Source: an optimization exercise on an open RTL-to-GDS flow (aim: small area and a short achievable clock period). Production flows keep margins and buffers that such runs may drop. Where RTL was checked, it was by simulation tests only, not by an equivalence proof against the original. Not every run is shown, and edits may drop behaviour that the tests do not exercise. The RTL of runs 2 to 11 was laid out without a check of its function.

## design/flow/run.sh

```bash
#!/bin/bash
# synth_recipe.tcl (not shown) runs the flow's synth.tcl, then flattens the netlist and writes it again
# the make line also repeats each setting of config.mk as NAME=value (left out here)
make -C /OpenROAD-flow-scripts/flow DESIGN_CONFIG=/design/flow/config.mk WORK_HOME=/design/flow/orfs CLKGATE_MAP_FILE= SYNTH_SCRIPT=/design/flow/synth_recipe.tcl finish
```

## design/flow/config.mk

```make
export PLATFORM = sky130hd
export DESIGN_NAME = iir
export DESIGN_NICKNAME = iir
export VERILOG_FILES = /design/flow/design.v
export SDC_FILE = /design/flow/constraint.sdc
export NUM_CORES = 4
export LEC_CHECK = 0
export CAP_MARGIN = 20
export CORE_MARGIN = 2
export CORE_UTILIZATION = 40
export SLEW_MARGIN = 20
```

## design/flow/constraint.sdc

```tcl
create_clock -name core_clock -period 7.5 [get_ports {clk}]
set_input_delay 1.5000 -clock core_clock [delete_from_list [all_inputs] [get_ports {clk}]]
set_output_delay 1.5000 -clock core_clock [all_outputs]
set_load 0.01 [all_outputs]
```

## design/flow/design.v

```verilog
`timescale 1ns / 1ps
module iir(
    input clk,
    input rst_n,
    input [31:0] x,
    output reg [31:0] y
    );
parameter [31:0] a1 = 32'd4;
parameter [31:0] a2 = 32'd3;
parameter [31:0] b0 = 32'd6;
parameter [31:0] b1 = 32'd1;
parameter [31:0] b2 = 32'd2;
reg [31:0] xn1, xn2, yn1, yn2;
always @(posedge clk or negedge rst_n)
begin
    if(!rst_n)
    begin
        xn1 <= 32'd0;
        xn2 <= 32'd0;
        yn1 <= 32'd0;
        yn2 <= 32'd0;
        y <= 32'd0;
    end
    else
    begin
        xn2 <= xn1;
        xn1 <= x;
        yn2 <= yn1;
        y <= b0 * x + b1 * xn1 + b2 * xn2 - a1 * yn1 - a2 * yn2;
        yn1 <= b0 * x + b1 * xn1 + b2 * xn2 - a1 * yn1 - a2 * yn2;
    end
end
endmodule
```

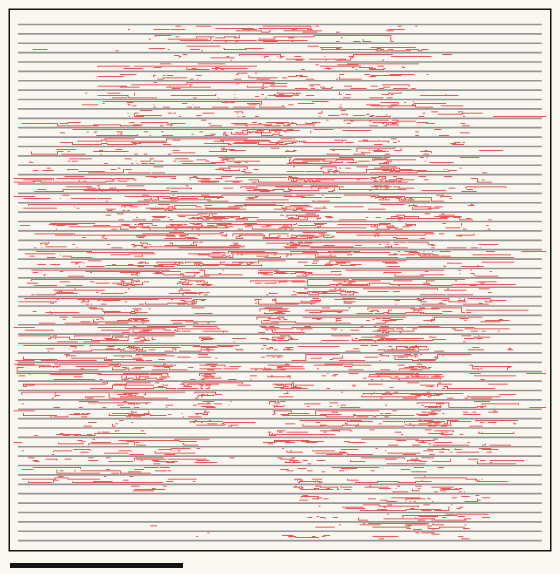
Fig. 1. The metal 1 layer (run 1).
The bar under the picture is 50 um long. Supply wires on this layer in gray.
1186 nets have wire on it. The longest straight run is 48.3 um. The layer carries 9610 um of wire.

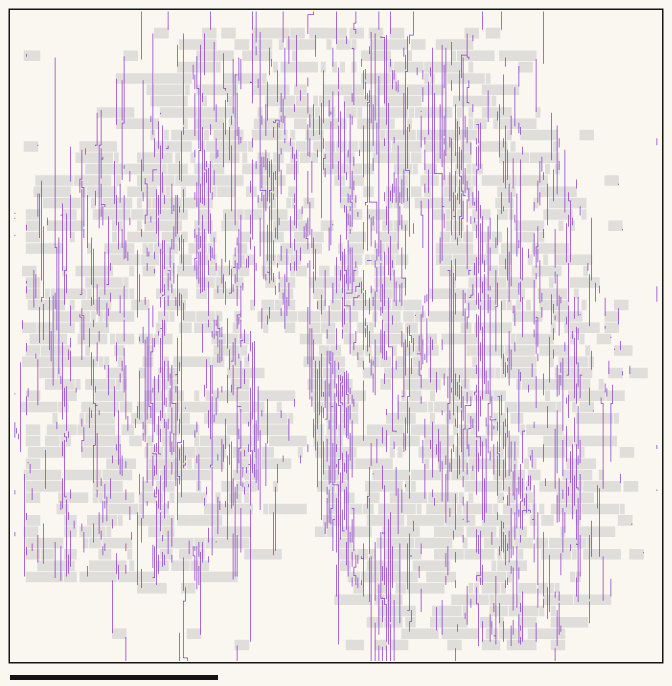
Fig. 2. The metal 2 layer (run 1).
The bar under the picture is 50 um long.
The layer holds 48% of the routed length. The layer carries 9380 um of wire. The longest straight run is 60.9 um. 1059 nets have wire on it. The wires run mostly vertical.
met2 Usage GRT: 0.289
via count: 6167
final WL: 19700 um

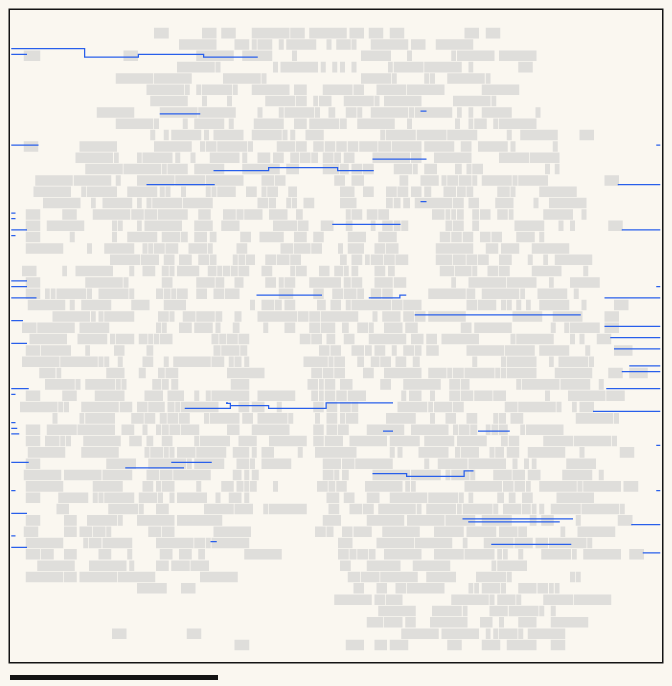
Fig. 3. Met3 routing (run 1).
The bar under the picture is 50 um long.
The longest straight run is 39.6 um. The layer holds 3.0% of the routed length. The layer carries 583 um of wire. 46 nets have wire on it.

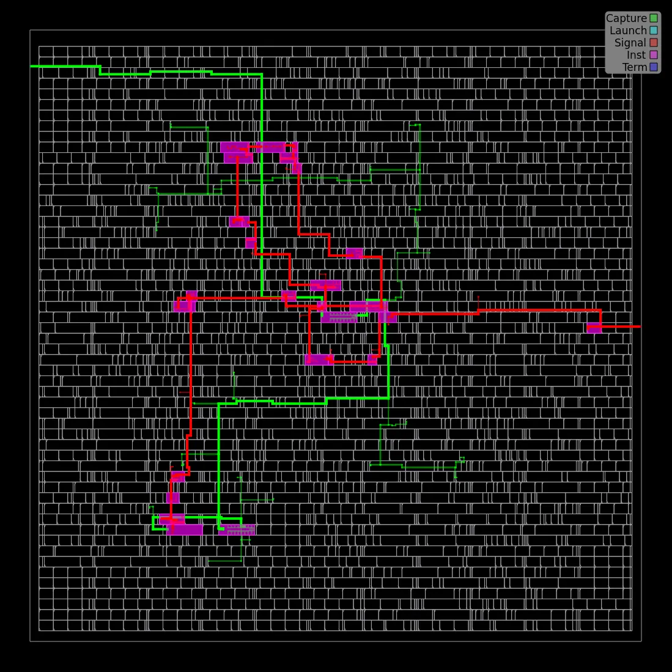
Fig. 4. Path with the least slack (run 1).
fin cells: 1334
Final WS setup: 0.236 ns
setup tns final: 0 ns
min Tclk post-route: 7.26 ns

==> metrics.yaml, run 1 <==
finish:
  clock_cell_area_share: 0.0483
  finalNetCount: 1253
  multi_input_cells: 488
  bufAreaShareNonClock: 0.124
  largest_cell_class: "multi-input combinational cells"
  area_delta_synth_final_pct: 27.4
  num-nonclk-buffers: 172
yosys:
  synthTopCellsByCount: "inv_1, dfrtp_1, fa_1"
  yosys-top-cells-area: "dfrtp_1, fa_1, inv_1"
  syn-cell-area_mm2: 0.00930
  yosysMostFrequentCell: "inv_1"
  synth_largest_area_cell: "dfrtp_1"
  synth_warnings: 1
  synth_cell_type_count: 52
  ys_seq_area_frac: 0.342
  syn_inst: 850
placement:
  hpwl_um: 15800
  detailedPlace.worstSlack_ns: -0.921
routing:
  wl_per_cell_um: 14.8
  drt-initial-drc-count: 289
  ant_nets: 0
  drc_errors: 0
  viasPerCell: 4.62
job:
  cap_violations: 0
global_route:
  grt_max_degree: 78
  grt_pass1_wl_um: 33800
clock_network:
  cts.sinks: 127
  root_buffer: "clkbuf_16"
  ctsResizeCount: 15
  clock_latency_ns: 0.43
  clk_path_buf_depth: 2
setup_path:
  worstPathArrival_ns: 7.61
  start_kind: "input port"
  crit_type: "input port to flop"
  cpPeakStageDelay_ns: 0.57
  cp_common_cell: "fa_1"
  required_ns: 7.85
  slowest_stage: "or4_4"
timing:
  max_slew_margin: 0.520
  hold_violations: 0
  whs_ns: 0.372
outcome:
  status: "no timing/DRC/antenna violations"
[run 1: logic make-up after synthesis]
| group | Yosys count | synth area share |
|---|---|---|
| buffers and inverters | 235 | 0.0953 |
| adder cells (fa/ha/maj) | 183 | 0.342 |
| AO/OA/AOI/OAI | 150 | 0.113 |
| flip-flops | 127 | 0.342 |
| AND/OR/NAND/NOR | 89 | 0.0456 |
| XOR/XNOR | 66 | 0.0621 |
[run 1: per-layer routing]
metal | routed length (um) | track usage
met1 | 9610 | 0.256
met5 | 0 | 0
met2 | 9380 | 0.289
met3 | 583 | 0.0352
met4 | 138 | 0.0406
[run 1: sequential cells by signal (all words and copies together) (netlist names)]
signal,flops
y,32
xn2,31
xn1,32
yn2,32
[run 1: critical path, delay by kind of cell]
family                     cells  cell delay [ns]
and+or+nand+nor                7             1.47
buffers and inverters          3             0.72
adders and majority gates      5             2.12
xor gates and xnor gates       3             0.50
AOI/OAI and AO/OA              7             1.29
## Run 2: what changed since run 1
==> design/flow/design.v (replaced) <==
module iir(
    input clk,
    input rst_n,
    input [31:0] x,
    output reg [31:0] y
    );
reg [31:0] x1, p;
always @(posedge clk or negedge rst_n)
begin
    if (!rst_n)
    begin
        x1 <= 32'd0;
        p  <= 32'd0;
        y  <= 32'd0;
    end
    else
    begin
        x1 <= x;
        p  <= x + (x1 << 1) - 32'd3 * y;
        y  <= 32'd6 * x - (y << 2) + p;
    end
end
endmodule
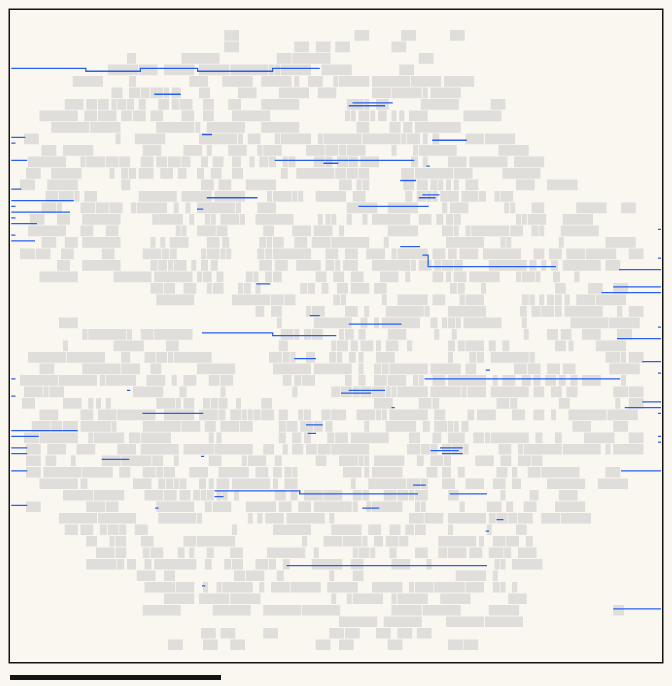
Fig. 5. Met3 routing (run 2).
The bar under the picture is 50 um long.
The wires run mostly horizontal. 65 nets have wire on it.
via count: 6535
final WL: 20500 um
met3 Usage GRT: 0.0255

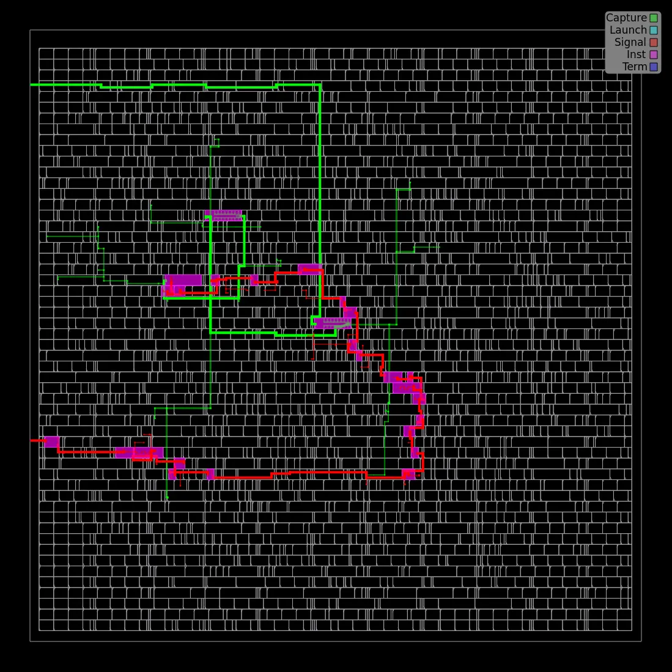
Fig. 6. Path with the least slack (run 2).
fin util: 0.469
Final WS setup: 0.685 ns
min Tclk post-route: 6.82 ns
fin cells: 1256

==> metrics.yaml, run 2 <==
floorplanning:
  dieArea_mm2: 0.0238
  row_count: 54
routing:
  m1WireLength_um: 10000  # +4.3%
  viasPerCell: 5.20  # +13%
  wl_per_cell_um: 16.3  # +10%
  wl_met2_um: 9450  # +0.71%
  wl_met3_um: 667  # +14%
  drc_errors: 0  # unchanged
  ant_nets: 0  # unchanged
  drt-initial-drc-count: 334  # +16%
  highest_layer: "met4"
setup_path:
  crit_type: "input port to flop"
  cp_common_cell: "a21oi_1"
  required_ns: 7.74  # -0.11 ns
  cpPeakStageDelay_ns: 0.51  # -0.06 ns
  worstPathArrival_ns: 7.05  # -0.56 ns
  start_kind: "input port"
  cp_max_fo: 7
global_route:
  grt_pass1_wl_um: 35200  # +4.1%
  grt_max_degree: 63  # -19%
  met2_usage: 0.296  # +0.00753
  top_usage_layer: "met2"
timing:
  max_slew_margin: 0.434  # -0.0864
  whs_ns: 0.349  # -0.0234 ns
  finalSetupViolCount: 0
clock_network:
  ctsResizeCount: 0  # -15
  cts.sinks: 95  # -25%
  clk_path_buf_depth: 2  # unchanged
  clock_latency_ns: 0.35  # -0.08 ns
  root_buffer: "clkbuf_16"
yosys:
  synth_top_family_by_area: "adder cells"
  synthXorXnorAreaFrac: 0.0873  # +0.0252
  syn_inst: 900  # +5.9%
  yosysMostFrequentCell: "inv_1"
  synth_edf_count: 0
  syn-cell-area_mm2: 0.00903  # -3.0%
  synth-adder-area-share: 0.330  # -0.0123
  yosys-top-cells-area: "dfrtp_1, fa_1, ha_1"
  synth_mux_area_frac: 0.00111  # +0.00111
  synth-compound-area-share: 0.179  # +0.0653
  synth_largest_area_cell: "dfrtp_1"
  synth_cell_type_count: 64  # +23%
job:
  cap_violations: 0  # unchanged
placement:
  detailedPlace.worstSlack_ns: 0.203  # +1.12 ns
  hpwl_um: 16700  # +5.5%
outcome:
  status: "no timing/DRC/antenna violations"
finish:
  area_delta_synth_final_pct: 14.2
  reg_top3: "p (32), y (32), x1 (31)"
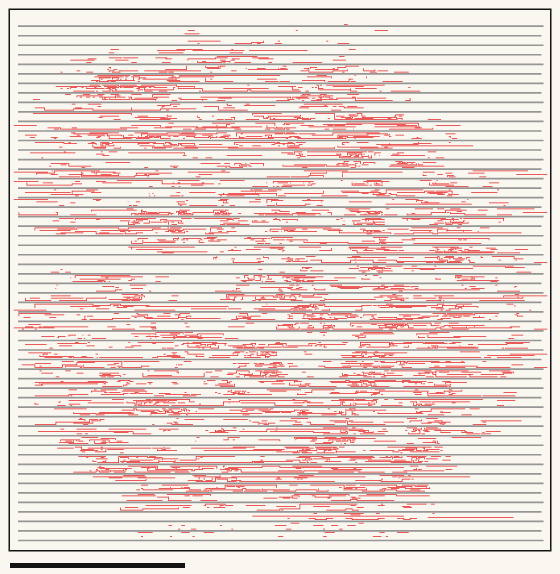
Fig. 7. The metal 1 layer (run 2).
The bar under the picture is 50 um long. Supply wires on this layer in gray.
The longest straight run is 43.2 um. 1119 nets have wire on it. The layer holds 49% of the routed length. The layer carries 10000 um of wire. The wires run mostly horizontal.
met1 Use GR: 0.264

==> run 2: cell types whose count changed in the layout (fill, tap and decap cells not counted), moves of 13 or more <==
cell / previous run / this run
fa_1: 118 / 90
o21bai_1: 5 / 21
a21oi_1: 46 / 63
ha_1: 59 / 94
nor2_1: 26 / 45
buf_4: 105 / 5
o21ai_0: 8 / 33
inv_1: 228 / 135
dfrtp_1: 127 / 95
xor2_1: 20 / 33
==> run 2: critical path, delay by kind of cell <==
| kind | cells | cell delay, ns |
|---|---|---|
| AOI/OAI and AO/OA | 13 | 2.88 |
| adders and majority gates | 4 | 1.53 |
| buffers and inverters | 2 | 0.55 |
| and+or+nand+nor | 2 | 0.33 |
| xor gates and xnor gates | 2 | 0.24 |
==> run 2: cells by family after synthesis <==
logic type | count (synthesis)
compound gates | 237
xor+xnor | 90
fa+ha+maj | 184
buf+inv | 141
flops | 95
mux | 1
simple gates | 152
==> run 2: layout make-up <==
class                      instances  area [um2]  share of cell area
multi-input combinational        664        6120               0.594
sequential                        95        2380               0.231
timing repair buffer              69         678              0.0658
inverter                         135         507              0.0492
tap                              280         350              0.0340
clock buffer                      11         233              0.0226
clock inverter                     2        35.0             0.00340
## Run 3: what changed since run 2
--- a/design/flow/config.mk
+++ b/design/flow/config.mk
@@ -7,2 +7,3 @@
 export LEC_CHECK = 0
+export ABC_CLOCK_PERIOD_IN_PS = 2500
 export CAP_MARGIN = 20
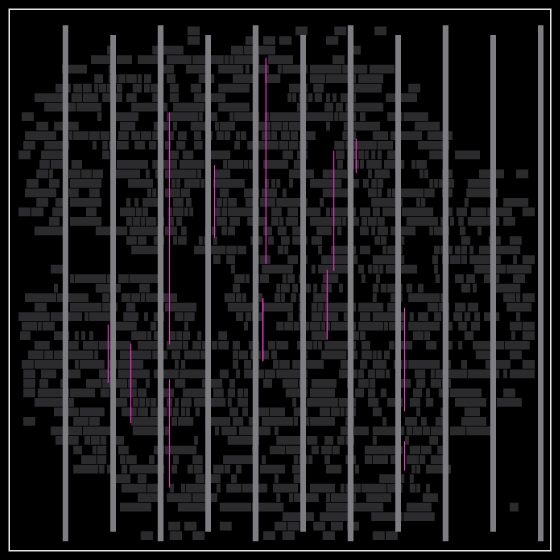
Fig. 8. Met4 routing (run 3).
Supply wires on this layer in gray.
9 nets have wire on it. The wires run mostly vertical. The layer carries 333 um of wire.

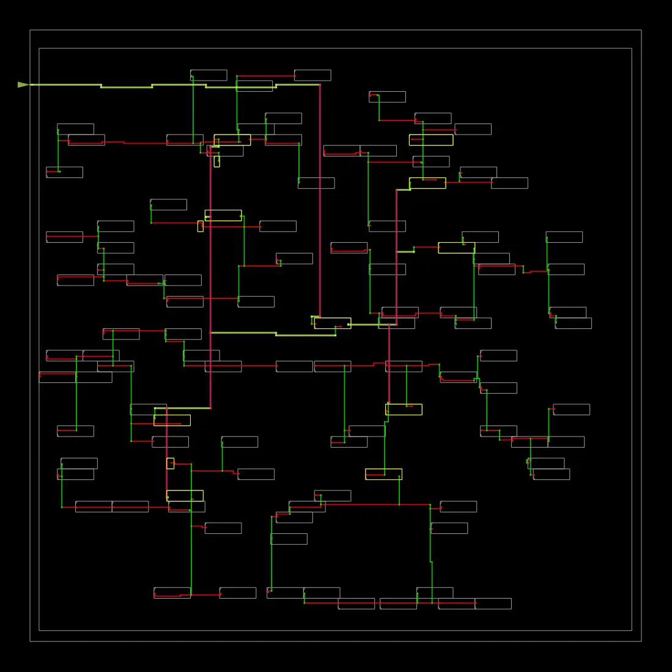
Fig. 9. Clock nets (run 3).
clock buffers: 11
Num CTS Buffers: 9
Clock Skews: 0.00851 ns

==> metrics.yaml, run 3 <==
global_route:
  grt_pass1_wl_um: 35200  # unchanged
  met3_usage: 0.0255  # unchanged
  top_usage_layer: "met2"
  grt_max_degree: 63  # unchanged
  use_met1: 0.264  # unchanged
finish:
  final_core_util: 0.469  # unchanged
  fin_cells: 1256  # unchanged
  reg_top3: "p (32), y (32), x1 (31)"
  diodes: 0
setup_path:
  start_kind: "input port"
  worstPathArrival_ns: 7.05  # about the same
  required_ns: 7.74  # about the same
  crit_family: "compound AO/OA/AOI/OAI gates"
  cpPeakStageDelay_ns: 0.51  # about the same
  cp_common_cell: "a21oi_1"
  crit_type: "input port to flop"
placement:
  detailedPlace.worstSlack_ns: 0.203  # unchanged
  dpl_cell_area_mm2: 0.0100
routing:
  viasPerCell: 5.20  # unchanged
  dr_total_vias: 6535  # unchanged
  drt-initial-drc-count: 334  # unchanged
  ant_nets: 0  # unchanged
  drt-total-wl_um: 20500  # unchanged
floorplanning:
  row_count: 54  # unchanged
  dieArea_mm2: 0.0238  # unchanged
timing:
  finalSetupViolCount: 0  # unchanged
  period_needed_ns: 6.82  # unchanged
  whs_ns: 0.349  # unchanged
  max_slew_margin: 0.434  # unchanged
  setup_slack_ns: 0.685  # unchanged
yosys:
  synth_mux_area_frac: 0.00111  # unchanged
  synth_edf_count: 0  # unchanged
  synthXorXnorAreaFrac: 0.0873  # unchanged
  synth-adder-area-share: 0.330  # unchanged
  synthSimpleGateAreaFrac: 0.0808
  syn_inst: 900  # unchanged
  synth-compound-area-share: 0.179  # unchanged
  yosysMostFrequentCell: "inv_1"
  synth_largest_area_cell: "dfrtp_1"
  syn-cell-area_mm2: 0.00903  # unchanged
clock_network:
  root_buffer: "clkbuf_16"
  clock_latency_ns: 0.35  # about the same
  cts.sinks: 95  # unchanged
  clk_path_buf_depth: 2  # unchanged
outcome:
  status: "no timing/DRC/antenna violations"
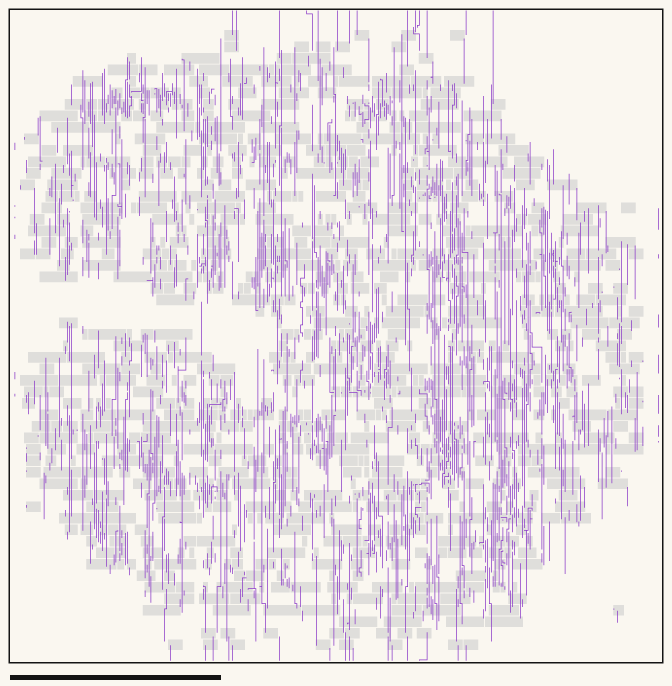
Fig. 10. The metal 2 layer (run 3).
The bar under the picture is 50 um long.
met2 Usage GRT: 0.296

==> run 3: path summary, 6_finish.rpt <==
check                                    start               end  slack, ns  cells past startpoint
max in group asynchronous                rst_n  x1[28]$_DFF_PN0_       5.17                      2
worst min register to register  p[0]$_DFF_PN0_    y[0]$_DFF_PN0_       0.35                      0
worst max register to register  y[2]$_DFF_PN0_   p[30]$_DFF_PN0_       2.78                     13
worst min-delay path            p[0]$_DFF_PN0_    y[0]$_DFF_PN0_       0.35                      0
min in group asynchronous                rst_n  x1[11]$_DFF_PN0_       1.11                      1
worst max-delay path                      x[1]   y[30]$_DFF_PN0_       0.68                     23
==> run 3: area by class of cell <==
cell class	count	area, um2
clock buffers	11	233
well taps	280	350
flip-flops and latches	95	2380
multi-input cells	664	6120
fillers	2090	11700
repair buffers	69	678
inverters	135	507
clock inverters	2	35.0
==> run 3: layer usage <==
layer / up-vias / part of all wire
met5: - / 0
met4: 0 / 0.016
met3: 27 / 0.033
met2: 106 / 0.46
met1: 3180 / 0.49
li1: 3222 / -
## Run 4: files that changed since run 3, shown whole
==> design/flow/design.v <==
module iir(
    input clk,
    input rst_n,
    input [31:0] x,
    output reg [31:0] y
    );
reg [31:0] x1, p;
wire s1 = 1'b1 ^ ~y[0] ^ p[2];
wire c2 = (1'b1 & ~y[0]) | (1'b1 & p[2]) | (~y[0] & p[2]);
wire s3 = s1 ^ x[0] ^ x[1];
wire c4 = (s1 & x[0]) | (s1 & x[1]) | (x[0] & x[1]);
wire s5 = ~y[1] ^ p[3] ^ c2;
wire c6 = (~y[1] & p[3]) | (~y[1] & c2) | (p[3] & c2);
wire s7 = s5 ^ x[1] ^ x[2];
wire c8 = (s5 & x[1]) | (s5 & x[2]) | (x[1] & x[2]);
wire s9 = ~y[2] ^ p[4] ^ c6;
wire c10 = (~y[2] & p[4]) | (~y[2] & c6) | (p[4] & c6);
wire s11 = x[2] ^ x[3] ^ s9;
wire c12 = (x[2] & x[3]) | (x[2] & s9) | (x[3] & s9);
wire s13 = ~y[3] ^ p[5] ^ x[3];
wire c14 = (~y[3] & p[5]) | (~y[3] & x[3]) | (p[5] & x[3]);
wire s15 = x[4] ^ c10 ^ s13;
wire c16 = (x[4] & c10) | (x[4] & s13) | (c10 & s13);
wire s17 = ~y[4] ^ p[6] ^ x[4];
wire c18 = (~y[4] & p[6]) | (~y[4] & x[4]) | (p[6] & x[4]);
wire s19 = x[5] ^ c14 ^ s17;
wire c20 = (x[5] & c14) | (x[5] & s17) | (c14 & s17);
wire s21 = ~y[5] ^ p[7] ^ x[5];
wire c22 = (~y[5] & p[7]) | (~y[5] & x[5]) | (p[7] & x[5]);
wire s23 = x[6] ^ c18 ^ s21;
wire c24 = (x[6] & c18) | (x[6] & s21) | (c18 & s21);
wire s25 = ~y[6] ^ p[8] ^ x[6];
wire c26 = (~y[6] & p[8]) | (~y[6] & x[6]) | (p[8] & x[6]);
wire s27 = x[7] ^ c22 ^ s25;
wire c28 = (x[7] & c22) | (x[7] & s25) | (c22 & s25);
wire s29 = ~y[7] ^ p[9] ^ x[7];
wire c30 = (~y[7] & p[9]) | (~y[7] & x[7]) | (p[9] & x[7]);
wire s31 = x[8] ^ c26 ^ s29;
wire c32 = (x[8] & c26) | (x[8] & s29) | (c26 & s29);
wire s33 = ~y[8] ^ p[10] ^ x[8];
wire c34 = (~y[8] & p[10]) | (~y[8] & x[8]) | (p[10] & x[8]);
wire s35 = x[9] ^ c30 ^ s33;
wire c36 = (x[9] & c30) | (x[9] & s33) | (c30 & s33);
wire s37 = ~y[9] ^ p[11] ^ x[9];
wire c38 = (~y[9] & p[11]) | (~y[9] & x[9]) | (p[11] & x[9]);
wire s39 = x[10] ^ c34 ^ s37;
wire c40 = (x[10] & c34) | (x[10] & s37) | (c34 & s37);
wire s41 = ~y[10] ^ p[12] ^ x[10];
wire c42 = (~y[10] & p[12]) | (~y[10] & x[10]) | (p[12] & x[10]);
wire s43 = x[11] ^ c38 ^ s41;
wire c44 = (x[11] & c38) | (x[11] & s41) | (c38 & s41);
wire s45 = ~y[11] ^ p[13] ^ x[11];
wire c46 = (~y[11] & p[13]) | (~y[11] & x[11]) | (p[13] & x[11]);
wire s47 = x[12] ^ c42 ^ s45;
wire c48 = (x[12] & c42) | (x[12] & s45) | (c42 & s45);
wire s49 = ~y[12] ^ p[14] ^ x[12];
wire c50 = (~y[12] & p[14]) | (~y[12] & x[12]) | (p[14] & x[12]);
wire s51 = x[13] ^ c46 ^ s49;
wire c52 = (x[13] & c46) | (x[13] & s49) | (c46 & s49);
wire s53 = ~y[13] ^ p[15] ^ x[13];
wire c54 = (~y[13] & p[15]) | (~y[13] & x[13]) | (p[15] & x[13]);
wire s55 = x[14] ^ c50 ^ s53;
wire c56 = (x[14] & c50) | (x[14] & s53) | (c50 & s53);
wire s57 = ~y[14] ^ p[16] ^ x[14];
wire c58 = (~y[14] & p[16]) | (~y[14] & x[14]) | (p[16] & x[14]);
wire s59 = x[15] ^ c54 ^ s57;
wire c60 = (x[15] & c54) | (x[15] & s57) | (c54 & s57);
wire s61 = ~y[15] ^ p[17] ^ x[15];
wire c62 = (~y[15] & p[17]) | (~y[15] & x[15]) | (p[17] & x[15]);
wire s63 = x[16] ^ c58 ^ s61;
wire c64 = (x[16] & c58) | (x[16] & s61) | (c58 & s61);
wire s65 = ~y[16] ^ p[18] ^ x[16];
wire c66 = (~y[16] & p[18]) | (~y[16] & x[16]) | (p[18] & x[16]);
wire s67 = x[17] ^ c62 ^ s65;
wire c68 = (x[17] & c62) | (x[17] & s65) | (c62 & s65);
wire s69 = ~y[17] ^ p[19] ^ x[17];
wire c70 = (~y[17] & p[19]) | (~y[17] & x[17]) | (p[19] & x[17]);
wire s71 = x[18] ^ c66 ^ s69;
wire c72 = (x[18] & c66) | (x[18] & s69) | (c66 & s69);
wire s73 = ~y[18] ^ p[20] ^ x[18];
wire c74 = (~y[18] & p[20]) | (~y[18] & x[18]) | (p[20] & x[18]);
wire s75 = x[19] ^ c70 ^ s73;
wire c76 = (x[19] & c70) | (x[19] & s73) | (c70 & s73);
wire s77 = ~y[19] ^ p[21] ^ x[19];
wire c78 = (~y[19] & p[21]) | (~y[19] & x[19]) | (p[21] & x[19]);
wire s79 = x[20] ^ c74 ^ s77;
wire c80 = (x[20] & c74) | (x[20] & s77) | (c74 & s77);
wire s81 = ~y[20] ^ p[22] ^ x[20];
wire c82 = (~y[20] & p[22]) | (~y[20] & x[20]) | (p[22] & x[20]);
wire s83 = x[21] ^ c78 ^ s81;
wire c84 = (x[21] & c78) | (x[21] & s81) | (c78 & s81);
wire s85 = ~y[21] ^ p[23] ^ x[21];
wire c86 = (~y[21] & p[23]) | (~y[21] & x[21]) | (p[23] & x[21]);
wire s87 = x[22] ^ c82 ^ s85;
wire c88 = (x[22] & c82) | (x[22] & s85) | (c82 & s85);
wire s89 = ~y[22] ^ p[24] ^ x[22];
wire c90 = (~y[22] & p[24]) | (~y[22] & x[22]) | (p[24] & x[22]);
wire s91 = x[23] ^ c86 ^ s89;
wire c92 = (x[23] & c86) | (x[23] & s89) | (c86 & s89);
wire s93 = ~y[23] ^ p[25] ^ x[23];
wire c94 = (~y[23] & p[25]) | (~y[23] & x[23]) | (p[25] & x[23]);
wire s95 = x[24] ^ c90 ^ s93;
wire c96 = (x[24] & c90) | (x[24] & s93) | (c90 & s93);
wire s97 = ~y[24] ^ p[26] ^ x[24];
wire c98 = (~y[24] & p[26]) | (~y[24] & x[24]) | (p[26] & x[24]);
wire s99 = x[25] ^ c94 ^ s97;
wire c100 = (x[25] & c94) | (x[25] & s97) | (c94 & s97);
wire s101 = ~y[25] ^ p[27] ^ x[25];
wire c102 = (~y[25] & p[27]) | (~y[25] & x[25]) | (p[27] & x[25]);
wire s103 = x[26] ^ c98 ^ s101;
wire c104 = (x[26] & c98) | (x[26] & s101) | (c98 & s101);
wire s105 = ~y[26] ^ p[28] ^ x[26];
wire c106 = (~y[26] & p[28]) | (~y[26] & x[26]) | (p[28] & x[26]);
wire s107 = x[27] ^ c102 ^ s105;
wire c108 = (x[27] & c102) | (x[27] & s105) | (c102 & s105);
wire s109 = ~y[27] ^ p[29] ^ x[27];
wire c110 = (~y[27] & p[29]) | (~y[27] & x[27]) | (p[29] & x[27]);
wire s111 = x[28] ^ c106 ^ s109;
wire c112 = (x[28] & c106) | (x[28] & s109) | (c106 & s109);
wire s113 = ~y[28] ^ p[30] ^ x[28];
wire c114 = (~y[28] & p[30]) | (~y[28] & x[28]) | (p[30] & x[28]);
wire s115 = x[29] ^ c110 ^ s113;
wire c116 = (x[29] & c110) | (x[29] & s113) | (c110 & s113);
wire s117 = ~y[29] ^ p[31] ^ x[29];
wire c118 = (~y[29] & p[31]) | (~y[29] & x[29]) | (p[31] & x[29]);
wire s119 = x[30] ^ c114 ^ s117;
wire c120 = (x[30] & c114) | (x[30] & s117) | (c114 & s117);
wire va121 = {c116, c112, c108, c104, c100, c96, c92, c88, c84, c80, c76, c72, c68, c64, c60, c56, c52, c48, c44, c40, c36, c32, c28, c24, c20, c16, c12, c8, c4, s3, p[1], p[0]};
wire s122 = 1'b1 ^ ~y[0] ^ x[0];
wire c123 = (1'b1 & ~y[0]) | (1'b1 & x[0]) | (~y[0] & x[0]);
wire s124 = 1'b1 ^ x1[0] ^ ~y[0];
wire c125 = (1'b1 & x1[0]) | (1'b1 & ~y[0]) | (x1[0] & ~y[0]);
wire s126 = ~y[1] ^ s124 ^ x[1];
wire c127 = (~y[1] & s124) | (~y[1] & x[1]) | (s124 & x[1]);
wire s128 = x1[1] ^ ~y[1] ^ ~y[2];
wire c129 = (x1[1] & ~y[1]) | (x1[1] & ~y[2]) | (~y[1] & ~y[2]);
wire s130 = c125 ^ s128 ^ x[2];
wire c131 = (c125 & s128) | (c125 & x[2]) | (s128 & x[2]);
wire s132 = x1[2] ^ ~y[2] ^ ~y[3];
wire c133 = (x1[2] & ~y[2]) | (x1[2] & ~y[3]) | (~y[2] & ~y[3]);
wire s134 = c129 ^ s132 ^ x[3];
wire c135 = (c129 & s132) | (c129 & x[3]) | (s132 & x[3]);
wire s136 = x1[3] ^ ~y[3] ^ ~y[4];
wire c137 = (x1[3] & ~y[3]) | (x1[3] & ~y[4]) | (~y[3] & ~y[4]);
wire s138 = c133 ^ s136 ^ x[4];
wire c139 = (c133 & s136) | (c133 & x[4]) | (s136 & x[4]);
wire s140 = x1[4] ^ ~y[4] ^ ~y[5];
wire c141 = (x1[4] & ~y[4]) | (x1[4] & ~y[5]) | (~y[4] & ~y[5]);
wire s142 = c137 ^ s140 ^ x[5];
wire c143 = (c137 & s140) | (c137 & x[5]) | (s140 & x[5]);
wire s144 = x1[5] ^ ~y[5] ^ ~y[6];
wire c145 = (x1[5] & ~y[5]) | (x1[5] & ~y[6]) | (~y[5] & ~y[6]);
wire s146 = c141 ^ s144 ^ x[6];
wire c147 = (c141 & s144) | (c141 & x[6]) | (s144 & x[6]);
wire s148 = x1[6] ^ ~y[6] ^ ~y[7];
wire c149 = (x1[6] & ~y[6]) | (x1[6] & ~y[7]) | (~y[6] & ~y[7]);
wire s150 = c145 ^ s148 ^ x[7];
wire c151 = (c145 & s148) | (c145 & x[7]) | (s148 & x[7]);
wire s152 = x1[7] ^ ~y[7] ^ ~y[8];
wire c153 = (x1[7] & ~y[7]) | (x1[7] & ~y[8]) | (~y[7] & ~y[8]);
wire s154 = c149 ^ s152 ^ x[8];
wire c155 = (c149 & s152) | (c149 & x[8]) | (s152 & x[8]);
wire s156 = x1[8] ^ ~y[8] ^ ~y[9];
wire c157 = (x1[8] & ~y[8]) | (x1[8] & ~y[9]) | (~y[8] & ~y[9]);
wire s158 = c153 ^ s156 ^ x[9];
wire c159 = (c153 & s156) | (c153 & x[9]) | (s156 & x[9]);
wire s160 = x1[9] ^ ~y[9] ^ ~y[10];
wire c161 = (x1[9] & ~y[9]) | (x1[9] & ~y[10]) | (~y[9] & ~y[10]);
wire s162 = c157 ^ s160 ^ x[10];
wire c163 = (c157 & s160) | (c157 & x[10]) | (s160 & x[10]);
wire s164 = x1[10] ^ ~y[10] ^ ~y[11];
wire c165 = (x1[10] & ~y[10]) | (x1[10] & ~y[11]) | (~y[10] & ~y[11]);
wire s166 = c161 ^ s164 ^ x[11];
wire c167 = (c161 & s164) | (c161 & x[11]) | (s164 & x[11]);
wire s168 = x1[11] ^ ~y[11] ^ ~y[12];
wire c169 = (x1[11] & ~y[11]) | (x1[11] & ~y[12]) | (~y[11] & ~y[12]);
wire s170 = c165 ^ s168 ^ x[12];
wire c171 = (c165 & s168) | (c165 & x[12]) | (s168 & x[12]);
wire s172 = x1[12] ^ ~y[12] ^ ~y[13];
wire c173 = (x1[12] & ~y[12]) | (x1[12] & ~y[13]) | (~y[12] & ~y[13]);
wire s174 = c169 ^ s172 ^ x[13];
wire c175 = (c169 & s172) | (c169 & x[13]) | (s172 & x[13]);
wire s176 = x1[13] ^ ~y[13] ^ ~y[14];
wire c177 = (x1[13] & ~y[13]) | (x1[13] & ~y[14]) | (~y[13] & ~y[14]);
wire s178 = c173 ^ s176 ^ x[14];
wire c179 = (c173 & s176) | (c173 & x[14]) | (s176 & x[14]);
wire s180 = x1[14] ^ ~y[14] ^ ~y[15];
wire c181 = (x1[14] & ~y[14]) | (x1[14] & ~y[15]) | (~y[14] & ~y[15]);
wire s182 = c177 ^ s180 ^ x[15];
wire c183 = (c177 & s180) | (c177 & x[15]) | (s180 & x[15]);
wire s184 = x1[15] ^ ~y[15] ^ ~y[16];
wire c185 = (x1[15] & ~y[15]) | (x1[15] & ~y[16]) | (~y[15] & ~y[16]);
wire s186 = c181 ^ s184 ^ x[16];
wire c187 = (c181 & s184) | (c181 & x[16]) | (s184 & x[16]);
wire s188 = x1[16] ^ ~y[16] ^ ~y[17];
wire c189 = (x1[16] & ~y[16]) | (x1[16] & ~y[17]) | (~y[16] & ~y[17]);
wire s190 = c185 ^ s188 ^ x[17];
wire c191 = (c185 & s188) | (c185 & x[17]) | (s188 & x[17]);
wire s192 = x1[17] ^ ~y[17] ^ ~y[18];
wire c193 = (x1[17] & ~y[17]) | (x1[17] & ~y[18]) | (~y[17] & ~y[18]);
wire s194 = c189 ^ s192 ^ x[18];
wire c195 = (c189 & s192) | (c189 & x[18]) | (s192 & x[18]);
wire s196 = x1[18] ^ ~y[18] ^ ~y[19];
wire c197 = (x1[18] & ~y[18]) | (x1[18] & ~y[19]) | (~y[18] & ~y[19]);
wire s198 = c193 ^ s196 ^ x[19];
wire c199 = (c193 & s196) | (c193 & x[19]) | (s196 & x[19]);
wire s200 = x1[19] ^ ~y[19] ^ ~y[20];
wire c201 = (x1[19] & ~y[19]) | (x1[19] & ~y[20]) | (~y[19] & ~y[20]);
wire s202 = c197 ^ s200 ^ x[20];
wire c203 = (c197 & s200) | (c197 & x[20]) | (s200 & x[20]);
wire s204 = x1[20] ^ ~y[20] ^ ~y[21];
wire c205 = (x1[20] & ~y[20]) | (x1[20] & ~y[21]) | (~y[20] & ~y[21]);
wire s206 = c201 ^ s204 ^ x[21];
wire c207 = (c201 & s204) | (c201 & x[21]) | (s204 & x[21]);
wire s208 = x1[21] ^ ~y[21] ^ ~y[22];
wire c209 = (x1[21] & ~y[21]) | (x1[21] & ~y[22]) | (~y[21] & ~y[22]);
wire s210 = c205 ^ s208 ^ x[22];
wire c211 = (c205 & s208) | (c205 & x[22]) | (s208 & x[22]);
wire s212 = x1[22] ^ ~y[22] ^ ~y[23];
wire c213 = (x1[22] & ~y[22]) | (x1[22] & ~y[23]) | (~y[22] & ~y[23]);
wire s214 = c209 ^ s212 ^ x[23];
wire c215 = (c209 & s212) | (c209 & x[23]) | (s212 & x[23]);
wire s216 = x1[23] ^ ~y[23] ^ ~y[24];
wire c217 = (x1[23] & ~y[23]) | (x1[23] & ~y[24]) | (~y[23] & ~y[24]);
wire s218 = c213 ^ s216 ^ x[24];
wire c219 = (c213 & s216) | (c213 & x[24]) | (s216 & x[24]);
wire s220 = x1[24] ^ ~y[24] ^ ~y[25];
wire c221 = (x1[24] & ~y[24]) | (x1[24] & ~y[25]) | (~y[24] & ~y[25]);
wire s222 = c217 ^ s220 ^ x[25];
wire c223 = (c217 & s220) | (c217 & x[25]) | (s220 & x[25]);
wire s224 = x1[25] ^ ~y[25] ^ ~y[26];
wire c225 = (x1[25] & ~y[25]) | (x1[25] & ~y[26]) | (~y[25] & ~y[26]);
wire s226 = c221 ^ s224 ^ x[26];
wire c227 = (c221 & s224) | (c221 & x[26]) | (s224 & x[26]);
wire s228 = x1[26] ^ ~y[26] ^ ~y[27];
wire c229 = (x1[26] & ~y[26]) | (x1[26] & ~y[27]) | (~y[26] & ~y[27]);
wire s230 = c225 ^ s228 ^ x[27];
wire c231 = (c225 & s228) | (c225 & x[27]) | (s228 & x[27]);
wire s232 = x1[27] ^ ~y[27] ^ ~y[28];
wire c233 = (x1[27] & ~y[27]) | (x1[27] & ~y[28]) | (~y[27] & ~y[28]);
wire s234 = c229 ^ s232 ^ x[28];
wire c235 = (c229 & s232) | (c229 & x[28]) | (s232 & x[28]);
wire s236 = x1[28] ^ ~y[28] ^ ~y[29];
wire c237 = (x1[28] & ~y[28]) | (x1[28] & ~y[29]) | (~y[28] & ~y[29]);
wire s238 = c233 ^ s236 ^ x[29];
wire c239 = (c233 & s236) | (c233 & x[29]) | (s236 & x[29]);
wire s240 = x1[29] ^ ~y[29] ^ ~y[30];
wire c241 = (x1[29] & ~y[29]) | (x1[29] & ~y[30]) | (~y[29] & ~y[30]);
wire s242 = c237 ^ s240 ^ x[30];
wire c243 = (c237 & s240) | (c237 & x[30]) | (s240 & x[30]);
wire s244 = x1[30] ^ ~y[30] ^ ~y[31];
wire c245 = (x1[30] & ~y[30]) | (x1[30] & ~y[31]) | (~y[30] & ~y[31]);
wire s246 = c241 ^ s244 ^ x[31];
wire c247 = (c241 & s244) | (c241 & x[31]) | (s244 & x[31]);
wire va248 = {c243, c239, c235, c231, c227, c223, c219, c215, c211, c207, c203, c199, c195, c191, c187, c183, c179, c175, c171, c167, c163, c159, c155, c151, c147, c143, c139, c135, c131, c127, c123, s122};
wire [31:0] y_next = {c116, c112, c108, c104, c100, c96, c92, c88, c84, c80, c76, c72, c68, c64, c60, c56, c52, c48, c44, c40, c36, c32, c28, c24, c20, c16, c12, c8, c4, s3, p[1], p[0]} + {s119, s115, s111, s107, s103, s99, s95, s91, s87, s83, s79, s75, s71, s67, s63, s59, s55, s51, s47, s43, s39, s35, s31, s27, s23, s19, s15, s11, s7, 1'b0, x[0], 1'b0};
wire [31:0] p_next = {c243, c239, c235, c231, c227, c223, c219, c215, c211, c207, c203, c199, c195, c191, c187, c183, c179, c175, c171, c167, c163, c159, c155, c151, c147, c143, c139, c135, c131, c127, c123, s122} + {s246, s242, s238, s234, s230, s226, s222, s218, s214, s210, s206, s202, s198, s194, s190, s186, s182, s178, s174, s170, s166, s162, s158, s154, s150, s146, s142, s138, s134, s130, s126, 1'b0};
always @(posedge clk or negedge rst_n)
begin
    if (!rst_n)
    begin
        x1 <= 32'd0;
        p  <= 32'd0;
        y  <= 32'd0;
    end
    else
    begin
        x1 <= x;
        p  <= p_next;
        y  <= y_next;
    end
end
endmodule
==> design/flow/config.mk <==
export PLATFORM = sky130hd
export DESIGN_NAME = iir
export DESIGN_NICKNAME = iir
export VERILOG_FILES = /design/flow/design.v
export SDC_FILE = /design/flow/constraint.sdc
export NUM_CORES = 4
export LEC_CHECK = 0
export CAP_MARGIN = 20
export CORE_MARGIN = 2
export CORE_UTILIZATION = 40
export SLEW_MARGIN = 20
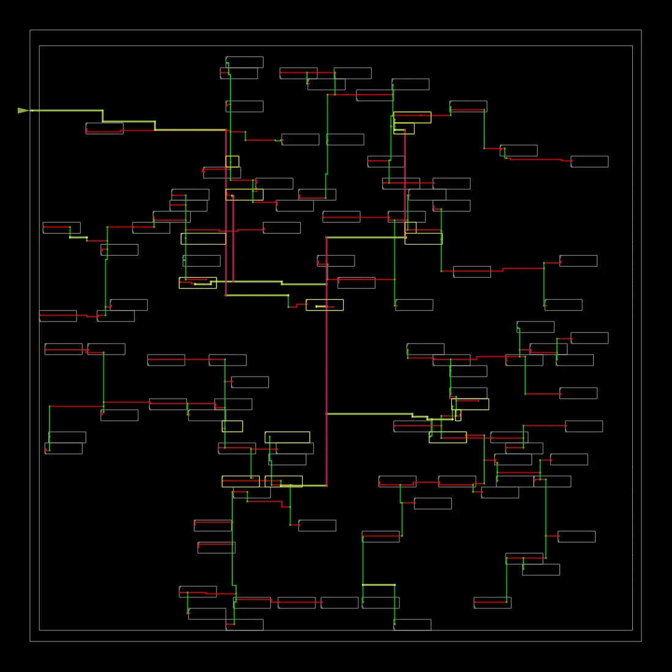
Fig. 11. Clock nets (run 4).
clock buffers: 12
clk sinks: 95
FFs & Latches: 95
Clock Skews: 0.00871 ns

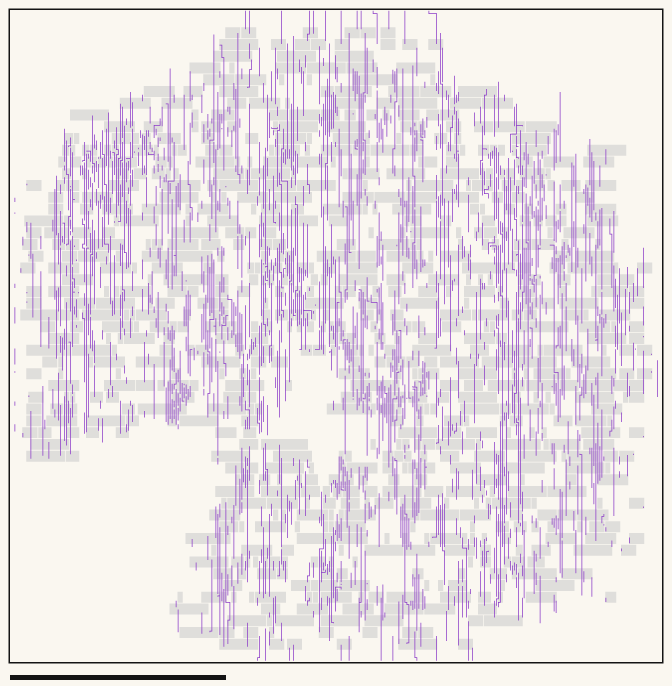
Fig. 12. The metal 2 layer (run 4).
The bar under the picture is 50 um long.
947 nets have wire on it. The wires run mostly vertical. The layer carries 8930 um of wire. The layer holds 46% of the routed length. The longest straight run is 58.0 um.

==> metrics.yaml, run 4 <==
yosys:
  syn-cell-area_mm2: 0.00862  # -4.6%
  syn_inst: 831  # -7.7%
finish:
  final_core_util: 0.469  # -0.000557
  bufAreaShareNonClock: 0.0663  # +0.000521
  inverters_excl_clock: 163  # +21%
  multi_input_area_share: 0.563  # -0.0316
  clock_cell_area_share: 0.0337  # +0.00769
  multi_input_area_mm2: 0.00556  # -9.2%
  sh_seq_area: 0.241  # +0.00981
  num-nonclk-buffers: 66  # -4.3%
setup_path:
  r2r-end: "y[24]$_DFF_PN0_"
  crit_type: "input port to flop"
  setup.worst_path.start: "x[3]"
  crit_end: "y[24]$_DFF_PN0_"
  crit_family: "compound AO/OA/AOI/OAI gates"
  required_ns: 7.73  # about the same
  ff2ff_path_depth: 15  # +2
  start_kind: "input port"
  reg2reg_slack_ns: 3.17  # +0.39 ns
timing:
  period_needed_ns: 5.11  # -1.70 ns
  whs_ns: 0.359  # +0.0101 ns
  finalSetupViolCount: 0  # unchanged
global_route:
  top_usage_layer: "met2"
  grt_pass1_wl_um: 33100  # -5.9%
routing:
  drt-initial-drc-count: 297  # -11%
  highest_layer: "met4"
  viasPerCell: 5.09  # -2.1%
clock_network:
  root_buffer: "clkbuf_16"
floorplanning:
  dieArea_mm2: 0.0227  # -4.4%
  num_tap_cells: 275  # -1.8%
min_path:
  holdPathEnd: "y[0]$_DFF_PN0_"
outcome:
  status: "no timing/DRC/antenna violations"
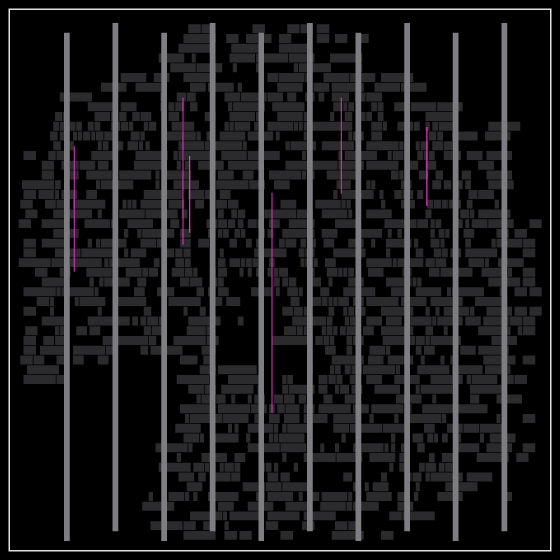
Fig. 13. Met4 routing (run 4).
Supply wires on this layer in gray.
The wires run mostly vertical. 4 nets have wire on it. The layer holds 1.1% of the routed length. The layer carries 206 um of wire. The longest straight run is 61.2 um.
final WL: 19200 um
via count: 5966

-- run 4: changes by cell type in the layout (fill, tap and decap cells not counted), moves of 6 or more --
| cell | delta |
|---|---|
| ha_1 | -31 |
| inv_1 | +28 |
| xor2_1 | -11 |
| nand4_1 | +6 |
| a21o_1 | -7 |
| fa_1 | +27 |
| nor2_1 | -15 |
| xnor2_1 | -17 |
| o21bai_1 | -12 |
| o21a_1 | -7 |
| nor3_1 | -7 |
-- run 4: stage by stage --
step / instance area [um2]
after floorplan: 8620
after global placement: 9550
after detailed placement: 9550
after CTS: 9880
after global routing: 9880
final: 9880
-- run 4: kinds of logic (layout without fill, tap and decap cells) --
kind of cell	after synthesis	in the layout	share of synthesized area
adders and majority gates	180	180	0.363
and+or+nand+nor	135	135	0.0790
muxes	1	1	0.00116
AOI/OAI and AO/OA	178	178	0.139
DFF	95	95	0.276
xor gates and xnor gates	62	62	0.0630
buffers and inverters	180	245	0.0784
--- run 5 (changed files replaced; the others as in run 4) ---
==> design/flow/design.v <==
module iir(
    input clk,
    input rst_n,
    input [31:0] x,
    output reg [31:0] y
    );
reg [31:0] x1, p;
wire s1 = 1'b1 ^ ~y[0] ^ p[2];
wire c2 = (1'b1 & ~y[0]) | (1'b1 & p[2]) | (~y[0] & p[2]);
wire s3 = s1 ^ x[0] ^ x[1];
wire c4 = (s1 & x[0]) | (s1 & x[1]) | (x[0] & x[1]);
wire s5 = ~y[1] ^ p[3] ^ c2;
wire c6 = (~y[1] & p[3]) | (~y[1] & c2) | (p[3] & c2);
wire s7 = s5 ^ x[1] ^ x[2];
wire c8 = (s5 & x[1]) | (s5 & x[2]) | (x[1] & x[2]);
wire s9 = ~y[2] ^ p[4] ^ c6;
wire c10 = (~y[2] & p[4]) | (~y[2] & c6) | (p[4] & c6);
wire s11 = x[2] ^ x[3] ^ s9;
wire c12 = (x[2] & x[3]) | (x[2] & s9) | (x[3] & s9);
wire s13 = ~y[3] ^ p[5] ^ x[3];
wire c14 = (~y[3] & p[5]) | (~y[3] & x[3]) | (p[5] & x[3]);
wire s15 = x[4] ^ c10 ^ s13;
wire c16 = (x[4] & c10) | (x[4] & s13) | (c10 & s13);
wire s17 = ~y[4] ^ p[6] ^ x[4];
wire c18 = (~y[4] & p[6]) | (~y[4] & x[4]) | (p[6] & x[4]);
wire s19 = x[5] ^ c14 ^ s17;
wire c20 = (x[5] & c14) | (x[5] & s17) | (c14 & s17);
wire s21 = ~y[5] ^ p[7] ^ x[5];
wire c22 = (~y[5] & p[7]) | (~y[5] & x[5]) | (p[7] & x[5]);
wire s23 = x[6] ^ c18 ^ s21;
wire c24 = (x[6] & c18) | (x[6] & s21) | (c18 & s21);
wire s25 = ~y[6] ^ p[8] ^ x[6];
wire c26 = (~y[6] & p[8]) | (~y[6] & x[6]) | (p[8] & x[6]);
wire s27 = x[7] ^ c22 ^ s25;
wire c28 = (x[7] & c22) | (x[7] & s25) | (c22 & s25);
wire s29 = ~y[7] ^ p[9] ^ x[7];
wire c30 = (~y[7] & p[9]) | (~y[7] & x[7]) | (p[9] & x[7]);
wire s31 = x[8] ^ c26 ^ s29;
wire c32 = (x[8] & c26) | (x[8] & s29) | (c26 & s29);
wire s33 = ~y[8] ^ p[10] ^ x[8];
wire c34 = (~y[8] & p[10]) | (~y[8] & x[8]) | (p[10] & x[8]);
wire s35 = x[9] ^ c30 ^ s33;
wire c36 = (x[9] & c30) | (x[9] & s33) | (c30 & s33);
wire s37 = ~y[9] ^ p[11] ^ x[9];
wire c38 = (~y[9] & p[11]) | (~y[9] & x[9]) | (p[11] & x[9]);
wire s39 = x[10] ^ c34 ^ s37;
wire c40 = (x[10] & c34) | (x[10] & s37) | (c34 & s37);
wire s41 = ~y[10] ^ p[12] ^ x[10];
wire c42 = (~y[10] & p[12]) | (~y[10] & x[10]) | (p[12] & x[10]);
wire s43 = x[11] ^ c38 ^ s41;
wire c44 = (x[11] & c38) | (x[11] & s41) | (c38 & s41);
wire s45 = ~y[11] ^ p[13] ^ x[11];
wire c46 = (~y[11] & p[13]) | (~y[11] & x[11]) | (p[13] & x[11]);
wire s47 = x[12] ^ c42 ^ s45;
wire c48 = (x[12] & c42) | (x[12] & s45) | (c42 & s45);
wire s49 = ~y[12] ^ p[14] ^ x[12];
wire c50 = (~y[12] & p[14]) | (~y[12] & x[12]) | (p[14] & x[12]);
wire s51 = x[13] ^ c46 ^ s49;
wire c52 = (x[13] & c46) | (x[13] & s49) | (c46 & s49);
wire s53 = ~y[13] ^ p[15] ^ x[13];
wire c54 = (~y[13] & p[15]) | (~y[13] & x[13]) | (p[15] & x[13]);
wire s55 = x[14] ^ c50 ^ s53;
wire c56 = (x[14] & c50) | (x[14] & s53) | (c50 & s53);
wire s57 = ~y[14] ^ p[16] ^ x[14];
wire c58 = (~y[14] & p[16]) | (~y[14] & x[14]) | (p[16] & x[14]);
wire s59 = x[15] ^ c54 ^ s57;
wire c60 = (x[15] & c54) | (x[15] & s57) | (c54 & s57);
wire s61 = ~y[15] ^ p[17] ^ x[15];
wire c62 = (~y[15] & p[17]) | (~y[15] & x[15]) | (p[17] & x[15]);
wire s63 = x[16] ^ c58 ^ s61;
wire c64 = (x[16] & c58) | (x[16] & s61) | (c58 & s61);
wire s65 = ~y[16] ^ p[18] ^ x[16];
wire c66 = (~y[16] & p[18]) | (~y[16] & x[16]) | (p[18] & x[16]);
wire s67 = x[17] ^ c62 ^ s65;
wire c68 = (x[17] & c62) | (x[17] & s65) | (c62 & s65);
wire s69 = ~y[17] ^ p[19] ^ x[17];
wire c70 = (~y[17] & p[19]) | (~y[17] & x[17]) | (p[19] & x[17]);
wire s71 = x[18] ^ c66 ^ s69;
wire c72 = (x[18] & c66) | (x[18] & s69) | (c66 & s69);
wire s73 = ~y[18] ^ p[20] ^ x[18];
wire c74 = (~y[18] & p[20]) | (~y[18] & x[18]) | (p[20] & x[18]);
wire s75 = x[19] ^ c70 ^ s73;
wire c76 = (x[19] & c70) | (x[19] & s73) | (c70 & s73);
wire s77 = ~y[19] ^ p[21] ^ x[19];
wire c78 = (~y[19] & p[21]) | (~y[19] & x[19]) | (p[21] & x[19]);
wire s79 = x[20] ^ c74 ^ s77;
wire c80 = (x[20] & c74) | (x[20] & s77) | (c74 & s77);
wire s81 = ~y[20] ^ p[22] ^ x[20];
wire c82 = (~y[20] & p[22]) | (~y[20] & x[20]) | (p[22] & x[20]);
wire s83 = x[21] ^ c78 ^ s81;
wire c84 = (x[21] & c78) | (x[21] & s81) | (c78 & s81);
wire s85 = ~y[21] ^ p[23] ^ x[21];
wire c86 = (~y[21] & p[23]) | (~y[21] & x[21]) | (p[23] & x[21]);
wire s87 = x[22] ^ c82 ^ s85;
wire c88 = (x[22] & c82) | (x[22] & s85) | (c82 & s85);
wire s89 = ~y[22] ^ p[24] ^ x[22];
wire c90 = (~y[22] & p[24]) | (~y[22] & x[22]) | (p[24] & x[22]);
wire s91 = x[23] ^ c86 ^ s89;
wire c92 = (x[23] & c86) | (x[23] & s89) | (c86 & s89);
wire s93 = ~y[23] ^ p[25] ^ x[23];
wire c94 = (~y[23] & p[25]) | (~y[23] & x[23]) | (p[25] & x[23]);
wire s95 = x[24] ^ c90 ^ s93;
wire c96 = (x[24] & c90) | (x[24] & s93) | (c90 & s93);
wire s97 = ~y[24] ^ p[26] ^ x[24];
wire c98 = (~y[24] & p[26]) | (~y[24] & x[24]) | (p[26] & x[24]);
wire s99 = x[25] ^ c94 ^ s97;
wire c100 = (x[25] & c94) | (x[25] & s97) | (c94 & s97);
wire s101 = ~y[25] ^ p[27] ^ x[25];
wire c102 = (~y[25] & p[27]) | (~y[25] & x[25]) | (p[27] & x[25]);
wire s103 = x[26] ^ c98 ^ s101;
wire c104 = (x[26] & c98) | (x[26] & s101) | (c98 & s101);
wire s105 = ~y[26] ^ p[28] ^ x[26];
wire c106 = (~y[26] & p[28]) | (~y[26] & x[26]) | (p[28] & x[26]);
wire s107 = x[27] ^ c102 ^ s105;
wire c108 = (x[27] & c102) | (x[27] & s105) | (c102 & s105);
wire s109 = ~y[27] ^ p[29] ^ x[27];
wire c110 = (~y[27] & p[29]) | (~y[27] & x[27]) | (p[29] & x[27]);
wire s111 = x[28] ^ c106 ^ s109;
wire c112 = (x[28] & c106) | (x[28] & s109) | (c106 & s109);
wire s113 = ~y[28] ^ p[30] ^ x[28];
wire c114 = (~y[28] & p[30]) | (~y[28] & x[28]) | (p[30] & x[28]);
wire s115 = x[29] ^ c110 ^ s113;
wire c116 = (x[29] & c110) | (x[29] & s113) | (c110 & s113);
wire s117 = ~y[29] ^ p[31] ^ x[29];
wire c118 = (~y[29] & p[31]) | (~y[29] & x[29]) | (p[31] & x[29]);
wire s119 = x[30] ^ c114 ^ s117;
wire c120 = (x[30] & c114) | (x[30] & s117) | (c114 & s117);
wire g121 = p[0] & 1'b0;
wire g122 = p[1] & x[0];
wire g123 = s3 & 1'b0;
wire g124 = c4 & s7;
wire g125 = c8 & s11;
wire g126 = c12 & s15;
wire g127 = c16 & s19;
wire g128 = c20 & s23;
wire g129 = c24 & s27;
wire g130 = c28 & s31;
wire g131 = c32 & s35;
wire g132 = c36 & s39;
wire g133 = c40 & s43;
wire g134 = c44 & s47;
wire g135 = c48 & s51;
wire g136 = c52 & s55;
wire g137 = c56 & s59;
wire g138 = c60 & s63;
wire g139 = c64 & s67;
wire g140 = c68 & s71;
wire g141 = c72 & s75;
wire g142 = c76 & s79;
wire g143 = c80 & s83;
wire g144 = c84 & s87;
wire g145 = c88 & s91;
wire g146 = c92 & s95;
wire g147 = c96 & s99;
wire g148 = c100 & s103;
wire g149 = c104 & s107;
wire g150 = c108 & s111;
wire g151 = c112 & s115;
wire g152 = c116 & s119;
wire p153 = p[0] ^ 1'b0;
wire p154 = p[1] ^ x[0];
wire p155 = s3 ^ 1'b0;
wire p156 = c4 ^ s7;
wire p157 = c8 ^ s11;
wire p158 = c12 ^ s15;
wire p159 = c16 ^ s19;
wire p160 = c20 ^ s23;
wire p161 = c24 ^ s27;
wire p162 = c28 ^ s31;
wire p163 = c32 ^ s35;
wire p164 = c36 ^ s39;
wire p165 = c40 ^ s43;
wire p166 = c44 ^ s47;
wire p167 = c48 ^ s51;
wire p168 = c52 ^ s55;
wire p169 = c56 ^ s59;
wire p170 = c60 ^ s63;
wire p171 = c64 ^ s67;
wire p172 = c68 ^ s71;
wire p173 = c72 ^ s75;
wire p174 = c76 ^ s79;
wire p175 = c80 ^ s83;
wire p176 = c84 ^ s87;
wire p177 = c88 ^ s91;
wire p178 = c92 ^ s95;
wire p179 = c96 ^ s99;
wire p180 = c100 ^ s103;
wire p181 = c104 ^ s107;
wire p182 = c108 ^ s111;
wire p183 = c112 ^ s115;
wire p184 = c116 ^ s119;
wire G185 = g122 | (p154 & g121);
wire P186 = p154 & p153;
wire G187 = g124 | (p156 & g123);
wire P188 = p156 & p155;
wire G189 = g126 | (p158 & g125);
wire P190 = p158 & p157;
wire G191 = g128 | (p160 & g127);
wire P192 = p160 & p159;
wire G193 = g130 | (p162 & g129);
wire P194 = p162 & p161;
wire G195 = g132 | (p164 & g131);
wire P196 = p164 & p163;
wire G197 = g134 | (p166 & g133);
wire P198 = p166 & p165;
wire G199 = g136 | (p168 & g135);
wire P200 = p168 & p167;
wire G201 = g138 | (p170 & g137);
wire P202 = p170 & p169;
wire G203 = g140 | (p172 & g139);
wire P204 = p172 & p171;
wire G205 = g142 | (p174 & g141);
wire P206 = p174 & p173;
wire G207 = g144 | (p176 & g143);
wire P208 = p176 & p175;
wire G209 = g146 | (p178 & g145);
wire P210 = p178 & p177;
wire G211 = g148 | (p180 & g147);
wire P212 = p180 & p179;
wire G213 = g150 | (p182 & g149);
wire P214 = p182 & p181;
wire G215 = g152 | (p184 & g151);
wire P216 = p184 & p183;
wire G217 = G187 | (P188 & G185);
wire P218 = P188 & P186;
wire G219 = G191 | (P192 & G189);
wire P220 = P192 & P190;
wire G221 = G195 | (P196 & G193);
wire P222 = P196 & P194;
wire G223 = G199 | (P200 & G197);
wire P224 = P200 & P198;
wire G225 = G203 | (P204 & G201);
wire P226 = P204 & P202;
wire G227 = G207 | (P208 & G205);
wire P228 = P208 & P206;
wire G229 = G211 | (P212 & G209);
wire P230 = P212 & P210;
wire G231 = G215 | (P216 & G213);
wire P232 = P216 & P214;
wire G233 = G219 | (P220 & G217);
wire P234 = P220 & P218;
wire G235 = G223 | (P224 & G221);
wire P236 = P224 & P222;
wire G237 = G227 | (P228 & G225);
wire P238 = P228 & P226;
wire G239 = G231 | (P232 & G229);
wire P240 = P232 & P230;
wire G241 = G235 | (P236 & G233);
wire P242 = P236 & P234;
wire G243 = G239 | (P240 & G237);
wire P244 = P240 & P238;
wire G245 = G243 | (P244 & G241);
wire P246 = P244 & P242;
wire G247 = G237 | (P238 & G241);
wire P248 = P238 & P242;
wire G249 = G221 | (P222 & G233);
wire P250 = P222 & P234;
wire G251 = G225 | (P226 & G241);
wire P252 = P226 & P242;
wire G253 = G229 | (P230 & G247);
wire P254 = P230 & P248;
wire G255 = G189 | (P190 & G217);
wire P256 = P190 & P218;
wire G257 = G193 | (P194 & G233);
wire P258 = P194 & P234;
wire G259 = G197 | (P198 & G249);
wire P260 = P198 & P250;
wire G261 = G201 | (P202 & G241);
wire P262 = P202 & P242;
wire G263 = G205 | (P206 & G251);
wire P264 = P206 & P252;
wire G265 = G209 | (P210 & G247);
wire P266 = P210 & P248;
wire G267 = G213 | (P214 & G253);
wire P268 = P214 & P254;
wire G269 = g123 | (p155 & G185);
wire P270 = p155 & P186;
wire G271 = g125 | (p157 & G217);
wire P272 = p157 & P218;
wire G273 = g127 | (p159 & G255);
wire P274 = p159 & P256;
wire G275 = g129 | (p161 & G233);
wire P276 = p161 & P234;
wire G277 = g131 | (p163 & G257);
wire P278 = p163 & P258;
wire G279 = g133 | (p165 & G249);
wire P280 = p165 & P250;
wire G281 = g135 | (p167 & G259);
wire P282 = p167 & P260;
wire G283 = g137 | (p169 & G241);
wire P284 = p169 & P242;
wire G285 = g139 | (p171 & G261);
wire P286 = p171 & P262;
wire G287 = g141 | (p173 & G251);
wire P288 = p173 & P252;
wire G289 = g143 | (p175 & G263);
wire P290 = p175 & P264;
wire G291 = g145 | (p177 & G247);
wire P292 = p177 & P248;
wire G293 = g147 | (p179 & G265);
wire P294 = p179 & P266;
wire G295 = g149 | (p181 & G253);
wire P296 = p181 & P254;
wire G297 = g151 | (p183 & G267);
wire P298 = p183 & P268;
wire sum299 = p153 ^ 1'b0;
wire sum300 = p154 ^ g121;
wire sum301 = p155 ^ G185;
wire sum302 = p156 ^ G269;
wire sum303 = p157 ^ G217;
wire sum304 = p158 ^ G271;
wire sum305 = p159 ^ G255;
wire sum306 = p160 ^ G273;
wire sum307 = p161 ^ G233;
wire sum308 = p162 ^ G275;
wire sum309 = p163 ^ G257;
wire sum310 = p164 ^ G277;
wire sum311 = p165 ^ G249;
wire sum312 = p166 ^ G279;
wire sum313 = p167 ^ G259;
wire sum314 = p168 ^ G281;
wire sum315 = p169 ^ G241;
wire sum316 = p170 ^ G283;
wire sum317 = p171 ^ G261;
wire sum318 = p172 ^ G285;
wire sum319 = p173 ^ G251;
wire sum320 = p174 ^ G287;
wire sum321 = p175 ^ G263;
wire sum322 = p176 ^ G289;
wire sum323 = p177 ^ G247;
wire sum324 = p178 ^ G291;
wire sum325 = p179 ^ G265;
wire sum326 = p180 ^ G293;
wire sum327 = p181 ^ G253;
wire sum328 = p182 ^ G295;
wire sum329 = p183 ^ G267;
wire sum330 = p184 ^ G297;
wire s331 = 1'b1 ^ ~y[0] ^ x[0];
wire c332 = (1'b1 & ~y[0]) | (1'b1 & x[0]) | (~y[0] & x[0]);
wire s333 = 1'b1 ^ x1[0] ^ ~y[0];
wire c334 = (1'b1 & x1[0]) | (1'b1 & ~y[0]) | (x1[0] & ~y[0]);
wire s335 = ~y[1] ^ s333 ^ x[1];
wire c336 = (~y[1] & s333) | (~y[1] & x[1]) | (s333 & x[1]);
wire s337 = x1[1] ^ ~y[1] ^ ~y[2];
wire c338 = (x1[1] & ~y[1]) | (x1[1] & ~y[2]) | (~y[1] & ~y[2]);
wire s339 = c334 ^ s337 ^ x[2];
wire c340 = (c334 & s337) | (c334 & x[2]) | (s337 & x[2]);
wire s341 = x1[2] ^ ~y[2] ^ ~y[3];
wire c342 = (x1[2] & ~y[2]) | (x1[2] & ~y[3]) | (~y[2] & ~y[3]);
wire s343 = c338 ^ s341 ^ x[3];
wire c344 = (c338 & s341) | (c338 & x[3]) | (s341 & x[3]);
wire s345 = x1[3] ^ ~y[3] ^ ~y[4];
wire c346 = (x1[3] & ~y[3]) | (x1[3] & ~y[4]) | (~y[3] & ~y[4]);
wire s347 = c342 ^ s345 ^ x[4];
wire c348 = (c342 & s345) | (c342 & x[4]) | (s345 & x[4]);
wire s349 = x1[4] ^ ~y[4] ^ ~y[5];
wire c350 = (x1[4] & ~y[4]) | (x1[4] & ~y[5]) | (~y[4] & ~y[5]);
wire s351 = c346 ^ s349 ^ x[5];
wire c352 = (c346 & s349) | (c346 & x[5]) | (s349 & x[5]);
wire s353 = x1[5] ^ ~y[5] ^ ~y[6];
wire c354 = (x1[5] & ~y[5]) | (x1[5] & ~y[6]) | (~y[5] & ~y[6]);
wire s355 = c350 ^ s353 ^ x[6];
wire c356 = (c350 & s353) | (c350 & x[6]) | (s353 & x[6]);
wire s357 = x1[6] ^ ~y[6] ^ ~y[7];
wire c358 = (x1[6] & ~y[6]) | (x1[6] & ~y[7]) | (~y[6] & ~y[7]);
wire s359 = c354 ^ s357 ^ x[7];
wire c360 = (c354 & s357) | (c354 & x[7]) | (s357 & x[7]);
wire s361 = x1[7] ^ ~y[7] ^ ~y[8];
wire c362 = (x1[7] & ~y[7]) | (x1[7] & ~y[8]) | (~y[7] & ~y[8]);
wire s363 = c358 ^ s361 ^ x[8];
wire c364 = (c358 & s361) | (c358 & x[8]) | (s361 & x[8]);
wire s365 = x1[8] ^ ~y[8] ^ ~y[9];
wire c366 = (x1[8] & ~y[8]) | (x1[8] & ~y[9]) | (~y[8] & ~y[9]);
wire s367 = c362 ^ s365 ^ x[9];
wire c368 = (c362 & s365) | (c362 & x[9]) | (s365 & x[9]);
wire s369 = x1[9] ^ ~y[9] ^ ~y[10];
wire c370 = (x1[9] & ~y[9]) | (x1[9] & ~y[10]) | (~y[9] & ~y[10]);
wire s371 = c366 ^ s369 ^ x[10];
wire c372 = (c366 & s369) | (c366 & x[10]) | (s369 & x[10]);
wire s373 = x1[10] ^ ~y[10] ^ ~y[11];
wire c374 = (x1[10] & ~y[10]) | (x1[10] & ~y[11]) | (~y[10] & ~y[11]);
wire s375 = c370 ^ s373 ^ x[11];
wire c376 = (c370 & s373) | (c370 & x[11]) | (s373 & x[11]);
wire s377 = x1[11] ^ ~y[11] ^ ~y[12];
wire c378 = (x1[11] & ~y[11]) | (x1[11] & ~y[12]) | (~y[11] & ~y[12]);
wire s379 = c374 ^ s377 ^ x[12];
wire c380 = (c374 & s377) | (c374 & x[12]) | (s377 & x[12]);
wire s381 = x1[12] ^ ~y[12] ^ ~y[13];
wire c382 = (x1[12] & ~y[12]) | (x1[12] & ~y[13]) | (~y[12] & ~y[13]);
wire s383 = c378 ^ s381 ^ x[13];
wire c384 = (c378 & s381) | (c378 & x[13]) | (s381 & x[13]);
wire s385 = x1[13] ^ ~y[13] ^ ~y[14];
wire c386 = (x1[13] & ~y[13]) | (x1[13] & ~y[14]) | (~y[13] & ~y[14]);
wire s387 = c382 ^ s385 ^ x[14];
wire c388 = (c382 & s385) | (c382 & x[14]) | (s385 & x[14]);
wire s389 = x1[14] ^ ~y[14] ^ ~y[15];
wire c390 = (x1[14] & ~y[14]) | (x1[14] & ~y[15]) | (~y[14] & ~y[15]);
wire s391 = c386 ^ s389 ^ x[15];
wire c392 = (c386 & s389) | (c386 & x[15]) | (s389 & x[15]);
wire s393 = x1[15] ^ ~y[15] ^ ~y[16];
wire c394 = (x1[15] & ~y[15]) | (x1[15] & ~y[16]) | (~y[15] & ~y[16]);
wire s395 = c390 ^ s393 ^ x[16];
wire c396 = (c390 & s393) | (c390 & x[16]) | (s393 & x[16]);
wire s397 = x1[16] ^ ~y[16] ^ ~y[17];
wire c398 = (x1[16] & ~y[16]) | (x1[16] & ~y[17]) | (~y[16] & ~y[17]);
wire s399 = c394 ^ s397 ^ x[17];
wire c400 = (c394 & s397) | (c394 & x[17]) | (s397 & x[17]);
wire s401 = x1[17] ^ ~y[17] ^ ~y[18];
wire c402 = (x1[17] & ~y[17]) | (x1[17] & ~y[18]) | (~y[17] & ~y[18]);
wire s403 = c398 ^ s401 ^ x[18];
wire c404 = (c398 & s401) | (c398 & x[18]) | (s401 & x[18]);
wire s405 = x1[18] ^ ~y[18] ^ ~y[19];
wire c406 = (x1[18] & ~y[18]) | (x1[18] & ~y[19]) | (~y[18] & ~y[19]);
wire s407 = c402 ^ s405 ^ x[19];
wire c408 = (c402 & s405) | (c402 & x[19]) | (s405 & x[19]);
wire s409 = x1[19] ^ ~y[19] ^ ~y[20];
wire c410 = (x1[19] & ~y[19]) | (x1[19] & ~y[20]) | (~y[19] & ~y[20]);
wire s411 = c406 ^ s409 ^ x[20];
wire c412 = (c406 & s409) | (c406 & x[20]) | (s409 & x[20]);
wire s413 = x1[20] ^ ~y[20] ^ ~y[21];
wire c414 = (x1[20] & ~y[20]) | (x1[20] & ~y[21]) | (~y[20] & ~y[21]);
wire s415 = c410 ^ s413 ^ x[21];
wire c416 = (c410 & s413) | (c410 & x[21]) | (s413 & x[21]);
wire s417 = x1[21] ^ ~y[21] ^ ~y[22];
wire c418 = (x1[21] & ~y[21]) | (x1[21] & ~y[22]) | (~y[21] & ~y[22]);
wire s419 = c414 ^ s417 ^ x[22];
wire c420 = (c414 & s417) | (c414 & x[22]) | (s417 & x[22]);
wire s421 = x1[22] ^ ~y[22] ^ ~y[23];
wire c422 = (x1[22] & ~y[22]) | (x1[22] & ~y[23]) | (~y[22] & ~y[23]);
wire s423 = c418 ^ s421 ^ x[23];
wire c424 = (c418 & s421) | (c418 & x[23]) | (s421 & x[23]);
wire s425 = x1[23] ^ ~y[23] ^ ~y[24];
wire c426 = (x1[23] & ~y[23]) | (x1[23] & ~y[24]) | (~y[23] & ~y[24]);
wire s427 = c422 ^ s425 ^ x[24];
wire c428 = (c422 & s425) | (c422 & x[24]) | (s425 & x[24]);
wire s429 = x1[24] ^ ~y[24] ^ ~y[25];
wire c430 = (x1[24] & ~y[24]) | (x1[24] & ~y[25]) | (~y[24] & ~y[25]);
wire s431 = c426 ^ s429 ^ x[25];
wire c432 = (c426 & s429) | (c426 & x[25]) | (s429 & x[25]);
wire s433 = x1[25] ^ ~y[25] ^ ~y[26];
wire c434 = (x1[25] & ~y[25]) | (x1[25] & ~y[26]) | (~y[25] & ~y[26]);
wire s435 = c430 ^ s433 ^ x[26];
wire c436 = (c430 & s433) | (c430 & x[26]) | (s433 & x[26]);
wire s437 = x1[26] ^ ~y[26] ^ ~y[27];
wire c438 = (x1[26] & ~y[26]) | (x1[26] & ~y[27]) | (~y[26] & ~y[27]);
wire s439 = c434 ^ s437 ^ x[27];
wire c440 = (c434 & s437) | (c434 & x[27]) | (s437 & x[27]);
wire s441 = x1[27] ^ ~y[27] ^ ~y[28];
wire c442 = (x1[27] & ~y[27]) | (x1[27] & ~y[28]) | (~y[27] & ~y[28]);
wire s443 = c438 ^ s441 ^ x[28];
wire c444 = (c438 & s441) | (c438 & x[28]) | (s441 & x[28]);
wire s445 = x1[28] ^ ~y[28] ^ ~y[29];
wire c446 = (x1[28] & ~y[28]) | (x1[28] & ~y[29]) | (~y[28] & ~y[29]);
wire s447 = c442 ^ s445 ^ x[29];
wire c448 = (c442 & s445) | (c442 & x[29]) | (s445 & x[29]);
wire s449 = x1[29] ^ ~y[29] ^ ~y[30];
wire c450 = (x1[29] & ~y[29]) | (x1[29] & ~y[30]) | (~y[29] & ~y[30]);
wire s451 = c446 ^ s449 ^ x[30];
wire c452 = (c446 & s449) | (c446 & x[30]) | (s449 & x[30]);
wire s453 = x1[30] ^ ~y[30] ^ ~y[31];
wire c454 = (x1[30] & ~y[30]) | (x1[30] & ~y[31]) | (~y[30] & ~y[31]);
wire s455 = c450 ^ s453 ^ x[31];
wire c456 = (c450 & s453) | (c450 & x[31]) | (s453 & x[31]);
wire g457 = s331 & 1'b0;
wire g458 = c332 & s335;
wire g459 = c336 & s339;
wire g460 = c340 & s343;
wire g461 = c344 & s347;
wire g462 = c348 & s351;
wire g463 = c352 & s355;
wire g464 = c356 & s359;
wire g465 = c360 & s363;
wire g466 = c364 & s367;
wire g467 = c368 & s371;
wire g468 = c372 & s375;
wire g469 = c376 & s379;
wire g470 = c380 & s383;
wire g471 = c384 & s387;
wire g472 = c388 & s391;
wire g473 = c392 & s395;
wire g474 = c396 & s399;
wire g475 = c400 & s403;
wire g476 = c404 & s407;
wire g477 = c408 & s411;
wire g478 = c412 & s415;
wire g479 = c416 & s419;
wire g480 = c420 & s423;
wire g481 = c424 & s427;
wire g482 = c428 & s431;
wire g483 = c432 & s435;
wire g484 = c436 & s439;
wire g485 = c440 & s443;
wire g486 = c444 & s447;
wire g487 = c448 & s451;
wire g488 = c452 & s455;
wire p489 = s331 ^ 1'b0;
wire p490 = c332 ^ s335;
wire p491 = c336 ^ s339;
wire p492 = c340 ^ s343;
wire p493 = c344 ^ s347;
wire p494 = c348 ^ s351;
wire p495 = c352 ^ s355;
wire p496 = c356 ^ s359;
wire p497 = c360 ^ s363;
wire p498 = c364 ^ s367;
wire p499 = c368 ^ s371;
wire p500 = c372 ^ s375;
wire p501 = c376 ^ s379;
wire p502 = c380 ^ s383;
wire p503 = c384 ^ s387;
wire p504 = c388 ^ s391;
wire p505 = c392 ^ s395;
wire p506 = c396 ^ s399;
wire p507 = c400 ^ s403;
wire p508 = c404 ^ s407;
wire p509 = c408 ^ s411;
wire p510 = c412 ^ s415;
wire p511 = c416 ^ s419;
wire p512 = c420 ^ s423;
wire p513 = c424 ^ s427;
wire p514 = c428 ^ s431;
wire p515 = c432 ^ s435;
wire p516 = c436 ^ s439;
wire p517 = c440 ^ s443;
wire p518 = c444 ^ s447;
wire p519 = c448 ^ s451;
wire p520 = c452 ^ s455;
wire G521 = g458 | (p490 & g457);
wire P522 = p490 & p489;
wire G523 = g460 | (p492 & g459);
wire P524 = p492 & p491;
wire G525 = g462 | (p494 & g461);
wire P526 = p494 & p493;
wire G527 = g464 | (p496 & g463);
wire P528 = p496 & p495;
wire G529 = g466 | (p498 & g465);
wire P530 = p498 & p497;
wire G531 = g468 | (p500 & g467);
wire P532 = p500 & p499;
wire G533 = g470 | (p502 & g469);
wire P534 = p502 & p501;
wire G535 = g472 | (p504 & g471);
wire P536 = p504 & p503;
wire G537 = g474 | (p506 & g473);
wire P538 = p506 & p505;
wire G539 = g476 | (p508 & g475);
wire P540 = p508 & p507;
wire G541 = g478 | (p510 & g477);
wire P542 = p510 & p509;
wire G543 = g480 | (p512 & g479);
wire P544 = p512 & p511;
wire G545 = g482 | (p514 & g481);
wire P546 = p514 & p513;
wire G547 = g484 | (p516 & g483);
wire P548 = p516 & p515;
wire G549 = g486 | (p518 & g485);
wire P550 = p518 & p517;
wire G551 = g488 | (p520 & g487);
wire P552 = p520 & p519;
wire G553 = G523 | (P524 & G521);
wire P554 = P524 & P522;
wire G555 = G527 | (P528 & G525);
wire P556 = P528 & P526;
wire G557 = G531 | (P532 & G529);
wire P558 = P532 & P530;
wire G559 = G535 | (P536 & G533);
wire P560 = P536 & P534;
wire G561 = G539 | (P540 & G537);
wire P562 = P540 & P538;
wire G563 = G543 | (P544 & G541);
wire P564 = P544 & P542;
wire G565 = G547 | (P548 & G545);
wire P566 = P548 & P546;
wire G567 = G551 | (P552 & G549);
wire P568 = P552 & P550;
wire G569 = G555 | (P556 & G553);
wire P570 = P556 & P554;
wire G571 = G559 | (P560 & G557);
wire P572 = P560 & P558;
wire G573 = G563 | (P564 & G561);
wire P574 = P564 & P562;
wire G575 = G567 | (P568 & G565);
wire P576 = P568 & P566;
wire G577 = G571 | (P572 & G569);
wire P578 = P572 & P570;
wire G579 = G575 | (P576 & G573);
wire P580 = P576 & P574;
wire G581 = G579 | (P580 & G577);
wire P582 = P580 & P578;
wire G583 = G573 | (P574 & G577);
wire P584 = P574 & P578;
wire G585 = G557 | (P558 & G569);
wire P586 = P558 & P570;
wire G587 = G561 | (P562 & G577);
wire P588 = P562 & P578;
wire G589 = G565 | (P566 & G583);
wire P590 = P566 & P584;
wire G591 = G525 | (P526 & G553);
wire P592 = P526 & P554;
wire G593 = G529 | (P530 & G569);
wire P594 = P530 & P570;
wire G595 = G533 | (P534 & G585);
wire P596 = P534 & P586;
wire G597 = G537 | (P538 & G577);
wire P598 = P538 & P578;
wire G599 = G541 | (P542 & G587);
wire P600 = P542 & P588;
wire G601 = G545 | (P546 & G583);
wire P602 = P546 & P584;
wire G603 = G549 | (P550 & G589);
wire P604 = P550 & P590;
wire G605 = g459 | (p491 & G521);
wire P606 = p491 & P522;
wire G607 = g461 | (p493 & G553);
wire P608 = p493 & P554;
wire G609 = g463 | (p495 & G591);
wire P610 = p495 & P592;
wire G611 = g465 | (p497 & G569);
wire P612 = p497 & P570;
wire G613 = g467 | (p499 & G593);
wire P614 = p499 & P594;
wire G615 = g469 | (p501 & G585);
wire P616 = p501 & P586;
wire G617 = g471 | (p503 & G595);
wire P618 = p503 & P596;
wire G619 = g473 | (p505 & G577);
wire P620 = p505 & P578;
wire G621 = g475 | (p507 & G597);
wire P622 = p507 & P598;
wire G623 = g477 | (p509 & G587);
wire P624 = p509 & P588;
wire G625 = g479 | (p511 & G599);
wire P626 = p511 & P600;
wire G627 = g481 | (p513 & G583);
wire P628 = p513 & P584;
wire G629 = g483 | (p515 & G601);
wire P630 = p515 & P602;
wire G631 = g485 | (p517 & G589);
wire P632 = p517 & P590;
wire G633 = g487 | (p519 & G603);
wire P634 = p519 & P604;
wire sum635 = p489 ^ 1'b0;
wire sum636 = p490 ^ g457;
wire sum637 = p491 ^ G521;
wire sum638 = p492 ^ G605;
wire sum639 = p493 ^ G553;
wire sum640 = p494 ^ G607;
wire sum641 = p495 ^ G591;
wire sum642 = p496 ^ G609;
wire sum643 = p497 ^ G569;
wire sum644 = p498 ^ G611;
wire sum645 = p499 ^ G593;
wire sum646 = p500 ^ G613;
wire sum647 = p501 ^ G585;
wire sum648 = p502 ^ G615;
wire sum649 = p503 ^ G595;
wire sum650 = p504 ^ G617;
wire sum651 = p505 ^ G577;
wire sum652 = p506 ^ G619;
wire sum653 = p507 ^ G597;
wire sum654 = p508 ^ G621;
wire sum655 = p509 ^ G587;
wire sum656 = p510 ^ G623;
wire sum657 = p511 ^ G599;
wire sum658 = p512 ^ G625;
wire sum659 = p513 ^ G583;
wire sum660 = p514 ^ G627;
wire sum661 = p515 ^ G601;
wire sum662 = p516 ^ G629;
wire sum663 = p517 ^ G589;
wire sum664 = p518 ^ G631;
wire sum665 = p519 ^ G603;
wire sum666 = p520 ^ G633;
wire [31:0] y_next = {sum330, sum329, sum328, sum327, sum326, sum325, sum324, sum323, sum322, sum321, sum320, sum319, sum318, sum317, sum316, sum315, sum314, sum313, sum312, sum311, sum310, sum309, sum308, sum307, sum306, sum305, sum304, sum303, sum302, sum301, sum300, sum299};
wire [31:0] p_next = {sum666, sum665, sum664, sum663, sum662, sum661, sum660, sum659, sum658, sum657, sum656, sum655, sum654, sum653, sum652, sum651, sum650, sum649, sum648, sum647, sum646, sum645, sum644, sum643, sum642, sum641, sum640, sum639, sum638, sum637, sum636, sum635};
always @(posedge clk or negedge rst_n)
begin
    if (!rst_n)
    begin
        x1 <= 32'd0;
        p  <= 32'd0;
        y  <= 32'd0;
    end
    else
    begin
        x1 <= x;
        p  <= p_next;
        y  <= y_next;
    end
end
endmodule
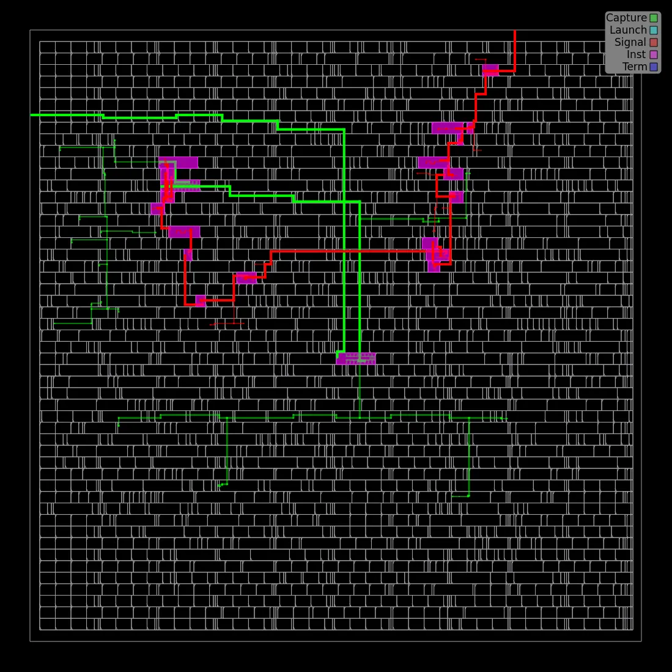
Fig. 14. Path with the least slack (run 5).
fin cells: 998
min Tclk post-route: 5.67 ns
Final WS setup: 1.83 ns
fin util: 0.473

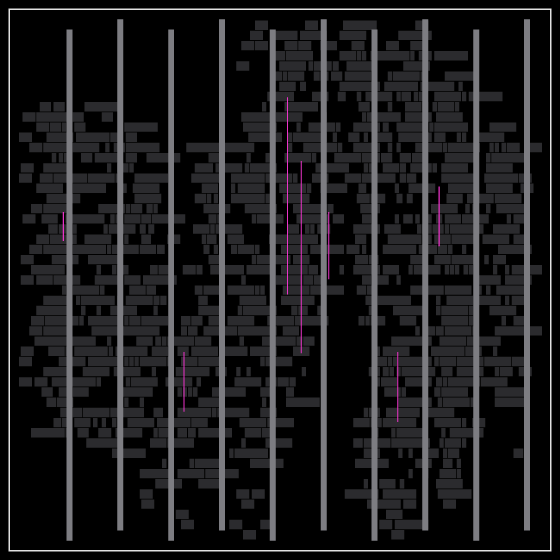
Fig. 15. Met4 routing (run 5).
Supply wires on this layer in gray.
5 nets have wire on it. The layer holds 1.2% of the routed length.

==> metrics.yaml, run 5 <==
finish:
  fin_area_mm2: 0.00917  # -7.2%
  multi_input_area_mm2: 0.00476  # -14%
  seq_area_mm2: 0.00238
  diodes: 0
global_route:
  top_usage_layer: "met2"
  grt_pass1_wl_um: 26800  # -19%
min_path:
  hold_start: "p[0]$_DFF_PN0_"
  holdPathEnd: "y[0]$_DFF_PN0_"
timing:
  fin_skew_ns: 0.00867  # -0.0000395 ns
  finalSetupViolCount: 0  # unchanged
  max_slew_margin: 0.458
yosys:
  synth_mux_area_frac: 0  # -0.00116
  syn-cell-area_mm2: 0.00786  # -8.8%
  synth-adder-area-share: 0.467  # +0.103
  syn_inst: 651  # -22%
  synth_top_family_by_area: "adder cells"
  synthXorXnorAreaFrac: 0.0446  # -0.0184
  synth-compound-area-share: 0.0650  # -0.0741
floorplanning:
  dieArea_mm2: 0.0208  # -8.6%
routing:
  firstDrtPassIters: 6
  drt-initial-drc-count: 170  # -43%
  ant_nets: 0
  highest_layer: "met4"
  viasPerCell: 4.51  # -11%
  drt-total-wl_um: 14900  # -23%
clock_network:
  root_buffer: "clkbuf_16"
  cts.sinks: 95  # unchanged
setup_path:
  crit_end: "y[31]$_DFF_PN0_"
  required_ns: 7.77  # +0.04 ns
  end_kind: "flop"
  start_kind: "input port"
  setup.worst_path.start: "x[11]"
  reg2reg_slack_ns: 2.87  # -0.30 ns
  ff2ff_path_depth: 17  # +2
  r2r-end: "y[31]$_DFF_PN0_"
outcome:
  status: "no timing/DRC/antenna violations"
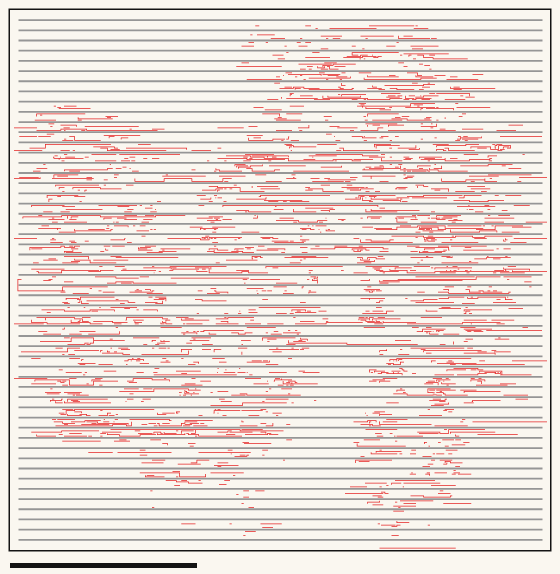
Fig. 16. The metal 1 layer (run 5).
The bar under the picture is 50 um long. Supply wires on this layer in gray.
The longest straight run is 41.4 um. The layer carries 6120 um of wire. The wires run mostly horizontal. The layer holds 41% of the routed length.

[run 5: changes by cell type after synthesis, moves of 18 or more]
cell,before,now
a21oi_1,59,15
inv_1,163,192
xnor2_1,40,17
nand2_1,36,13
fa_1,117,145
o21ai_0,28,10
nor2_1,30,8
[run 5: area by class of cell]
| class | count | share of cell area |
|---|---|---|
| tap | 265 | 0.0362 |
| clock inverter | 3 | 0.00710 |
| clock buffer | 13 | 0.0284 |
| sequential | 95 | 0.259 |
| multi-input combinational | 364 | 0.519 |
| inverter | 192 | 0.0786 |
| timing repair buffer | 66 | 0.0715 |
[run 5: stage by stage]
| step | worst slack [ns] | cells | hold slack, ns | utilization |
|---|---|---|---|---|
| floorplan | 2.46 | 651 | 0.331 | - |
| global placement | 1.52 | 982 | 0.334 | 0.456 |
| detailed placement | 1.47 | 982 | 0.338 | 0.456 |
| CTS | 1.81 | 998 | 0.354 | 0.473 |
| global route | 1.58 | 998 | 0.373 | 0.473 |
| finish | 1.83 | 998 | 0.356 | 0.473 |
--- run 6: outline of the changes from run 5 ---
design/flow/design.v: 691 -> 899 lines; modules unchanged: 0
  iir: edited, 691 -> 899 lines
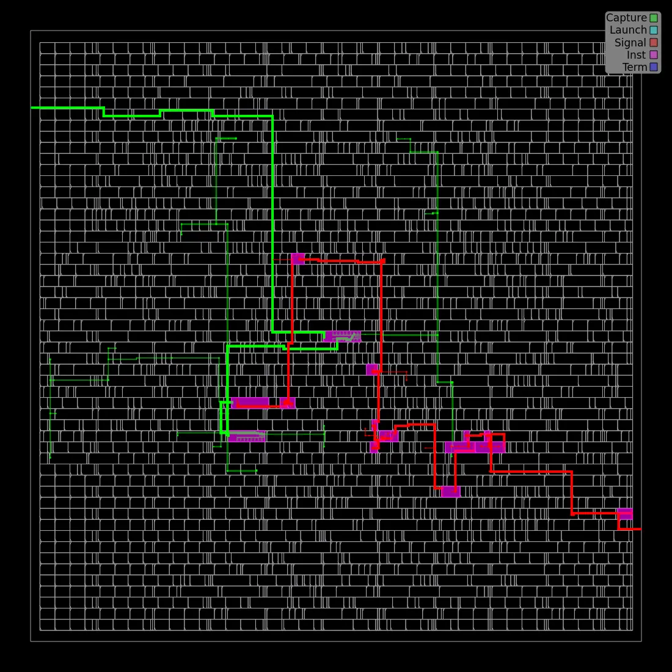
Fig. 17. Path with the least slack (run 6).
fin cells: 1173
Final WS setup: 2.35 ns
min Tclk post-route: 5.15 ns
fin util: 0.466

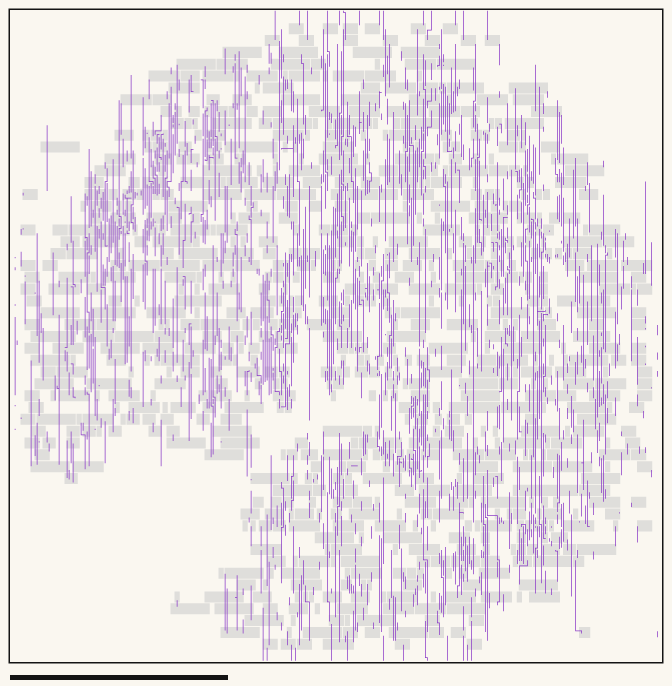
Fig. 18. The metal 2 layer (run 6).
The bar under the picture is 50 um long.
The layer holds 47% of the routed length. 945 nets have wire on it. The wires run mostly vertical. The layer carries 8700 um of wire.

==> metrics.yaml, run 6 <==
outcome:
  status: "no timing/DRC/antenna violations"
placement:
  dp.cells: 1157  # +18%
  detailedPlace.worstSlack_ns: 1.94  # +0.471 ns
finish:
  multi_input_area_share: 0.558  # +0.0387
  largest_cell_class: "multi-input combinational cells"
  final_cell_mix: "inv_1, fa_1, dfrtp_1"
  bufAreaShareNonClock: 0.0672  # -0.00434
  fin_area_mm2: 0.00976  # +6.5%
  seq_cells: 95  # unchanged
  nClkBuffers: 10  # -3
  sh_seq_area: 0.244  # -0.0158
  seq_area_mm2: 0.00238  # unchanged
  clock_cell_area_share: 0.0306  # -0.00485
  multi_input_area_mm2: 0.00544  # +14%
  diodes: 0  # unchanged
  num-nonclk-buffers: 66  # unchanged
  inverters_excl_clock: 171  # -11%
yosys:
  syn-cell-area_mm2: 0.00851  # +8.3%
  syn_inst: 826  # +27%
timing:
  whs_ns: 0.349  # -0.00752 ns
  max_slew_margin: 0.479  # +0.0211
  finalSetupViolCount: 0  # unchanged
floorplanning:
  dieArea_mm2: 0.0224  # +8.0%
  num_tap_cells: 275  # +3.8%
global_route:
  grt_pass1_wl_um: 31900  # +19%
routing:
  viasPerCell: 4.99  # +11%
  dr_total_vias: 5856
  ant_nets: 0  # unchanged
setup_path:
  start_kind: "input port"
  end_kind: "flop"
  required_ns: 7.72  # -0.05 ns
clock_network:
  root_buffer: "clkbuf_16"
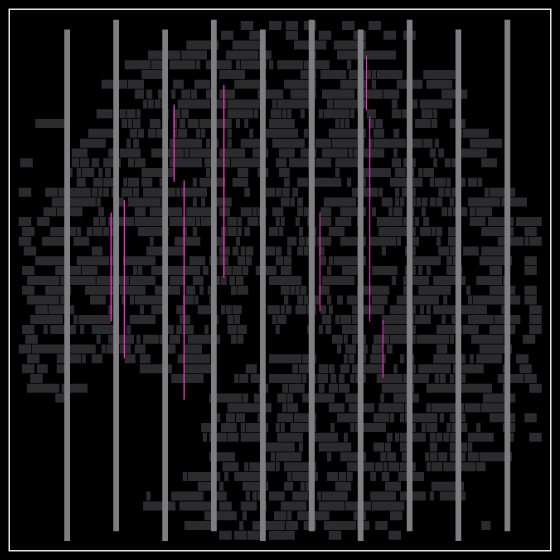
Fig. 19. Met4 routing (run 6).
Supply wires on this layer in gray.
The layer holds 1.7% of the routed length. The longest straight run is 60.5 um. 6 nets have wire on it. The wires run mostly vertical.

-- run 6: layer usage --
layer / global-route usage / up-vias / part of all wire
met4: 0.0509 / 0 / 0.017
met2: 0.289 / 105 / 0.47
met3: 0.0280 / 22 / 0.037
li1: - / 2819 / -
met1: 0.264 / 2910 / 0.48
met5: 0 / - / 0
-- run 6: logic make-up (layout without fill, tap and decap cells) --
group           after synthesis  after routing  share of synthesized area
compound gates              175            175                      0.132
xor+xnor                     65             65                     0.0669
fa+ha+maj                   180            180                      0.368
buf+inv                     181            253                     0.0805
flops                        95             95                      0.279
mux                           2              2                    0.00294
simple gates                128            128                     0.0706
-- run 6: worst paths after layout --
kind,start,end,slack [ns],depth (start not counted)
worst max-delay path,x[7],y[28]$_DFF_PN0_,2.35,14
worst min-delay path,p[0]$_DFF_PN0_,y[0]$_DFF_PN0_,0.35,0
worst max register to register,y[0]$_DFF_PN0_,y[28]$_DFF_PN0_,3.24,16
worst min register to register,p[0]$_DFF_PN0_,y[0]$_DFF_PN0_,0.35,0
max in group asynchronous,rst_n,p[21]$_DFF_PN0_,5.21,2
min in group asynchronous,rst_n,x1[4]$_DFF_PN0_,1.11,1
==> run 7: too many edits to list; what changed since run 6 <==
design/flow/design.v: 899 -> 872 lines; modules unchanged: 0
  iir: edited, 899 -> 872 lines
new, not shown: design/flow/flow/run.sh
new, not shown: design/flow/flow/gen2.py
new, not shown: design/flow/flow/swap_netlist.py
new, not shown: design/flow/standard.sh
removed: design/flow/run.sh
--- a/design/flow/config.mk
+++ b/design/flow/config.mk
@@ -8,4 +8,5 @@
 export CAP_MARGIN = 20
 export CORE_MARGIN = 2
-export CORE_UTILIZATION = 40
+export CORE_UTILIZATION = 60
+export SETUP_SLACK_MARGIN = 3
 export SLEW_MARGIN = 20
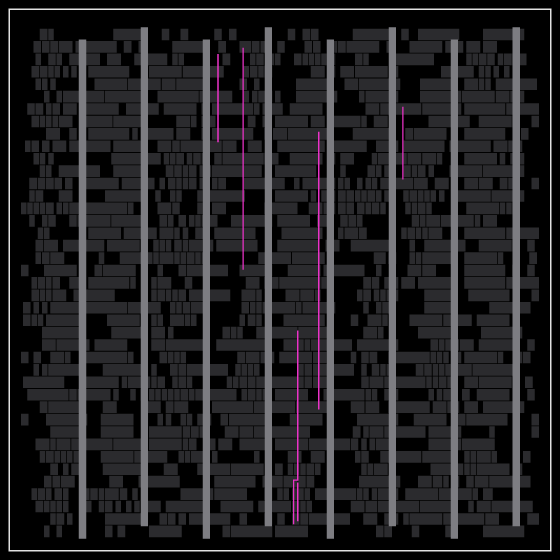
Fig. 20. Met4 routing (run 7).
Supply wires on this layer in gray.
6 nets have wire on it. The longest straight run is 60.5 um.

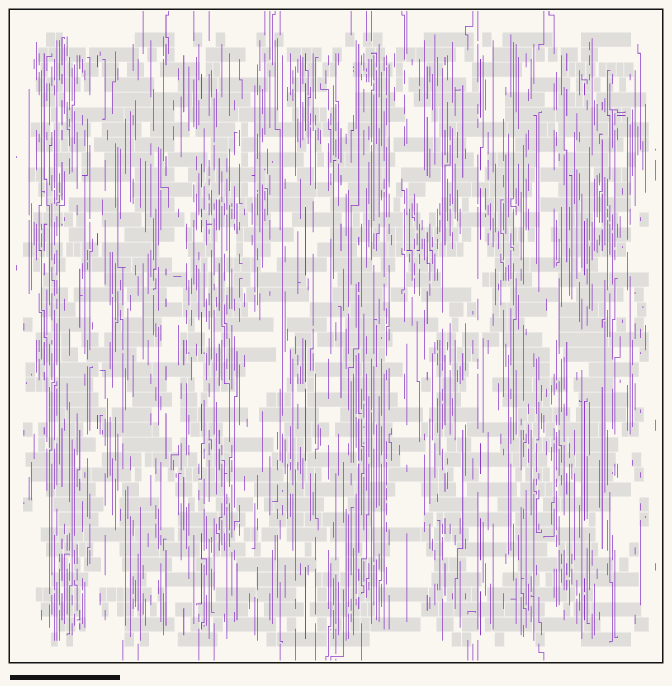
Fig. 21. The metal 2 layer (run 7).
The bar under the picture is 20 um long.
The layer carries 8450 um of wire. 901 nets have wire on it. The layer holds 54% of the routed length.
via count: 5433
met2 Usage GRT: 0.451
final WL: 15800 um

==> metrics.yaml, run 7 <==
placement:
  detailedPlace.worstSlack_ns: 3.08  # +1.14 ns
  dp.cells: 1058  # -8.6%
global_route:
  grt-ovfl-total: 0
  grt_max_degree: 69
  top_usage_layer: "met2"
  grt_pass1_wl_um: 27700  # -13%
  met3_usage: 0.0598  # +0.0318
finish:
  fin_cells: 1074  # -8.4%
  final_core_util: 0.691  # +0.225
  diodes: 0  # unchanged
  fin_area_mm2: 0.00876  # -10%
  multi_input_area_mm2: 0.00499  # -8.3%
  reg_top3: "p (32), y (32), x1 (31)"
  seq_area_mm2: 0.00238  # unchanged
  final_cell_mix: "inv_1, fa_1, nor2_1"
timing:
  setup_slack_ns: 3.45  # +1.10 ns
  finalSetupViolCount: 0  # unchanged
  max_slew_margin: 0.418  # -0.0609
  whs_ns: 0.364  # +0.0154 ns
  period_needed_ns: 4.05  # -1.10 ns
routing:
  drc_errors: 0
  ant_nets: 0  # unchanged
  viasPerCell: 5.06  # +1.3%
yosys:
  syn-cell-area_mm2: 0.00783  # -7.9%
setup_path:
  setup.worst_path.start: "x[1]"
  start_kind: "input port"
  reg2reg_slack_ns: 4.04  # +0.80 ns
  end_kind: "flop"
  required_ns: 7.77  # +0.05 ns
  r2r_start: "y[14]$_DFF_PN0_"
floorplanning:
  row_count: 41
  dieArea_mm2: 0.0140  # -38%
outcome:
  status: "no timing/DRC/antenna violations"
min_path:
  hold_start: "p[0]$_DFF_PN0_"
clock_network:
  root_buffer: "clkbuf_16"
  cts.sinks: 95
  clk_pin_slew_worst_paths_ns: 0.07
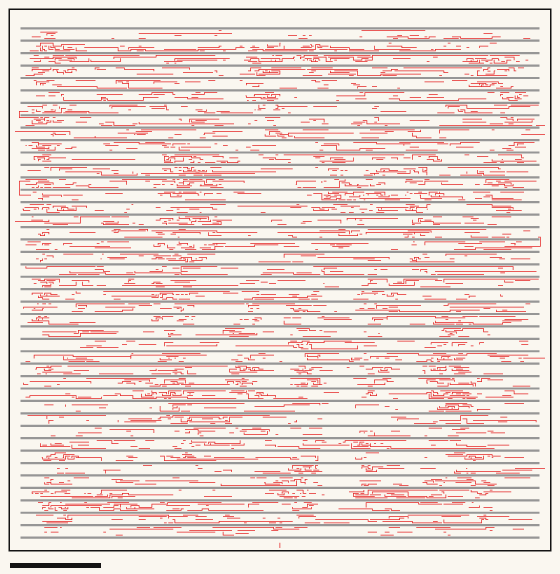
Fig. 22. The metal 1 layer (run 7).
The bar under the picture is 20 um long. Supply wires on this layer in gray.
The layer carries 6600 um of wire. 972 nets have wire on it. The wires run mostly horizontal. The layer holds 42% of the routed length.
met1 Use GR: 0.308

==> run 7: area by class of cell <==
| class | instances | area share |
|---|---|---|
| Clock buffer | 10 | 0.0273 |
| Clock inverter | 6 | 0.0133 |
| Inverter | 123 | 0.0527 |
| Multi-Input combinational cell | 599 | 0.570 |
| Sequential cell | 95 | 0.271 |
| Tap cell | 172 | 0.0246 |
| Timing Repair Buffer | 69 | 0.0409 |
==> run 7: layer usage <==
layer	share of wire	up-vias
met4	0.012	0
met1	0.42	2687
li1	-	2647
met3	0.033	15
met2	0.54	84
met5	0	-
==> run 7: worst paths after layout <==
path,end,cells after the start
max,y[24]$_DFF_PN0_,11
min,y[0]$_DFF_PN0_,0
max reg2reg,p[27]$_DFF_PN0_,10
min reg2reg,y[0]$_DFF_PN0_,0
max in group asynchronous,x1[27]$_DFF_PN0_,2
min in group asynchronous,y[2]$_DFF_PN0_,1
==> run 7: worst register-to-register path, cell delays in order, from the launching register on <==
cell and delay, ns:
dfrtp_1 0.45, inv_1 0.14, fa_1 0.45, fa_1 0.59, nand2_1 0.11, o21ai_1 0.27, a21oi_1 0.24, o21ai_1 0.66
a21oi_1 0.16, o21ai_1 0.13, xor2_1 0.19
## Run 8: what changed since run 7
--- a/design/flow/config.mk
+++ b/design/flow/config.mk
@@ -10,3 +10,3 @@
 export CORE_UTILIZATION = 60
-export SETUP_SLACK_MARGIN = 3
+export SETUP_SLACK_MARGIN = 4
 export SLEW_MARGIN = 20
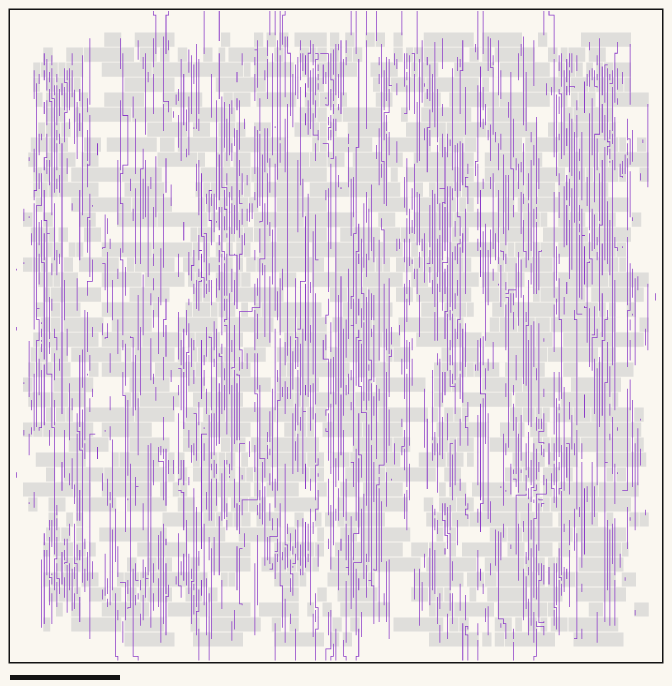
Fig. 23. The metal 2 layer (run 8).
The bar under the picture is 20 um long.
final WL: 17400 um
via count: 5723

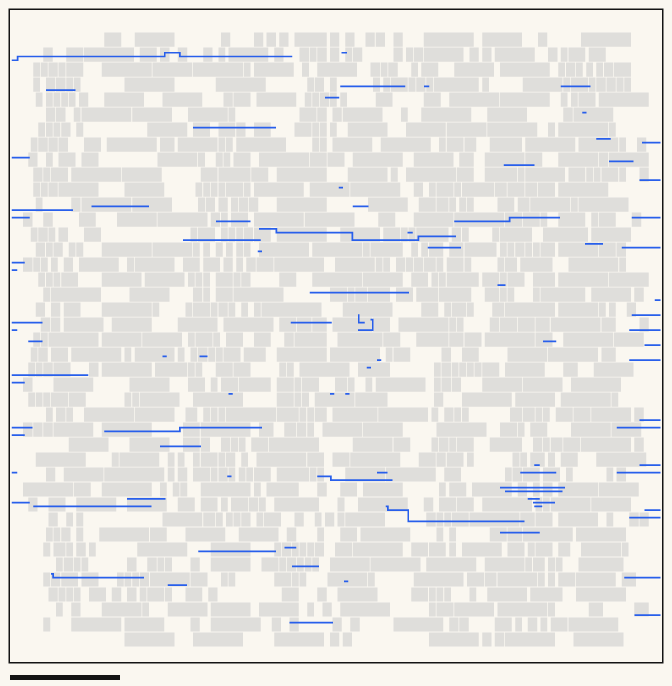
Fig. 24. Met3 routing (run 8).
The bar under the picture is 20 um long.
met3 Usage GRT: 0.0526

==> metrics.yaml, run 8 <==
global_route:
  grt_max_degree: 67  # -2.9%
  met2_usage: 0.465  # +0.0145
  top_usage_layer: "met2"
  grt_pass1_wl_um: 28800  # +3.8%
finish:
  num-nonclk-buffers: 85  # +23%
  reg_top3: "p (32), y (32), x1 (31)"
  clock_cell_area_share: 0.0353  # -0.00530
  sh_seq_area: 0.254  # -0.0175
  fin_area_mm2: 0.00937  # +6.9%
  bufAreaShareNonClock: 0.0593  # +0.0185
  final_cell_mix: "inv_1, fa_1, xor2_1"
  seq_area_mm2: 0.00238  # unchanged
  inverters_excl_clock: 123  # unchanged
  diodes: 0  # unchanged
  multi_input_cells: 599  # unchanged
  multi_input_area_share: 0.579  # +0.00937
  seq_cells: 95  # unchanged
routing:
  drc_errors: 0  # unchanged
  wl_met2_um: 9500  # +12%
  ant_nets: 0  # unchanged
  viasPerCell: 5.25  # +3.8%
  wl_met3_um: 571  # +8.1%
min_path:
  holdPathEnd: "y[0]$_DFF_PN0_"
  hold_start: "p[0]$_DFF_PN0_"
  min_path_type: "flop to flop"
  holdPathStages: 0  # unchanged
timing:
  finalSetupViolCount: 0  # unchanged
outcome:
  status: "no timing/DRC/antenna violations"
setup_path:
  setup.worst_path.start: "x[5]"
  r2r-end: "p[25]$_DFF_PN0_"
  reg2reg_slack_ns: 4.39  # +0.35 ns
  start_kind: "input port"
  ff2ff_path_depth: 10  # unchanged
  r2r_start: "y[15]$_DFF_PN0_"
  end_kind: "flop"
  required_ns: 7.72  # -0.05 ns
placement:
  dp.cells: 1056  # -0.19%
floorplanning:
  row_count: 41  # unchanged
  num_tap_cells: 172  # unchanged
  dieArea_mm2: 0.0140  # unchanged
clock_network:
  cts.sinks: 95  # unchanged
  root_buffer: "clkbuf_16"
  clk_pin_slew_worst_paths_ns: 0.07  # about the same
  cts_made_buffers: 9
yosys:
  syn-cell-area_mm2: 0.00783  # unchanged
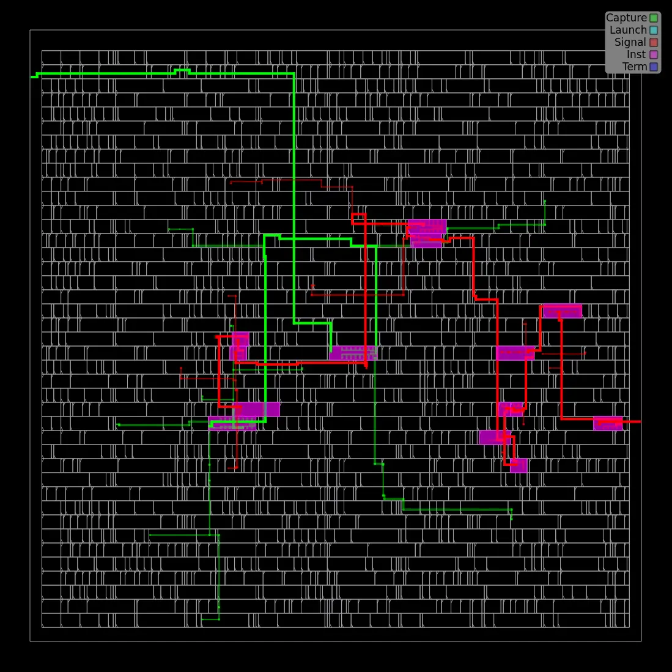
Fig. 25. Path with the least slack (run 8).
fin util: 0.739
Final WS setup: 3.89 ns
fin cells: 1090
min Tclk post-route: 3.61 ns

==> run 8: how the worst max path moves through the flow <==
stage / to / slack [ns] / cells after the start
6_report: y[25]$_DFF_PN0_ / 3.89 / 11
4_1_cts: y[23]$_DFF_PN0_ / 3.98 / 11
3_5_place_dp: y[29]$_DFF_PN0_ / 3.29 / 10
3_3_place_gp: y[30]$_DFF_PN0_ / 3.38 / 10
2_1_floorplan: y[20]$_DFF_PN0_ / 3.81 / 9
5_1_grt: y[20]$_DFF_PN0_ / 3.82 / 11
==> run 8: timing repair <==
action                     in CTS  in global routing
resized for setup              21                 84
pin swaps                       5                 22
setup buffers                   5                 12
hold endpoints to repair        0                  0
gates cloned                    0                  1
setup endpoints to repair      31                 37
==> run 8: through the flow <==
step                      hold slack, ns  setup WS (ns)
after floorplan                    0.331           3.81
after detailed placement           0.358           3.29
after CTS                          0.371           3.98
after global placement             0.338           3.38
final                              0.364           3.89
after global routing               0.377           3.82
## Run 9: what changed since run 8
--- a/design/flow/config.mk
+++ b/design/flow/config.mk
@@ -10,3 +10,3 @@
 export CORE_UTILIZATION = 60
-export SETUP_SLACK_MARGIN = 4
+export SETUP_SLACK_MARGIN = 4.5
 export SLEW_MARGIN = 20
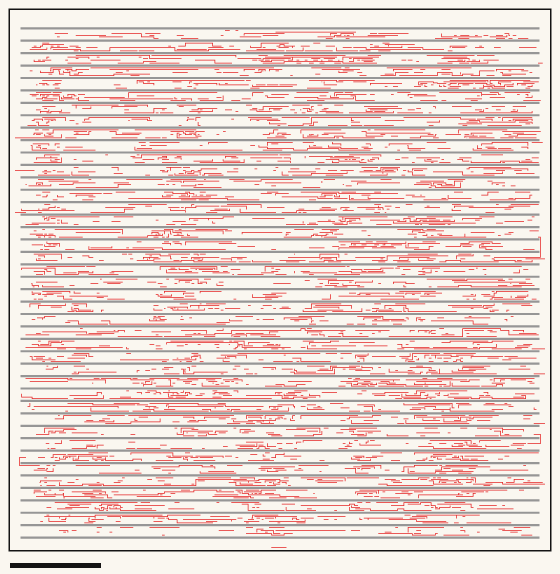
Fig. 26. The metal 1 layer (run 9).
The bar under the picture is 20 um long. Supply wires on this layer in gray.
final WL: 22300 um
met1 Use GR: 0.350
via count: 6376

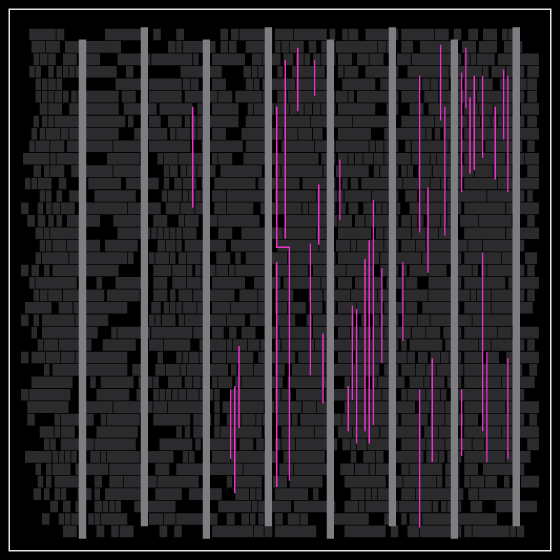
Fig. 27. Met4 routing (run 9).
Supply wires on this layer in gray.
The longest straight run is 51.0 um. The wires run mostly vertical. 38 nets have wire on it. The layer holds 4.3% of the routed length. The layer carries 964 um of wire.

==> metrics.yaml, run 9 <==
setup_path:
  crit_end: "y[29]$_DFF_PN0_"
  start_kind: "input port"
  ff2ff_path_depth: 12  # +2
  r2r-end: "p[22]$_DFF_PN0_"
  end_kind: "flop"
  required_ns: 7.72  # about the same
  path_depth: 11  # unchanged
min_path:
  hold_start: "p[0]$_DFF_PN0_"
  holdPathStages: 0  # unchanged
routing:
  drc_errors: 0  # unchanged
  ant_nets: 0  # unchanged
  wl_met3_um: 953  # +67%
  viasPerCell: 5.58  # +6.2%
clock_network:
  cts.sinks: 95  # unchanged
  cts_made_buffers: 9  # unchanged
  clk_pin_slew_worst_paths_ns: 0.07  # about the same
  root_buffer: "clkbuf_16"
placement:
  dp.cells: 1055  # -0.095%
global_route:
  top_usage_layer: "met2"
finish:
  reg_top3: "p (32), y (32), x1 (31)"
outcome:
  status: "no timing/DRC/antenna violations"
yosys:
  syn-cell-area_mm2: 0.00783  # unchanged
floorplanning:
  dieArea_mm2: 0.0140  # unchanged
timing:
  finalSetupViolCount: 0  # unchanged
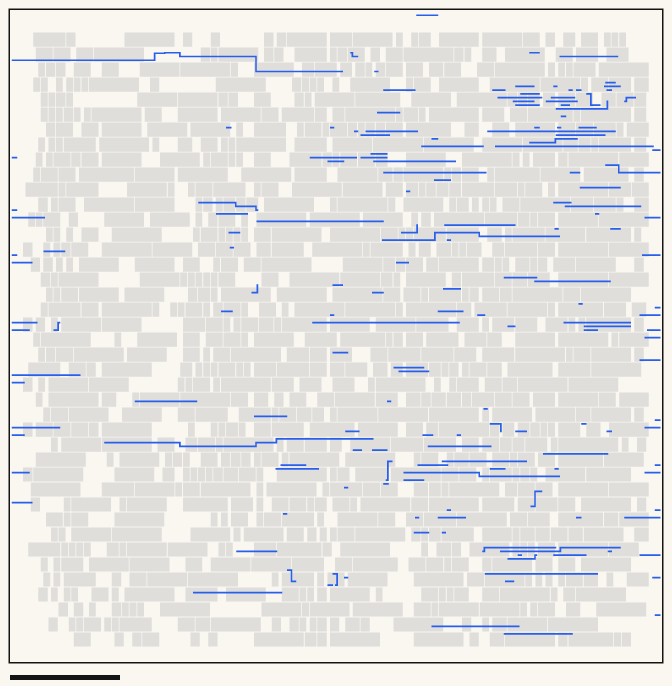
Fig. 28. Met3 routing (run 9).
The bar under the picture is 20 um long.
met3 Usage GRT: 0.0541

run 9: timing repair:
action	in CTS	in global routing
setup buffers	41	29
gates resized for setup	137	174
endpoints found under the setup margin	50	51
cloned	1	1
pin swaps	36	67
run 9: metrics by stage:
step	utilization	hold WS (ns)
global placement	0.667	0.338
detailed placement	0.667	0.336
global route	0.837	0.369
CTS	0.760	0.352
finish	0.837	0.352
floorplan	-	0.331
run 9: cell type report:
type / count / area [um2] / share of cell area
inverters: 123 / 464 / 0.0438
flip-flops and latches: 95 / 2380 / 0.224
clock inverters: 7 / 73.8 / 0.00696
multi-input cells: 599 / 6050 / 0.570
well taps: 172 / 215 / 0.0203
repair buffers: 138 / 1200 / 0.113
clock buffers: 9 / 225 / 0.0212
run 9: worst reg2reg max path, cell delays in order (launching register included):
cell,delay [ns]
dfrtp_1,0.42
inv_1,0.16
fa_1,0.49
fa_1,0.60
nand2_1,0.14
o21ai_2,0.27
a21oi_4,0.10
o21ai_4,0.11
a21oi_4,0.10
buf_6,0.14
buf_12,0.15
o21ai_4,0.16
xor2_1,0.18
## Run 10: what changed since run 9
--- a/design/flow/config.mk
+++ b/design/flow/config.mk
@@ -9,4 +9,5 @@
 export CORE_MARGIN = 2
-export CORE_UTILIZATION = 60
-export SETUP_SLACK_MARGIN = 4.5
+export CORE_UTILIZATION = 70
+export CTS_BUF_LIST = sky130_fd_sc_hd__clkbuf_4 sky130_fd_sc_hd__clkbuf_8
+export SETUP_SLACK_MARGIN = 4
 export SLEW_MARGIN = 20
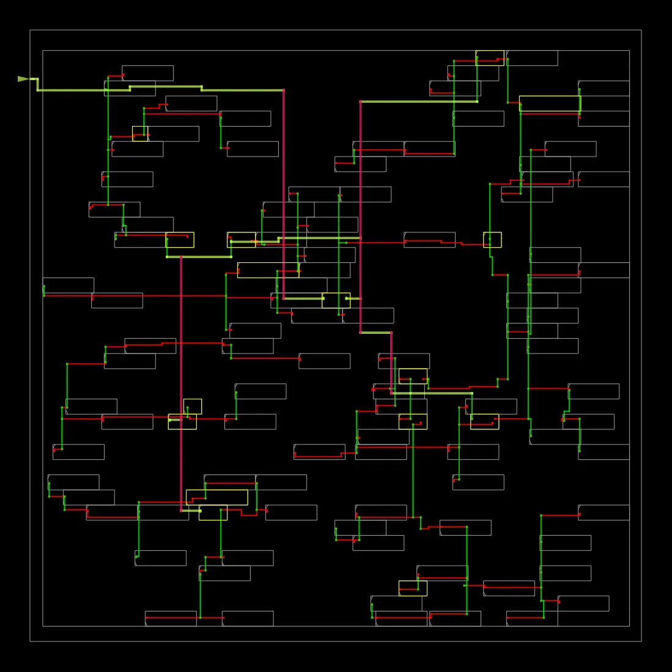
Fig. 29. Clock nets (run 10).
clock latency (worst-skew pair): 0.39 ns
Clock Skews: 0.0165 ns

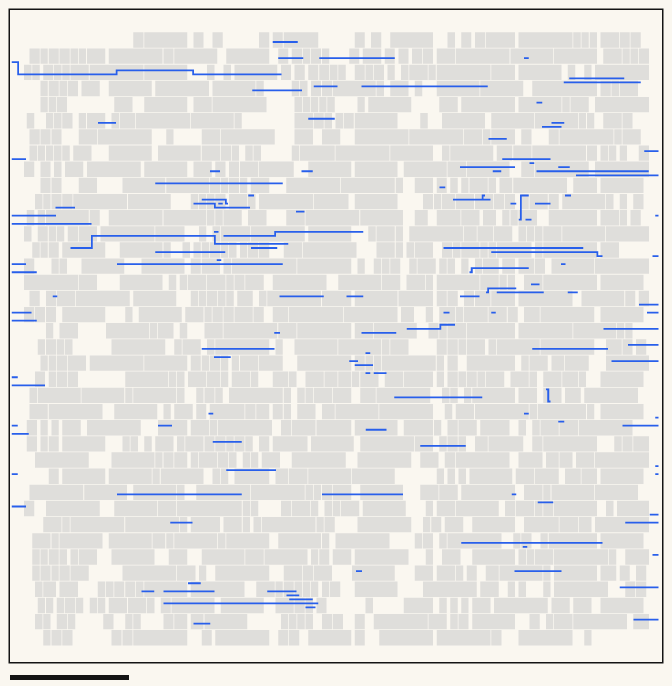
Fig. 30. Met3 routing (run 10).
The bar under the picture is 20 um long.
The layer carries 756 um of wire. The layer holds 4.0% of the routed length. 92 nets have wire on it. The wires run mostly horizontal. The longest straight run is 27.6 um.

==> metrics.yaml, run 10 <==
clock_network:
  clk_pin_slew_worst_paths_ns: 0.10  # +0.03 ns
  ctsResizeCount: 16  # -88%
  cts_setup_buffers: 7  # -83%
  cts_made_buffers: 9  # unchanged
  clk_path_buf_depth: 2
  cts.sinks: 95  # unchanged
routing:
  viasPerCell: 5.60  # +0.37%
  wl_met3_um: 756  # -21%
  ant_nets: 0  # unchanged
  dr_total_vias: 5946  # -6.7%
  drc_errors: 0  # unchanged
timing:
  finalSetupViolCount: 0  # unchanged
  setup_slack_ns: 3.87
  whs_ns: 0.370  # +0.0184 ns
setup_path:
  start_kind: "input port"
  crit_type: "input port to flop"
  r2r-end: "p[20]$_DFF_PN0_"
  crit_end: "y[29]$_DFF_PN0_"
  required_ns: 7.76  # +0.04 ns
  end_kind: "flop"
  ff2ff_path_depth: 11  # -1
finish:
  reg_top3: "p (32), y (32), x1 (31)"
  multi_input_area_mm2: 0.00533  # -12%
yosys:
  avgSynthCellArea_um2: 9.59
  syn-cell-area_mm2: 0.00783  # unchanged
  synth_warnings: 1
min_path:
  hold_start: "p[0]$_DFF_PN0_"
  holdPathStages: 0  # unchanged
global_route:
  grt_pass1_wl_um: 28500
outcome:
  status: "no timing/DRC/antenna violations"
placement:
  dp.cells: 1024  # -2.9%
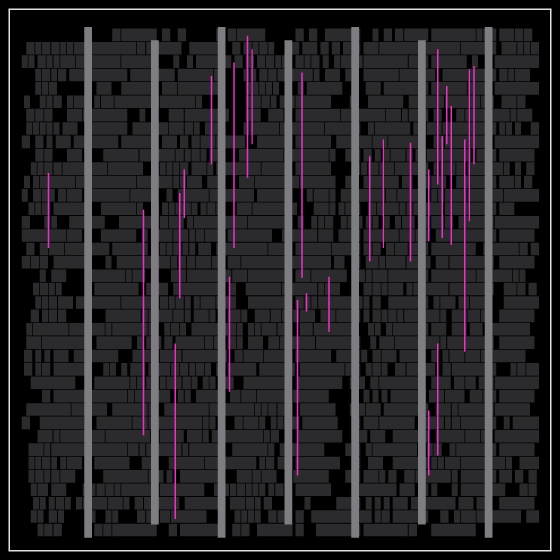
Fig. 31. Met4 routing (run 10).
Supply wires on this layer in gray.
The wires run mostly vertical. The layer holds 3.4% of the routed length. 25 nets have wire on it. The longest straight run is 45.6 um.

==> run 10: changes by cell type in the layout (fill, tap and decap cells not counted), moves of 20 or more <==
cell	change
buf_4	-24
buf_6	-20
o21ai_4	-20
a21oi_1	+28
nor2_1	+30
o21ai_1	+33
==> run 10: critical path, cell delays in order <==
cell and delay [ns]:
buf_2 0.17, fa_1 0.45, fa_1 0.52, nor2_1 0.30, nor2_2 0.10, nand2_2 0.12
nor2_4 0.06, a21oi_4 0.22, clkbuf_16 0.21, o21ai_4 0.07, xor2_1 0.18
==> run 10: cell type report <==
| class | count | share of cell area |
|---|---|---|
| flip-flops and latches | 95 | 0.259 |
| clock inverters | 6 | 0.0125 |
| clock buffers | 10 | 0.0150 |
| repair buffers | 89 | 0.0648 |
| multi-input cells | 599 | 0.580 |
| inverters | 123 | 0.0502 |
| well taps | 140 | 0.0191 |
==> run 10: routing by layer <==
metal  vias up  global-route usage
met5         -                   0
met3        58              0.0462
met4         0               0.110
met2       176               0.570
li1       2697                   -
met1      3015               0.383
## Run 11: what changed since run 10
--- a/design/flow/flow/run.sh
+++ b/design/flow/flow/run.sh
@@ -6,5 +6,5 @@
 #     swap_netlist.py, and the standard netlist is kept if they differ);
-#  2. the port buffers are buf_2 cells instead of the default.
+#  2. the port buffers are buf_1 cells instead of the default.
 set -euo pipefail
-export BUFFER_PORTS_ARGS="-buffer_cell sky130_fd_sc_hd__buf_2"
+export BUFFER_PORTS_ARGS="-buffer_cell sky130_fd_sc_hd__buf_1"
 R=orfs/results/sky130hd/iir/base
--- a/design/flow/config.mk
+++ b/design/flow/config.mk
@@ -9,4 +9,3 @@
 export CORE_MARGIN = 2
-export CORE_UTILIZATION = 70
-export CTS_BUF_LIST = sky130_fd_sc_hd__clkbuf_4 sky130_fd_sc_hd__clkbuf_8
+export CORE_UTILIZATION = 60
 export SETUP_SLACK_MARGIN = 4
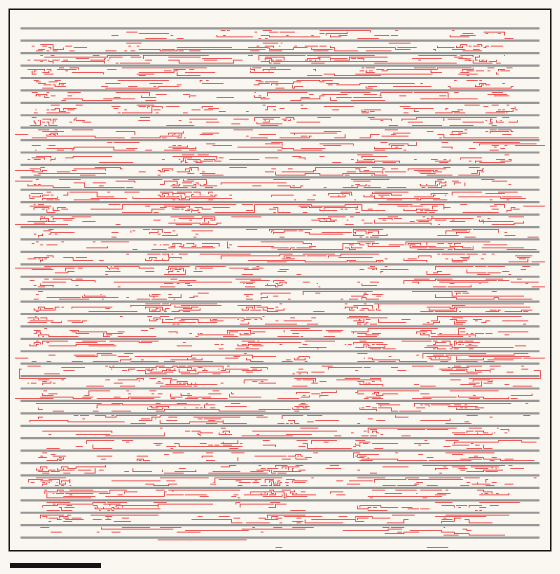
Fig. 32. The metal 1 layer (run 11).
The bar under the picture is 20 um long. Supply wires on this layer in gray.
The longest straight run is 32.7 um. The layer carries 6950 um of wire.
via count: 5724
final WL: 17000 um
met1 Use GR: 0.318

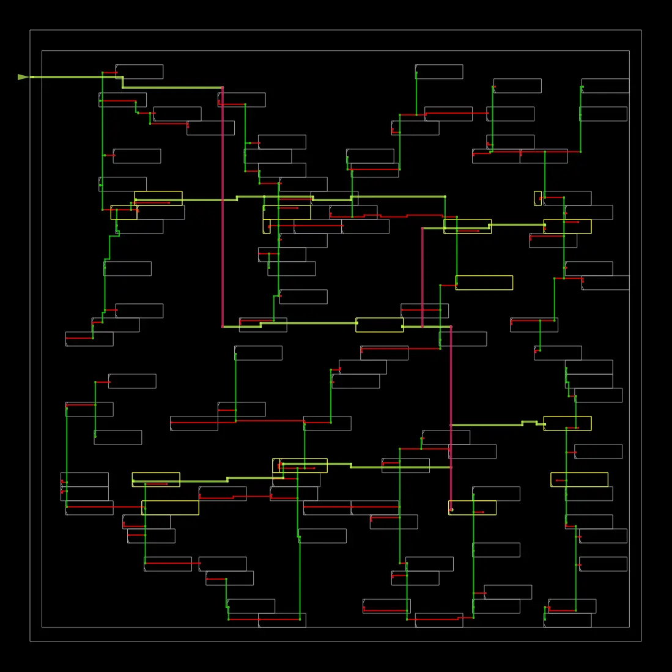
Fig. 33. Clock nets (run 11).
clock buffers: 13
Clock Skews: 0.00977 ns

==> metrics.yaml, run 11 <==
outcome:
  status: "no timing/DRC/antenna violations"
setup_path:
  cp_cell_sequence: "buf_2 > fa_1 > fa_2 > nor2_2 > nor2_2 > nand2_2 > nor2_4 > a21oi_4 > clkbuf_16 > o21ai_2 > xor2_1"
  setup.worst_path.start: "x[7]"
  end_kind: "flop"
  crit_type: "input port to flop"
  start_kind: "input port"
  cp_common_cell: "nor2_2"
  cpPeakStageDelay_ns: 0.59  # +0.07 ns
  crit_family: "adder cells"
  slowest_stage: "fa_2"
yosys:
  syn-cell-area_mm2: 0.00783  # unchanged
  synth_warnings: 1  # unchanged
  avgSynthCellArea_um2: 9.59  # unchanged
clock_network:
  clk_pin_slew_worst_paths_ns: 0.07  # -0.03 ns
  ctsResizeCount: 44  # +28
  cts.sinks: 95  # unchanged
  cts_made_buffers: 9  # unchanged
  clk_path_buf_depth: 2  # unchanged
  cts_setup_buffers: 5  # -2
routing:
  ant_nets: 0  # unchanged
  viasPerCell: 5.24  # -6.5%
  drc_errors: 0  # unchanged
timing:
  finalSetupViolCount: 0  # unchanged
placement:
  dp.cells: 1056  # +3.1%
finish:
  area_delta_synth_final_pct: 18.0
  reg_top3: "p (32), y (32), x1 (31)"
global_route:
  grt_pass1_wl_um: 28200  # -0.92%
floorplanning:
  dieArea_mm2: 0.0140
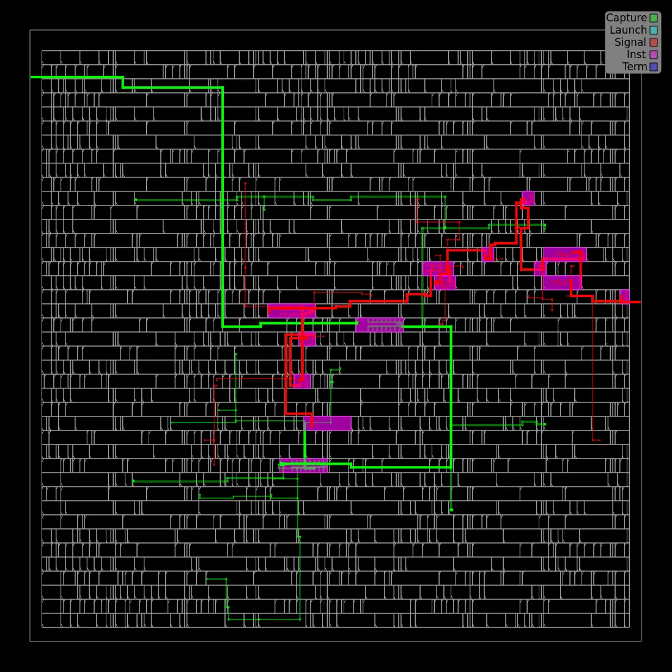
Fig. 34. Path with the least slack (run 11).
Final WS setup: 3.93 ns
fin util: 0.730
min Tclk post-route: 3.57 ns
fin cells: 1093

run 11: area by class of cell:
type,count,area (um2),area share
repair buffers,88,519,0.0562
inverters,123,462,0.0499
multi-input cells,599,5330,0.577
clock inverters,3,90.1,0.00975
well taps,172,215,0.0233
clock buffers,13,250,0.0271
flip-flops and latches,95,2380,0.257
run 11: path summary, 6_finish.rpt:
check                                  endpoint  slack, ns  cells after the start
worst max register to register  p[27]$_DFF_PN0_       4.38                     10
min in group asynchronous        p[1]$_DFF_PN0_       1.19                      1
worst min register to register   y[0]$_DFF_PN0_       0.36                      0
worst min-delay path             y[0]$_DFF_PN0_       0.36                      0
worst max-delay path            y[18]$_DFF_PN0_       3.93                     11
max in group asynchronous       y[26]$_DFF_PN0_       5.21                      2
run 11: routing by layer:
layer	GRT usage	share of wire
met3	0.0555	0.034
met5	0	0
met2	0.461	0.54
met1	0.318	0.41
met4	0.0550	0.017

-- port drivers added, routing unchanged --
No port has a modelled driver above. Below, the same layouts with a new extraction and two added sets of constraints.
Step 1 (the two cells are an assumption about what drives the block):
set clk [get_ports {clk}]
set_driving_cell -lib_cell sky130_fd_sc_hd__clkbuf_16 $clk
set_driving_cell -lib_cell sky130_fd_sc_hd__buf_2 [delete_from_list [all_inputs] $clk]
Step 2 times the ports against the registers' clock, not the clock port: input delays grow and output delays shrink by t, the midpoint of the rising clock arrivals with the driver on.
a / b / c = no drivers / after step 1 / after step 2; a / b = the first two.
| run | t (ns) | setup slack, ns | worst hold slack (ns) | worst setup path at the end | pins driven straight from the clock port |
|---|---|---|---|---|---|
| run 1 | 0.470 | 0.236 / 0.257 / -0.213 | 0.372 / 0.372 / 0.372 | input to register | 1 |
| run 2 | 0.393 | 0.685 / 0.711 / 0.319 | 0.349 / 0.349 / 0.349 | input to register | 1 |
| run 3 | 0.393 | 0.685 / 0.711 / 0.319 | 0.349 / 0.349 / 0.349 | input to register | 1 |
| run 4 | 0.395 | 2.388 / 2.398 / 2.004 | 0.359 / 0.359 / 0.359 | input to register | 1 |
| run 5 | 0.396 | 1.830 / 1.844 / 1.448 | 0.356 / 0.356 / 0.356 | input to register | 1 |
| run 6 | 0.398 | 2.350 / 2.369 / 1.971 | 0.349 / 0.349 / 0.349 | input to register | 1 |
| run 7 | 0.393 | 3.452 / 3.474 / 3.082 | 0.364 / 0.364 / 0.364 | input to register | 1 |
| run 8 | 0.391 | 3.892 / 3.894 / 3.503 | 0.364 / 0.364 / 0.364 | input to register | 1 |
| run 9 | 0.390 | 3.825 / 3.826 / 3.436 | 0.352 / 0.352 / 0.352 | input to register | 1 |
| run 10 | 0.412 | 3.867 / 3.863 / 3.451 | 0.370 / 0.370 / 0.370 | input to register | 1 |
| run 11 | 0.389 | 3.932 / 3.941 / 3.552 | 0.356 / 0.356 / 0.356 | input to register | 1 |
With both steps, setup timing fails in run 1, where it was met with ideal ports. The setup slack of run 1, which loses most, moves by +0.021 ns with the drivers and by -0.449 ns with both steps.
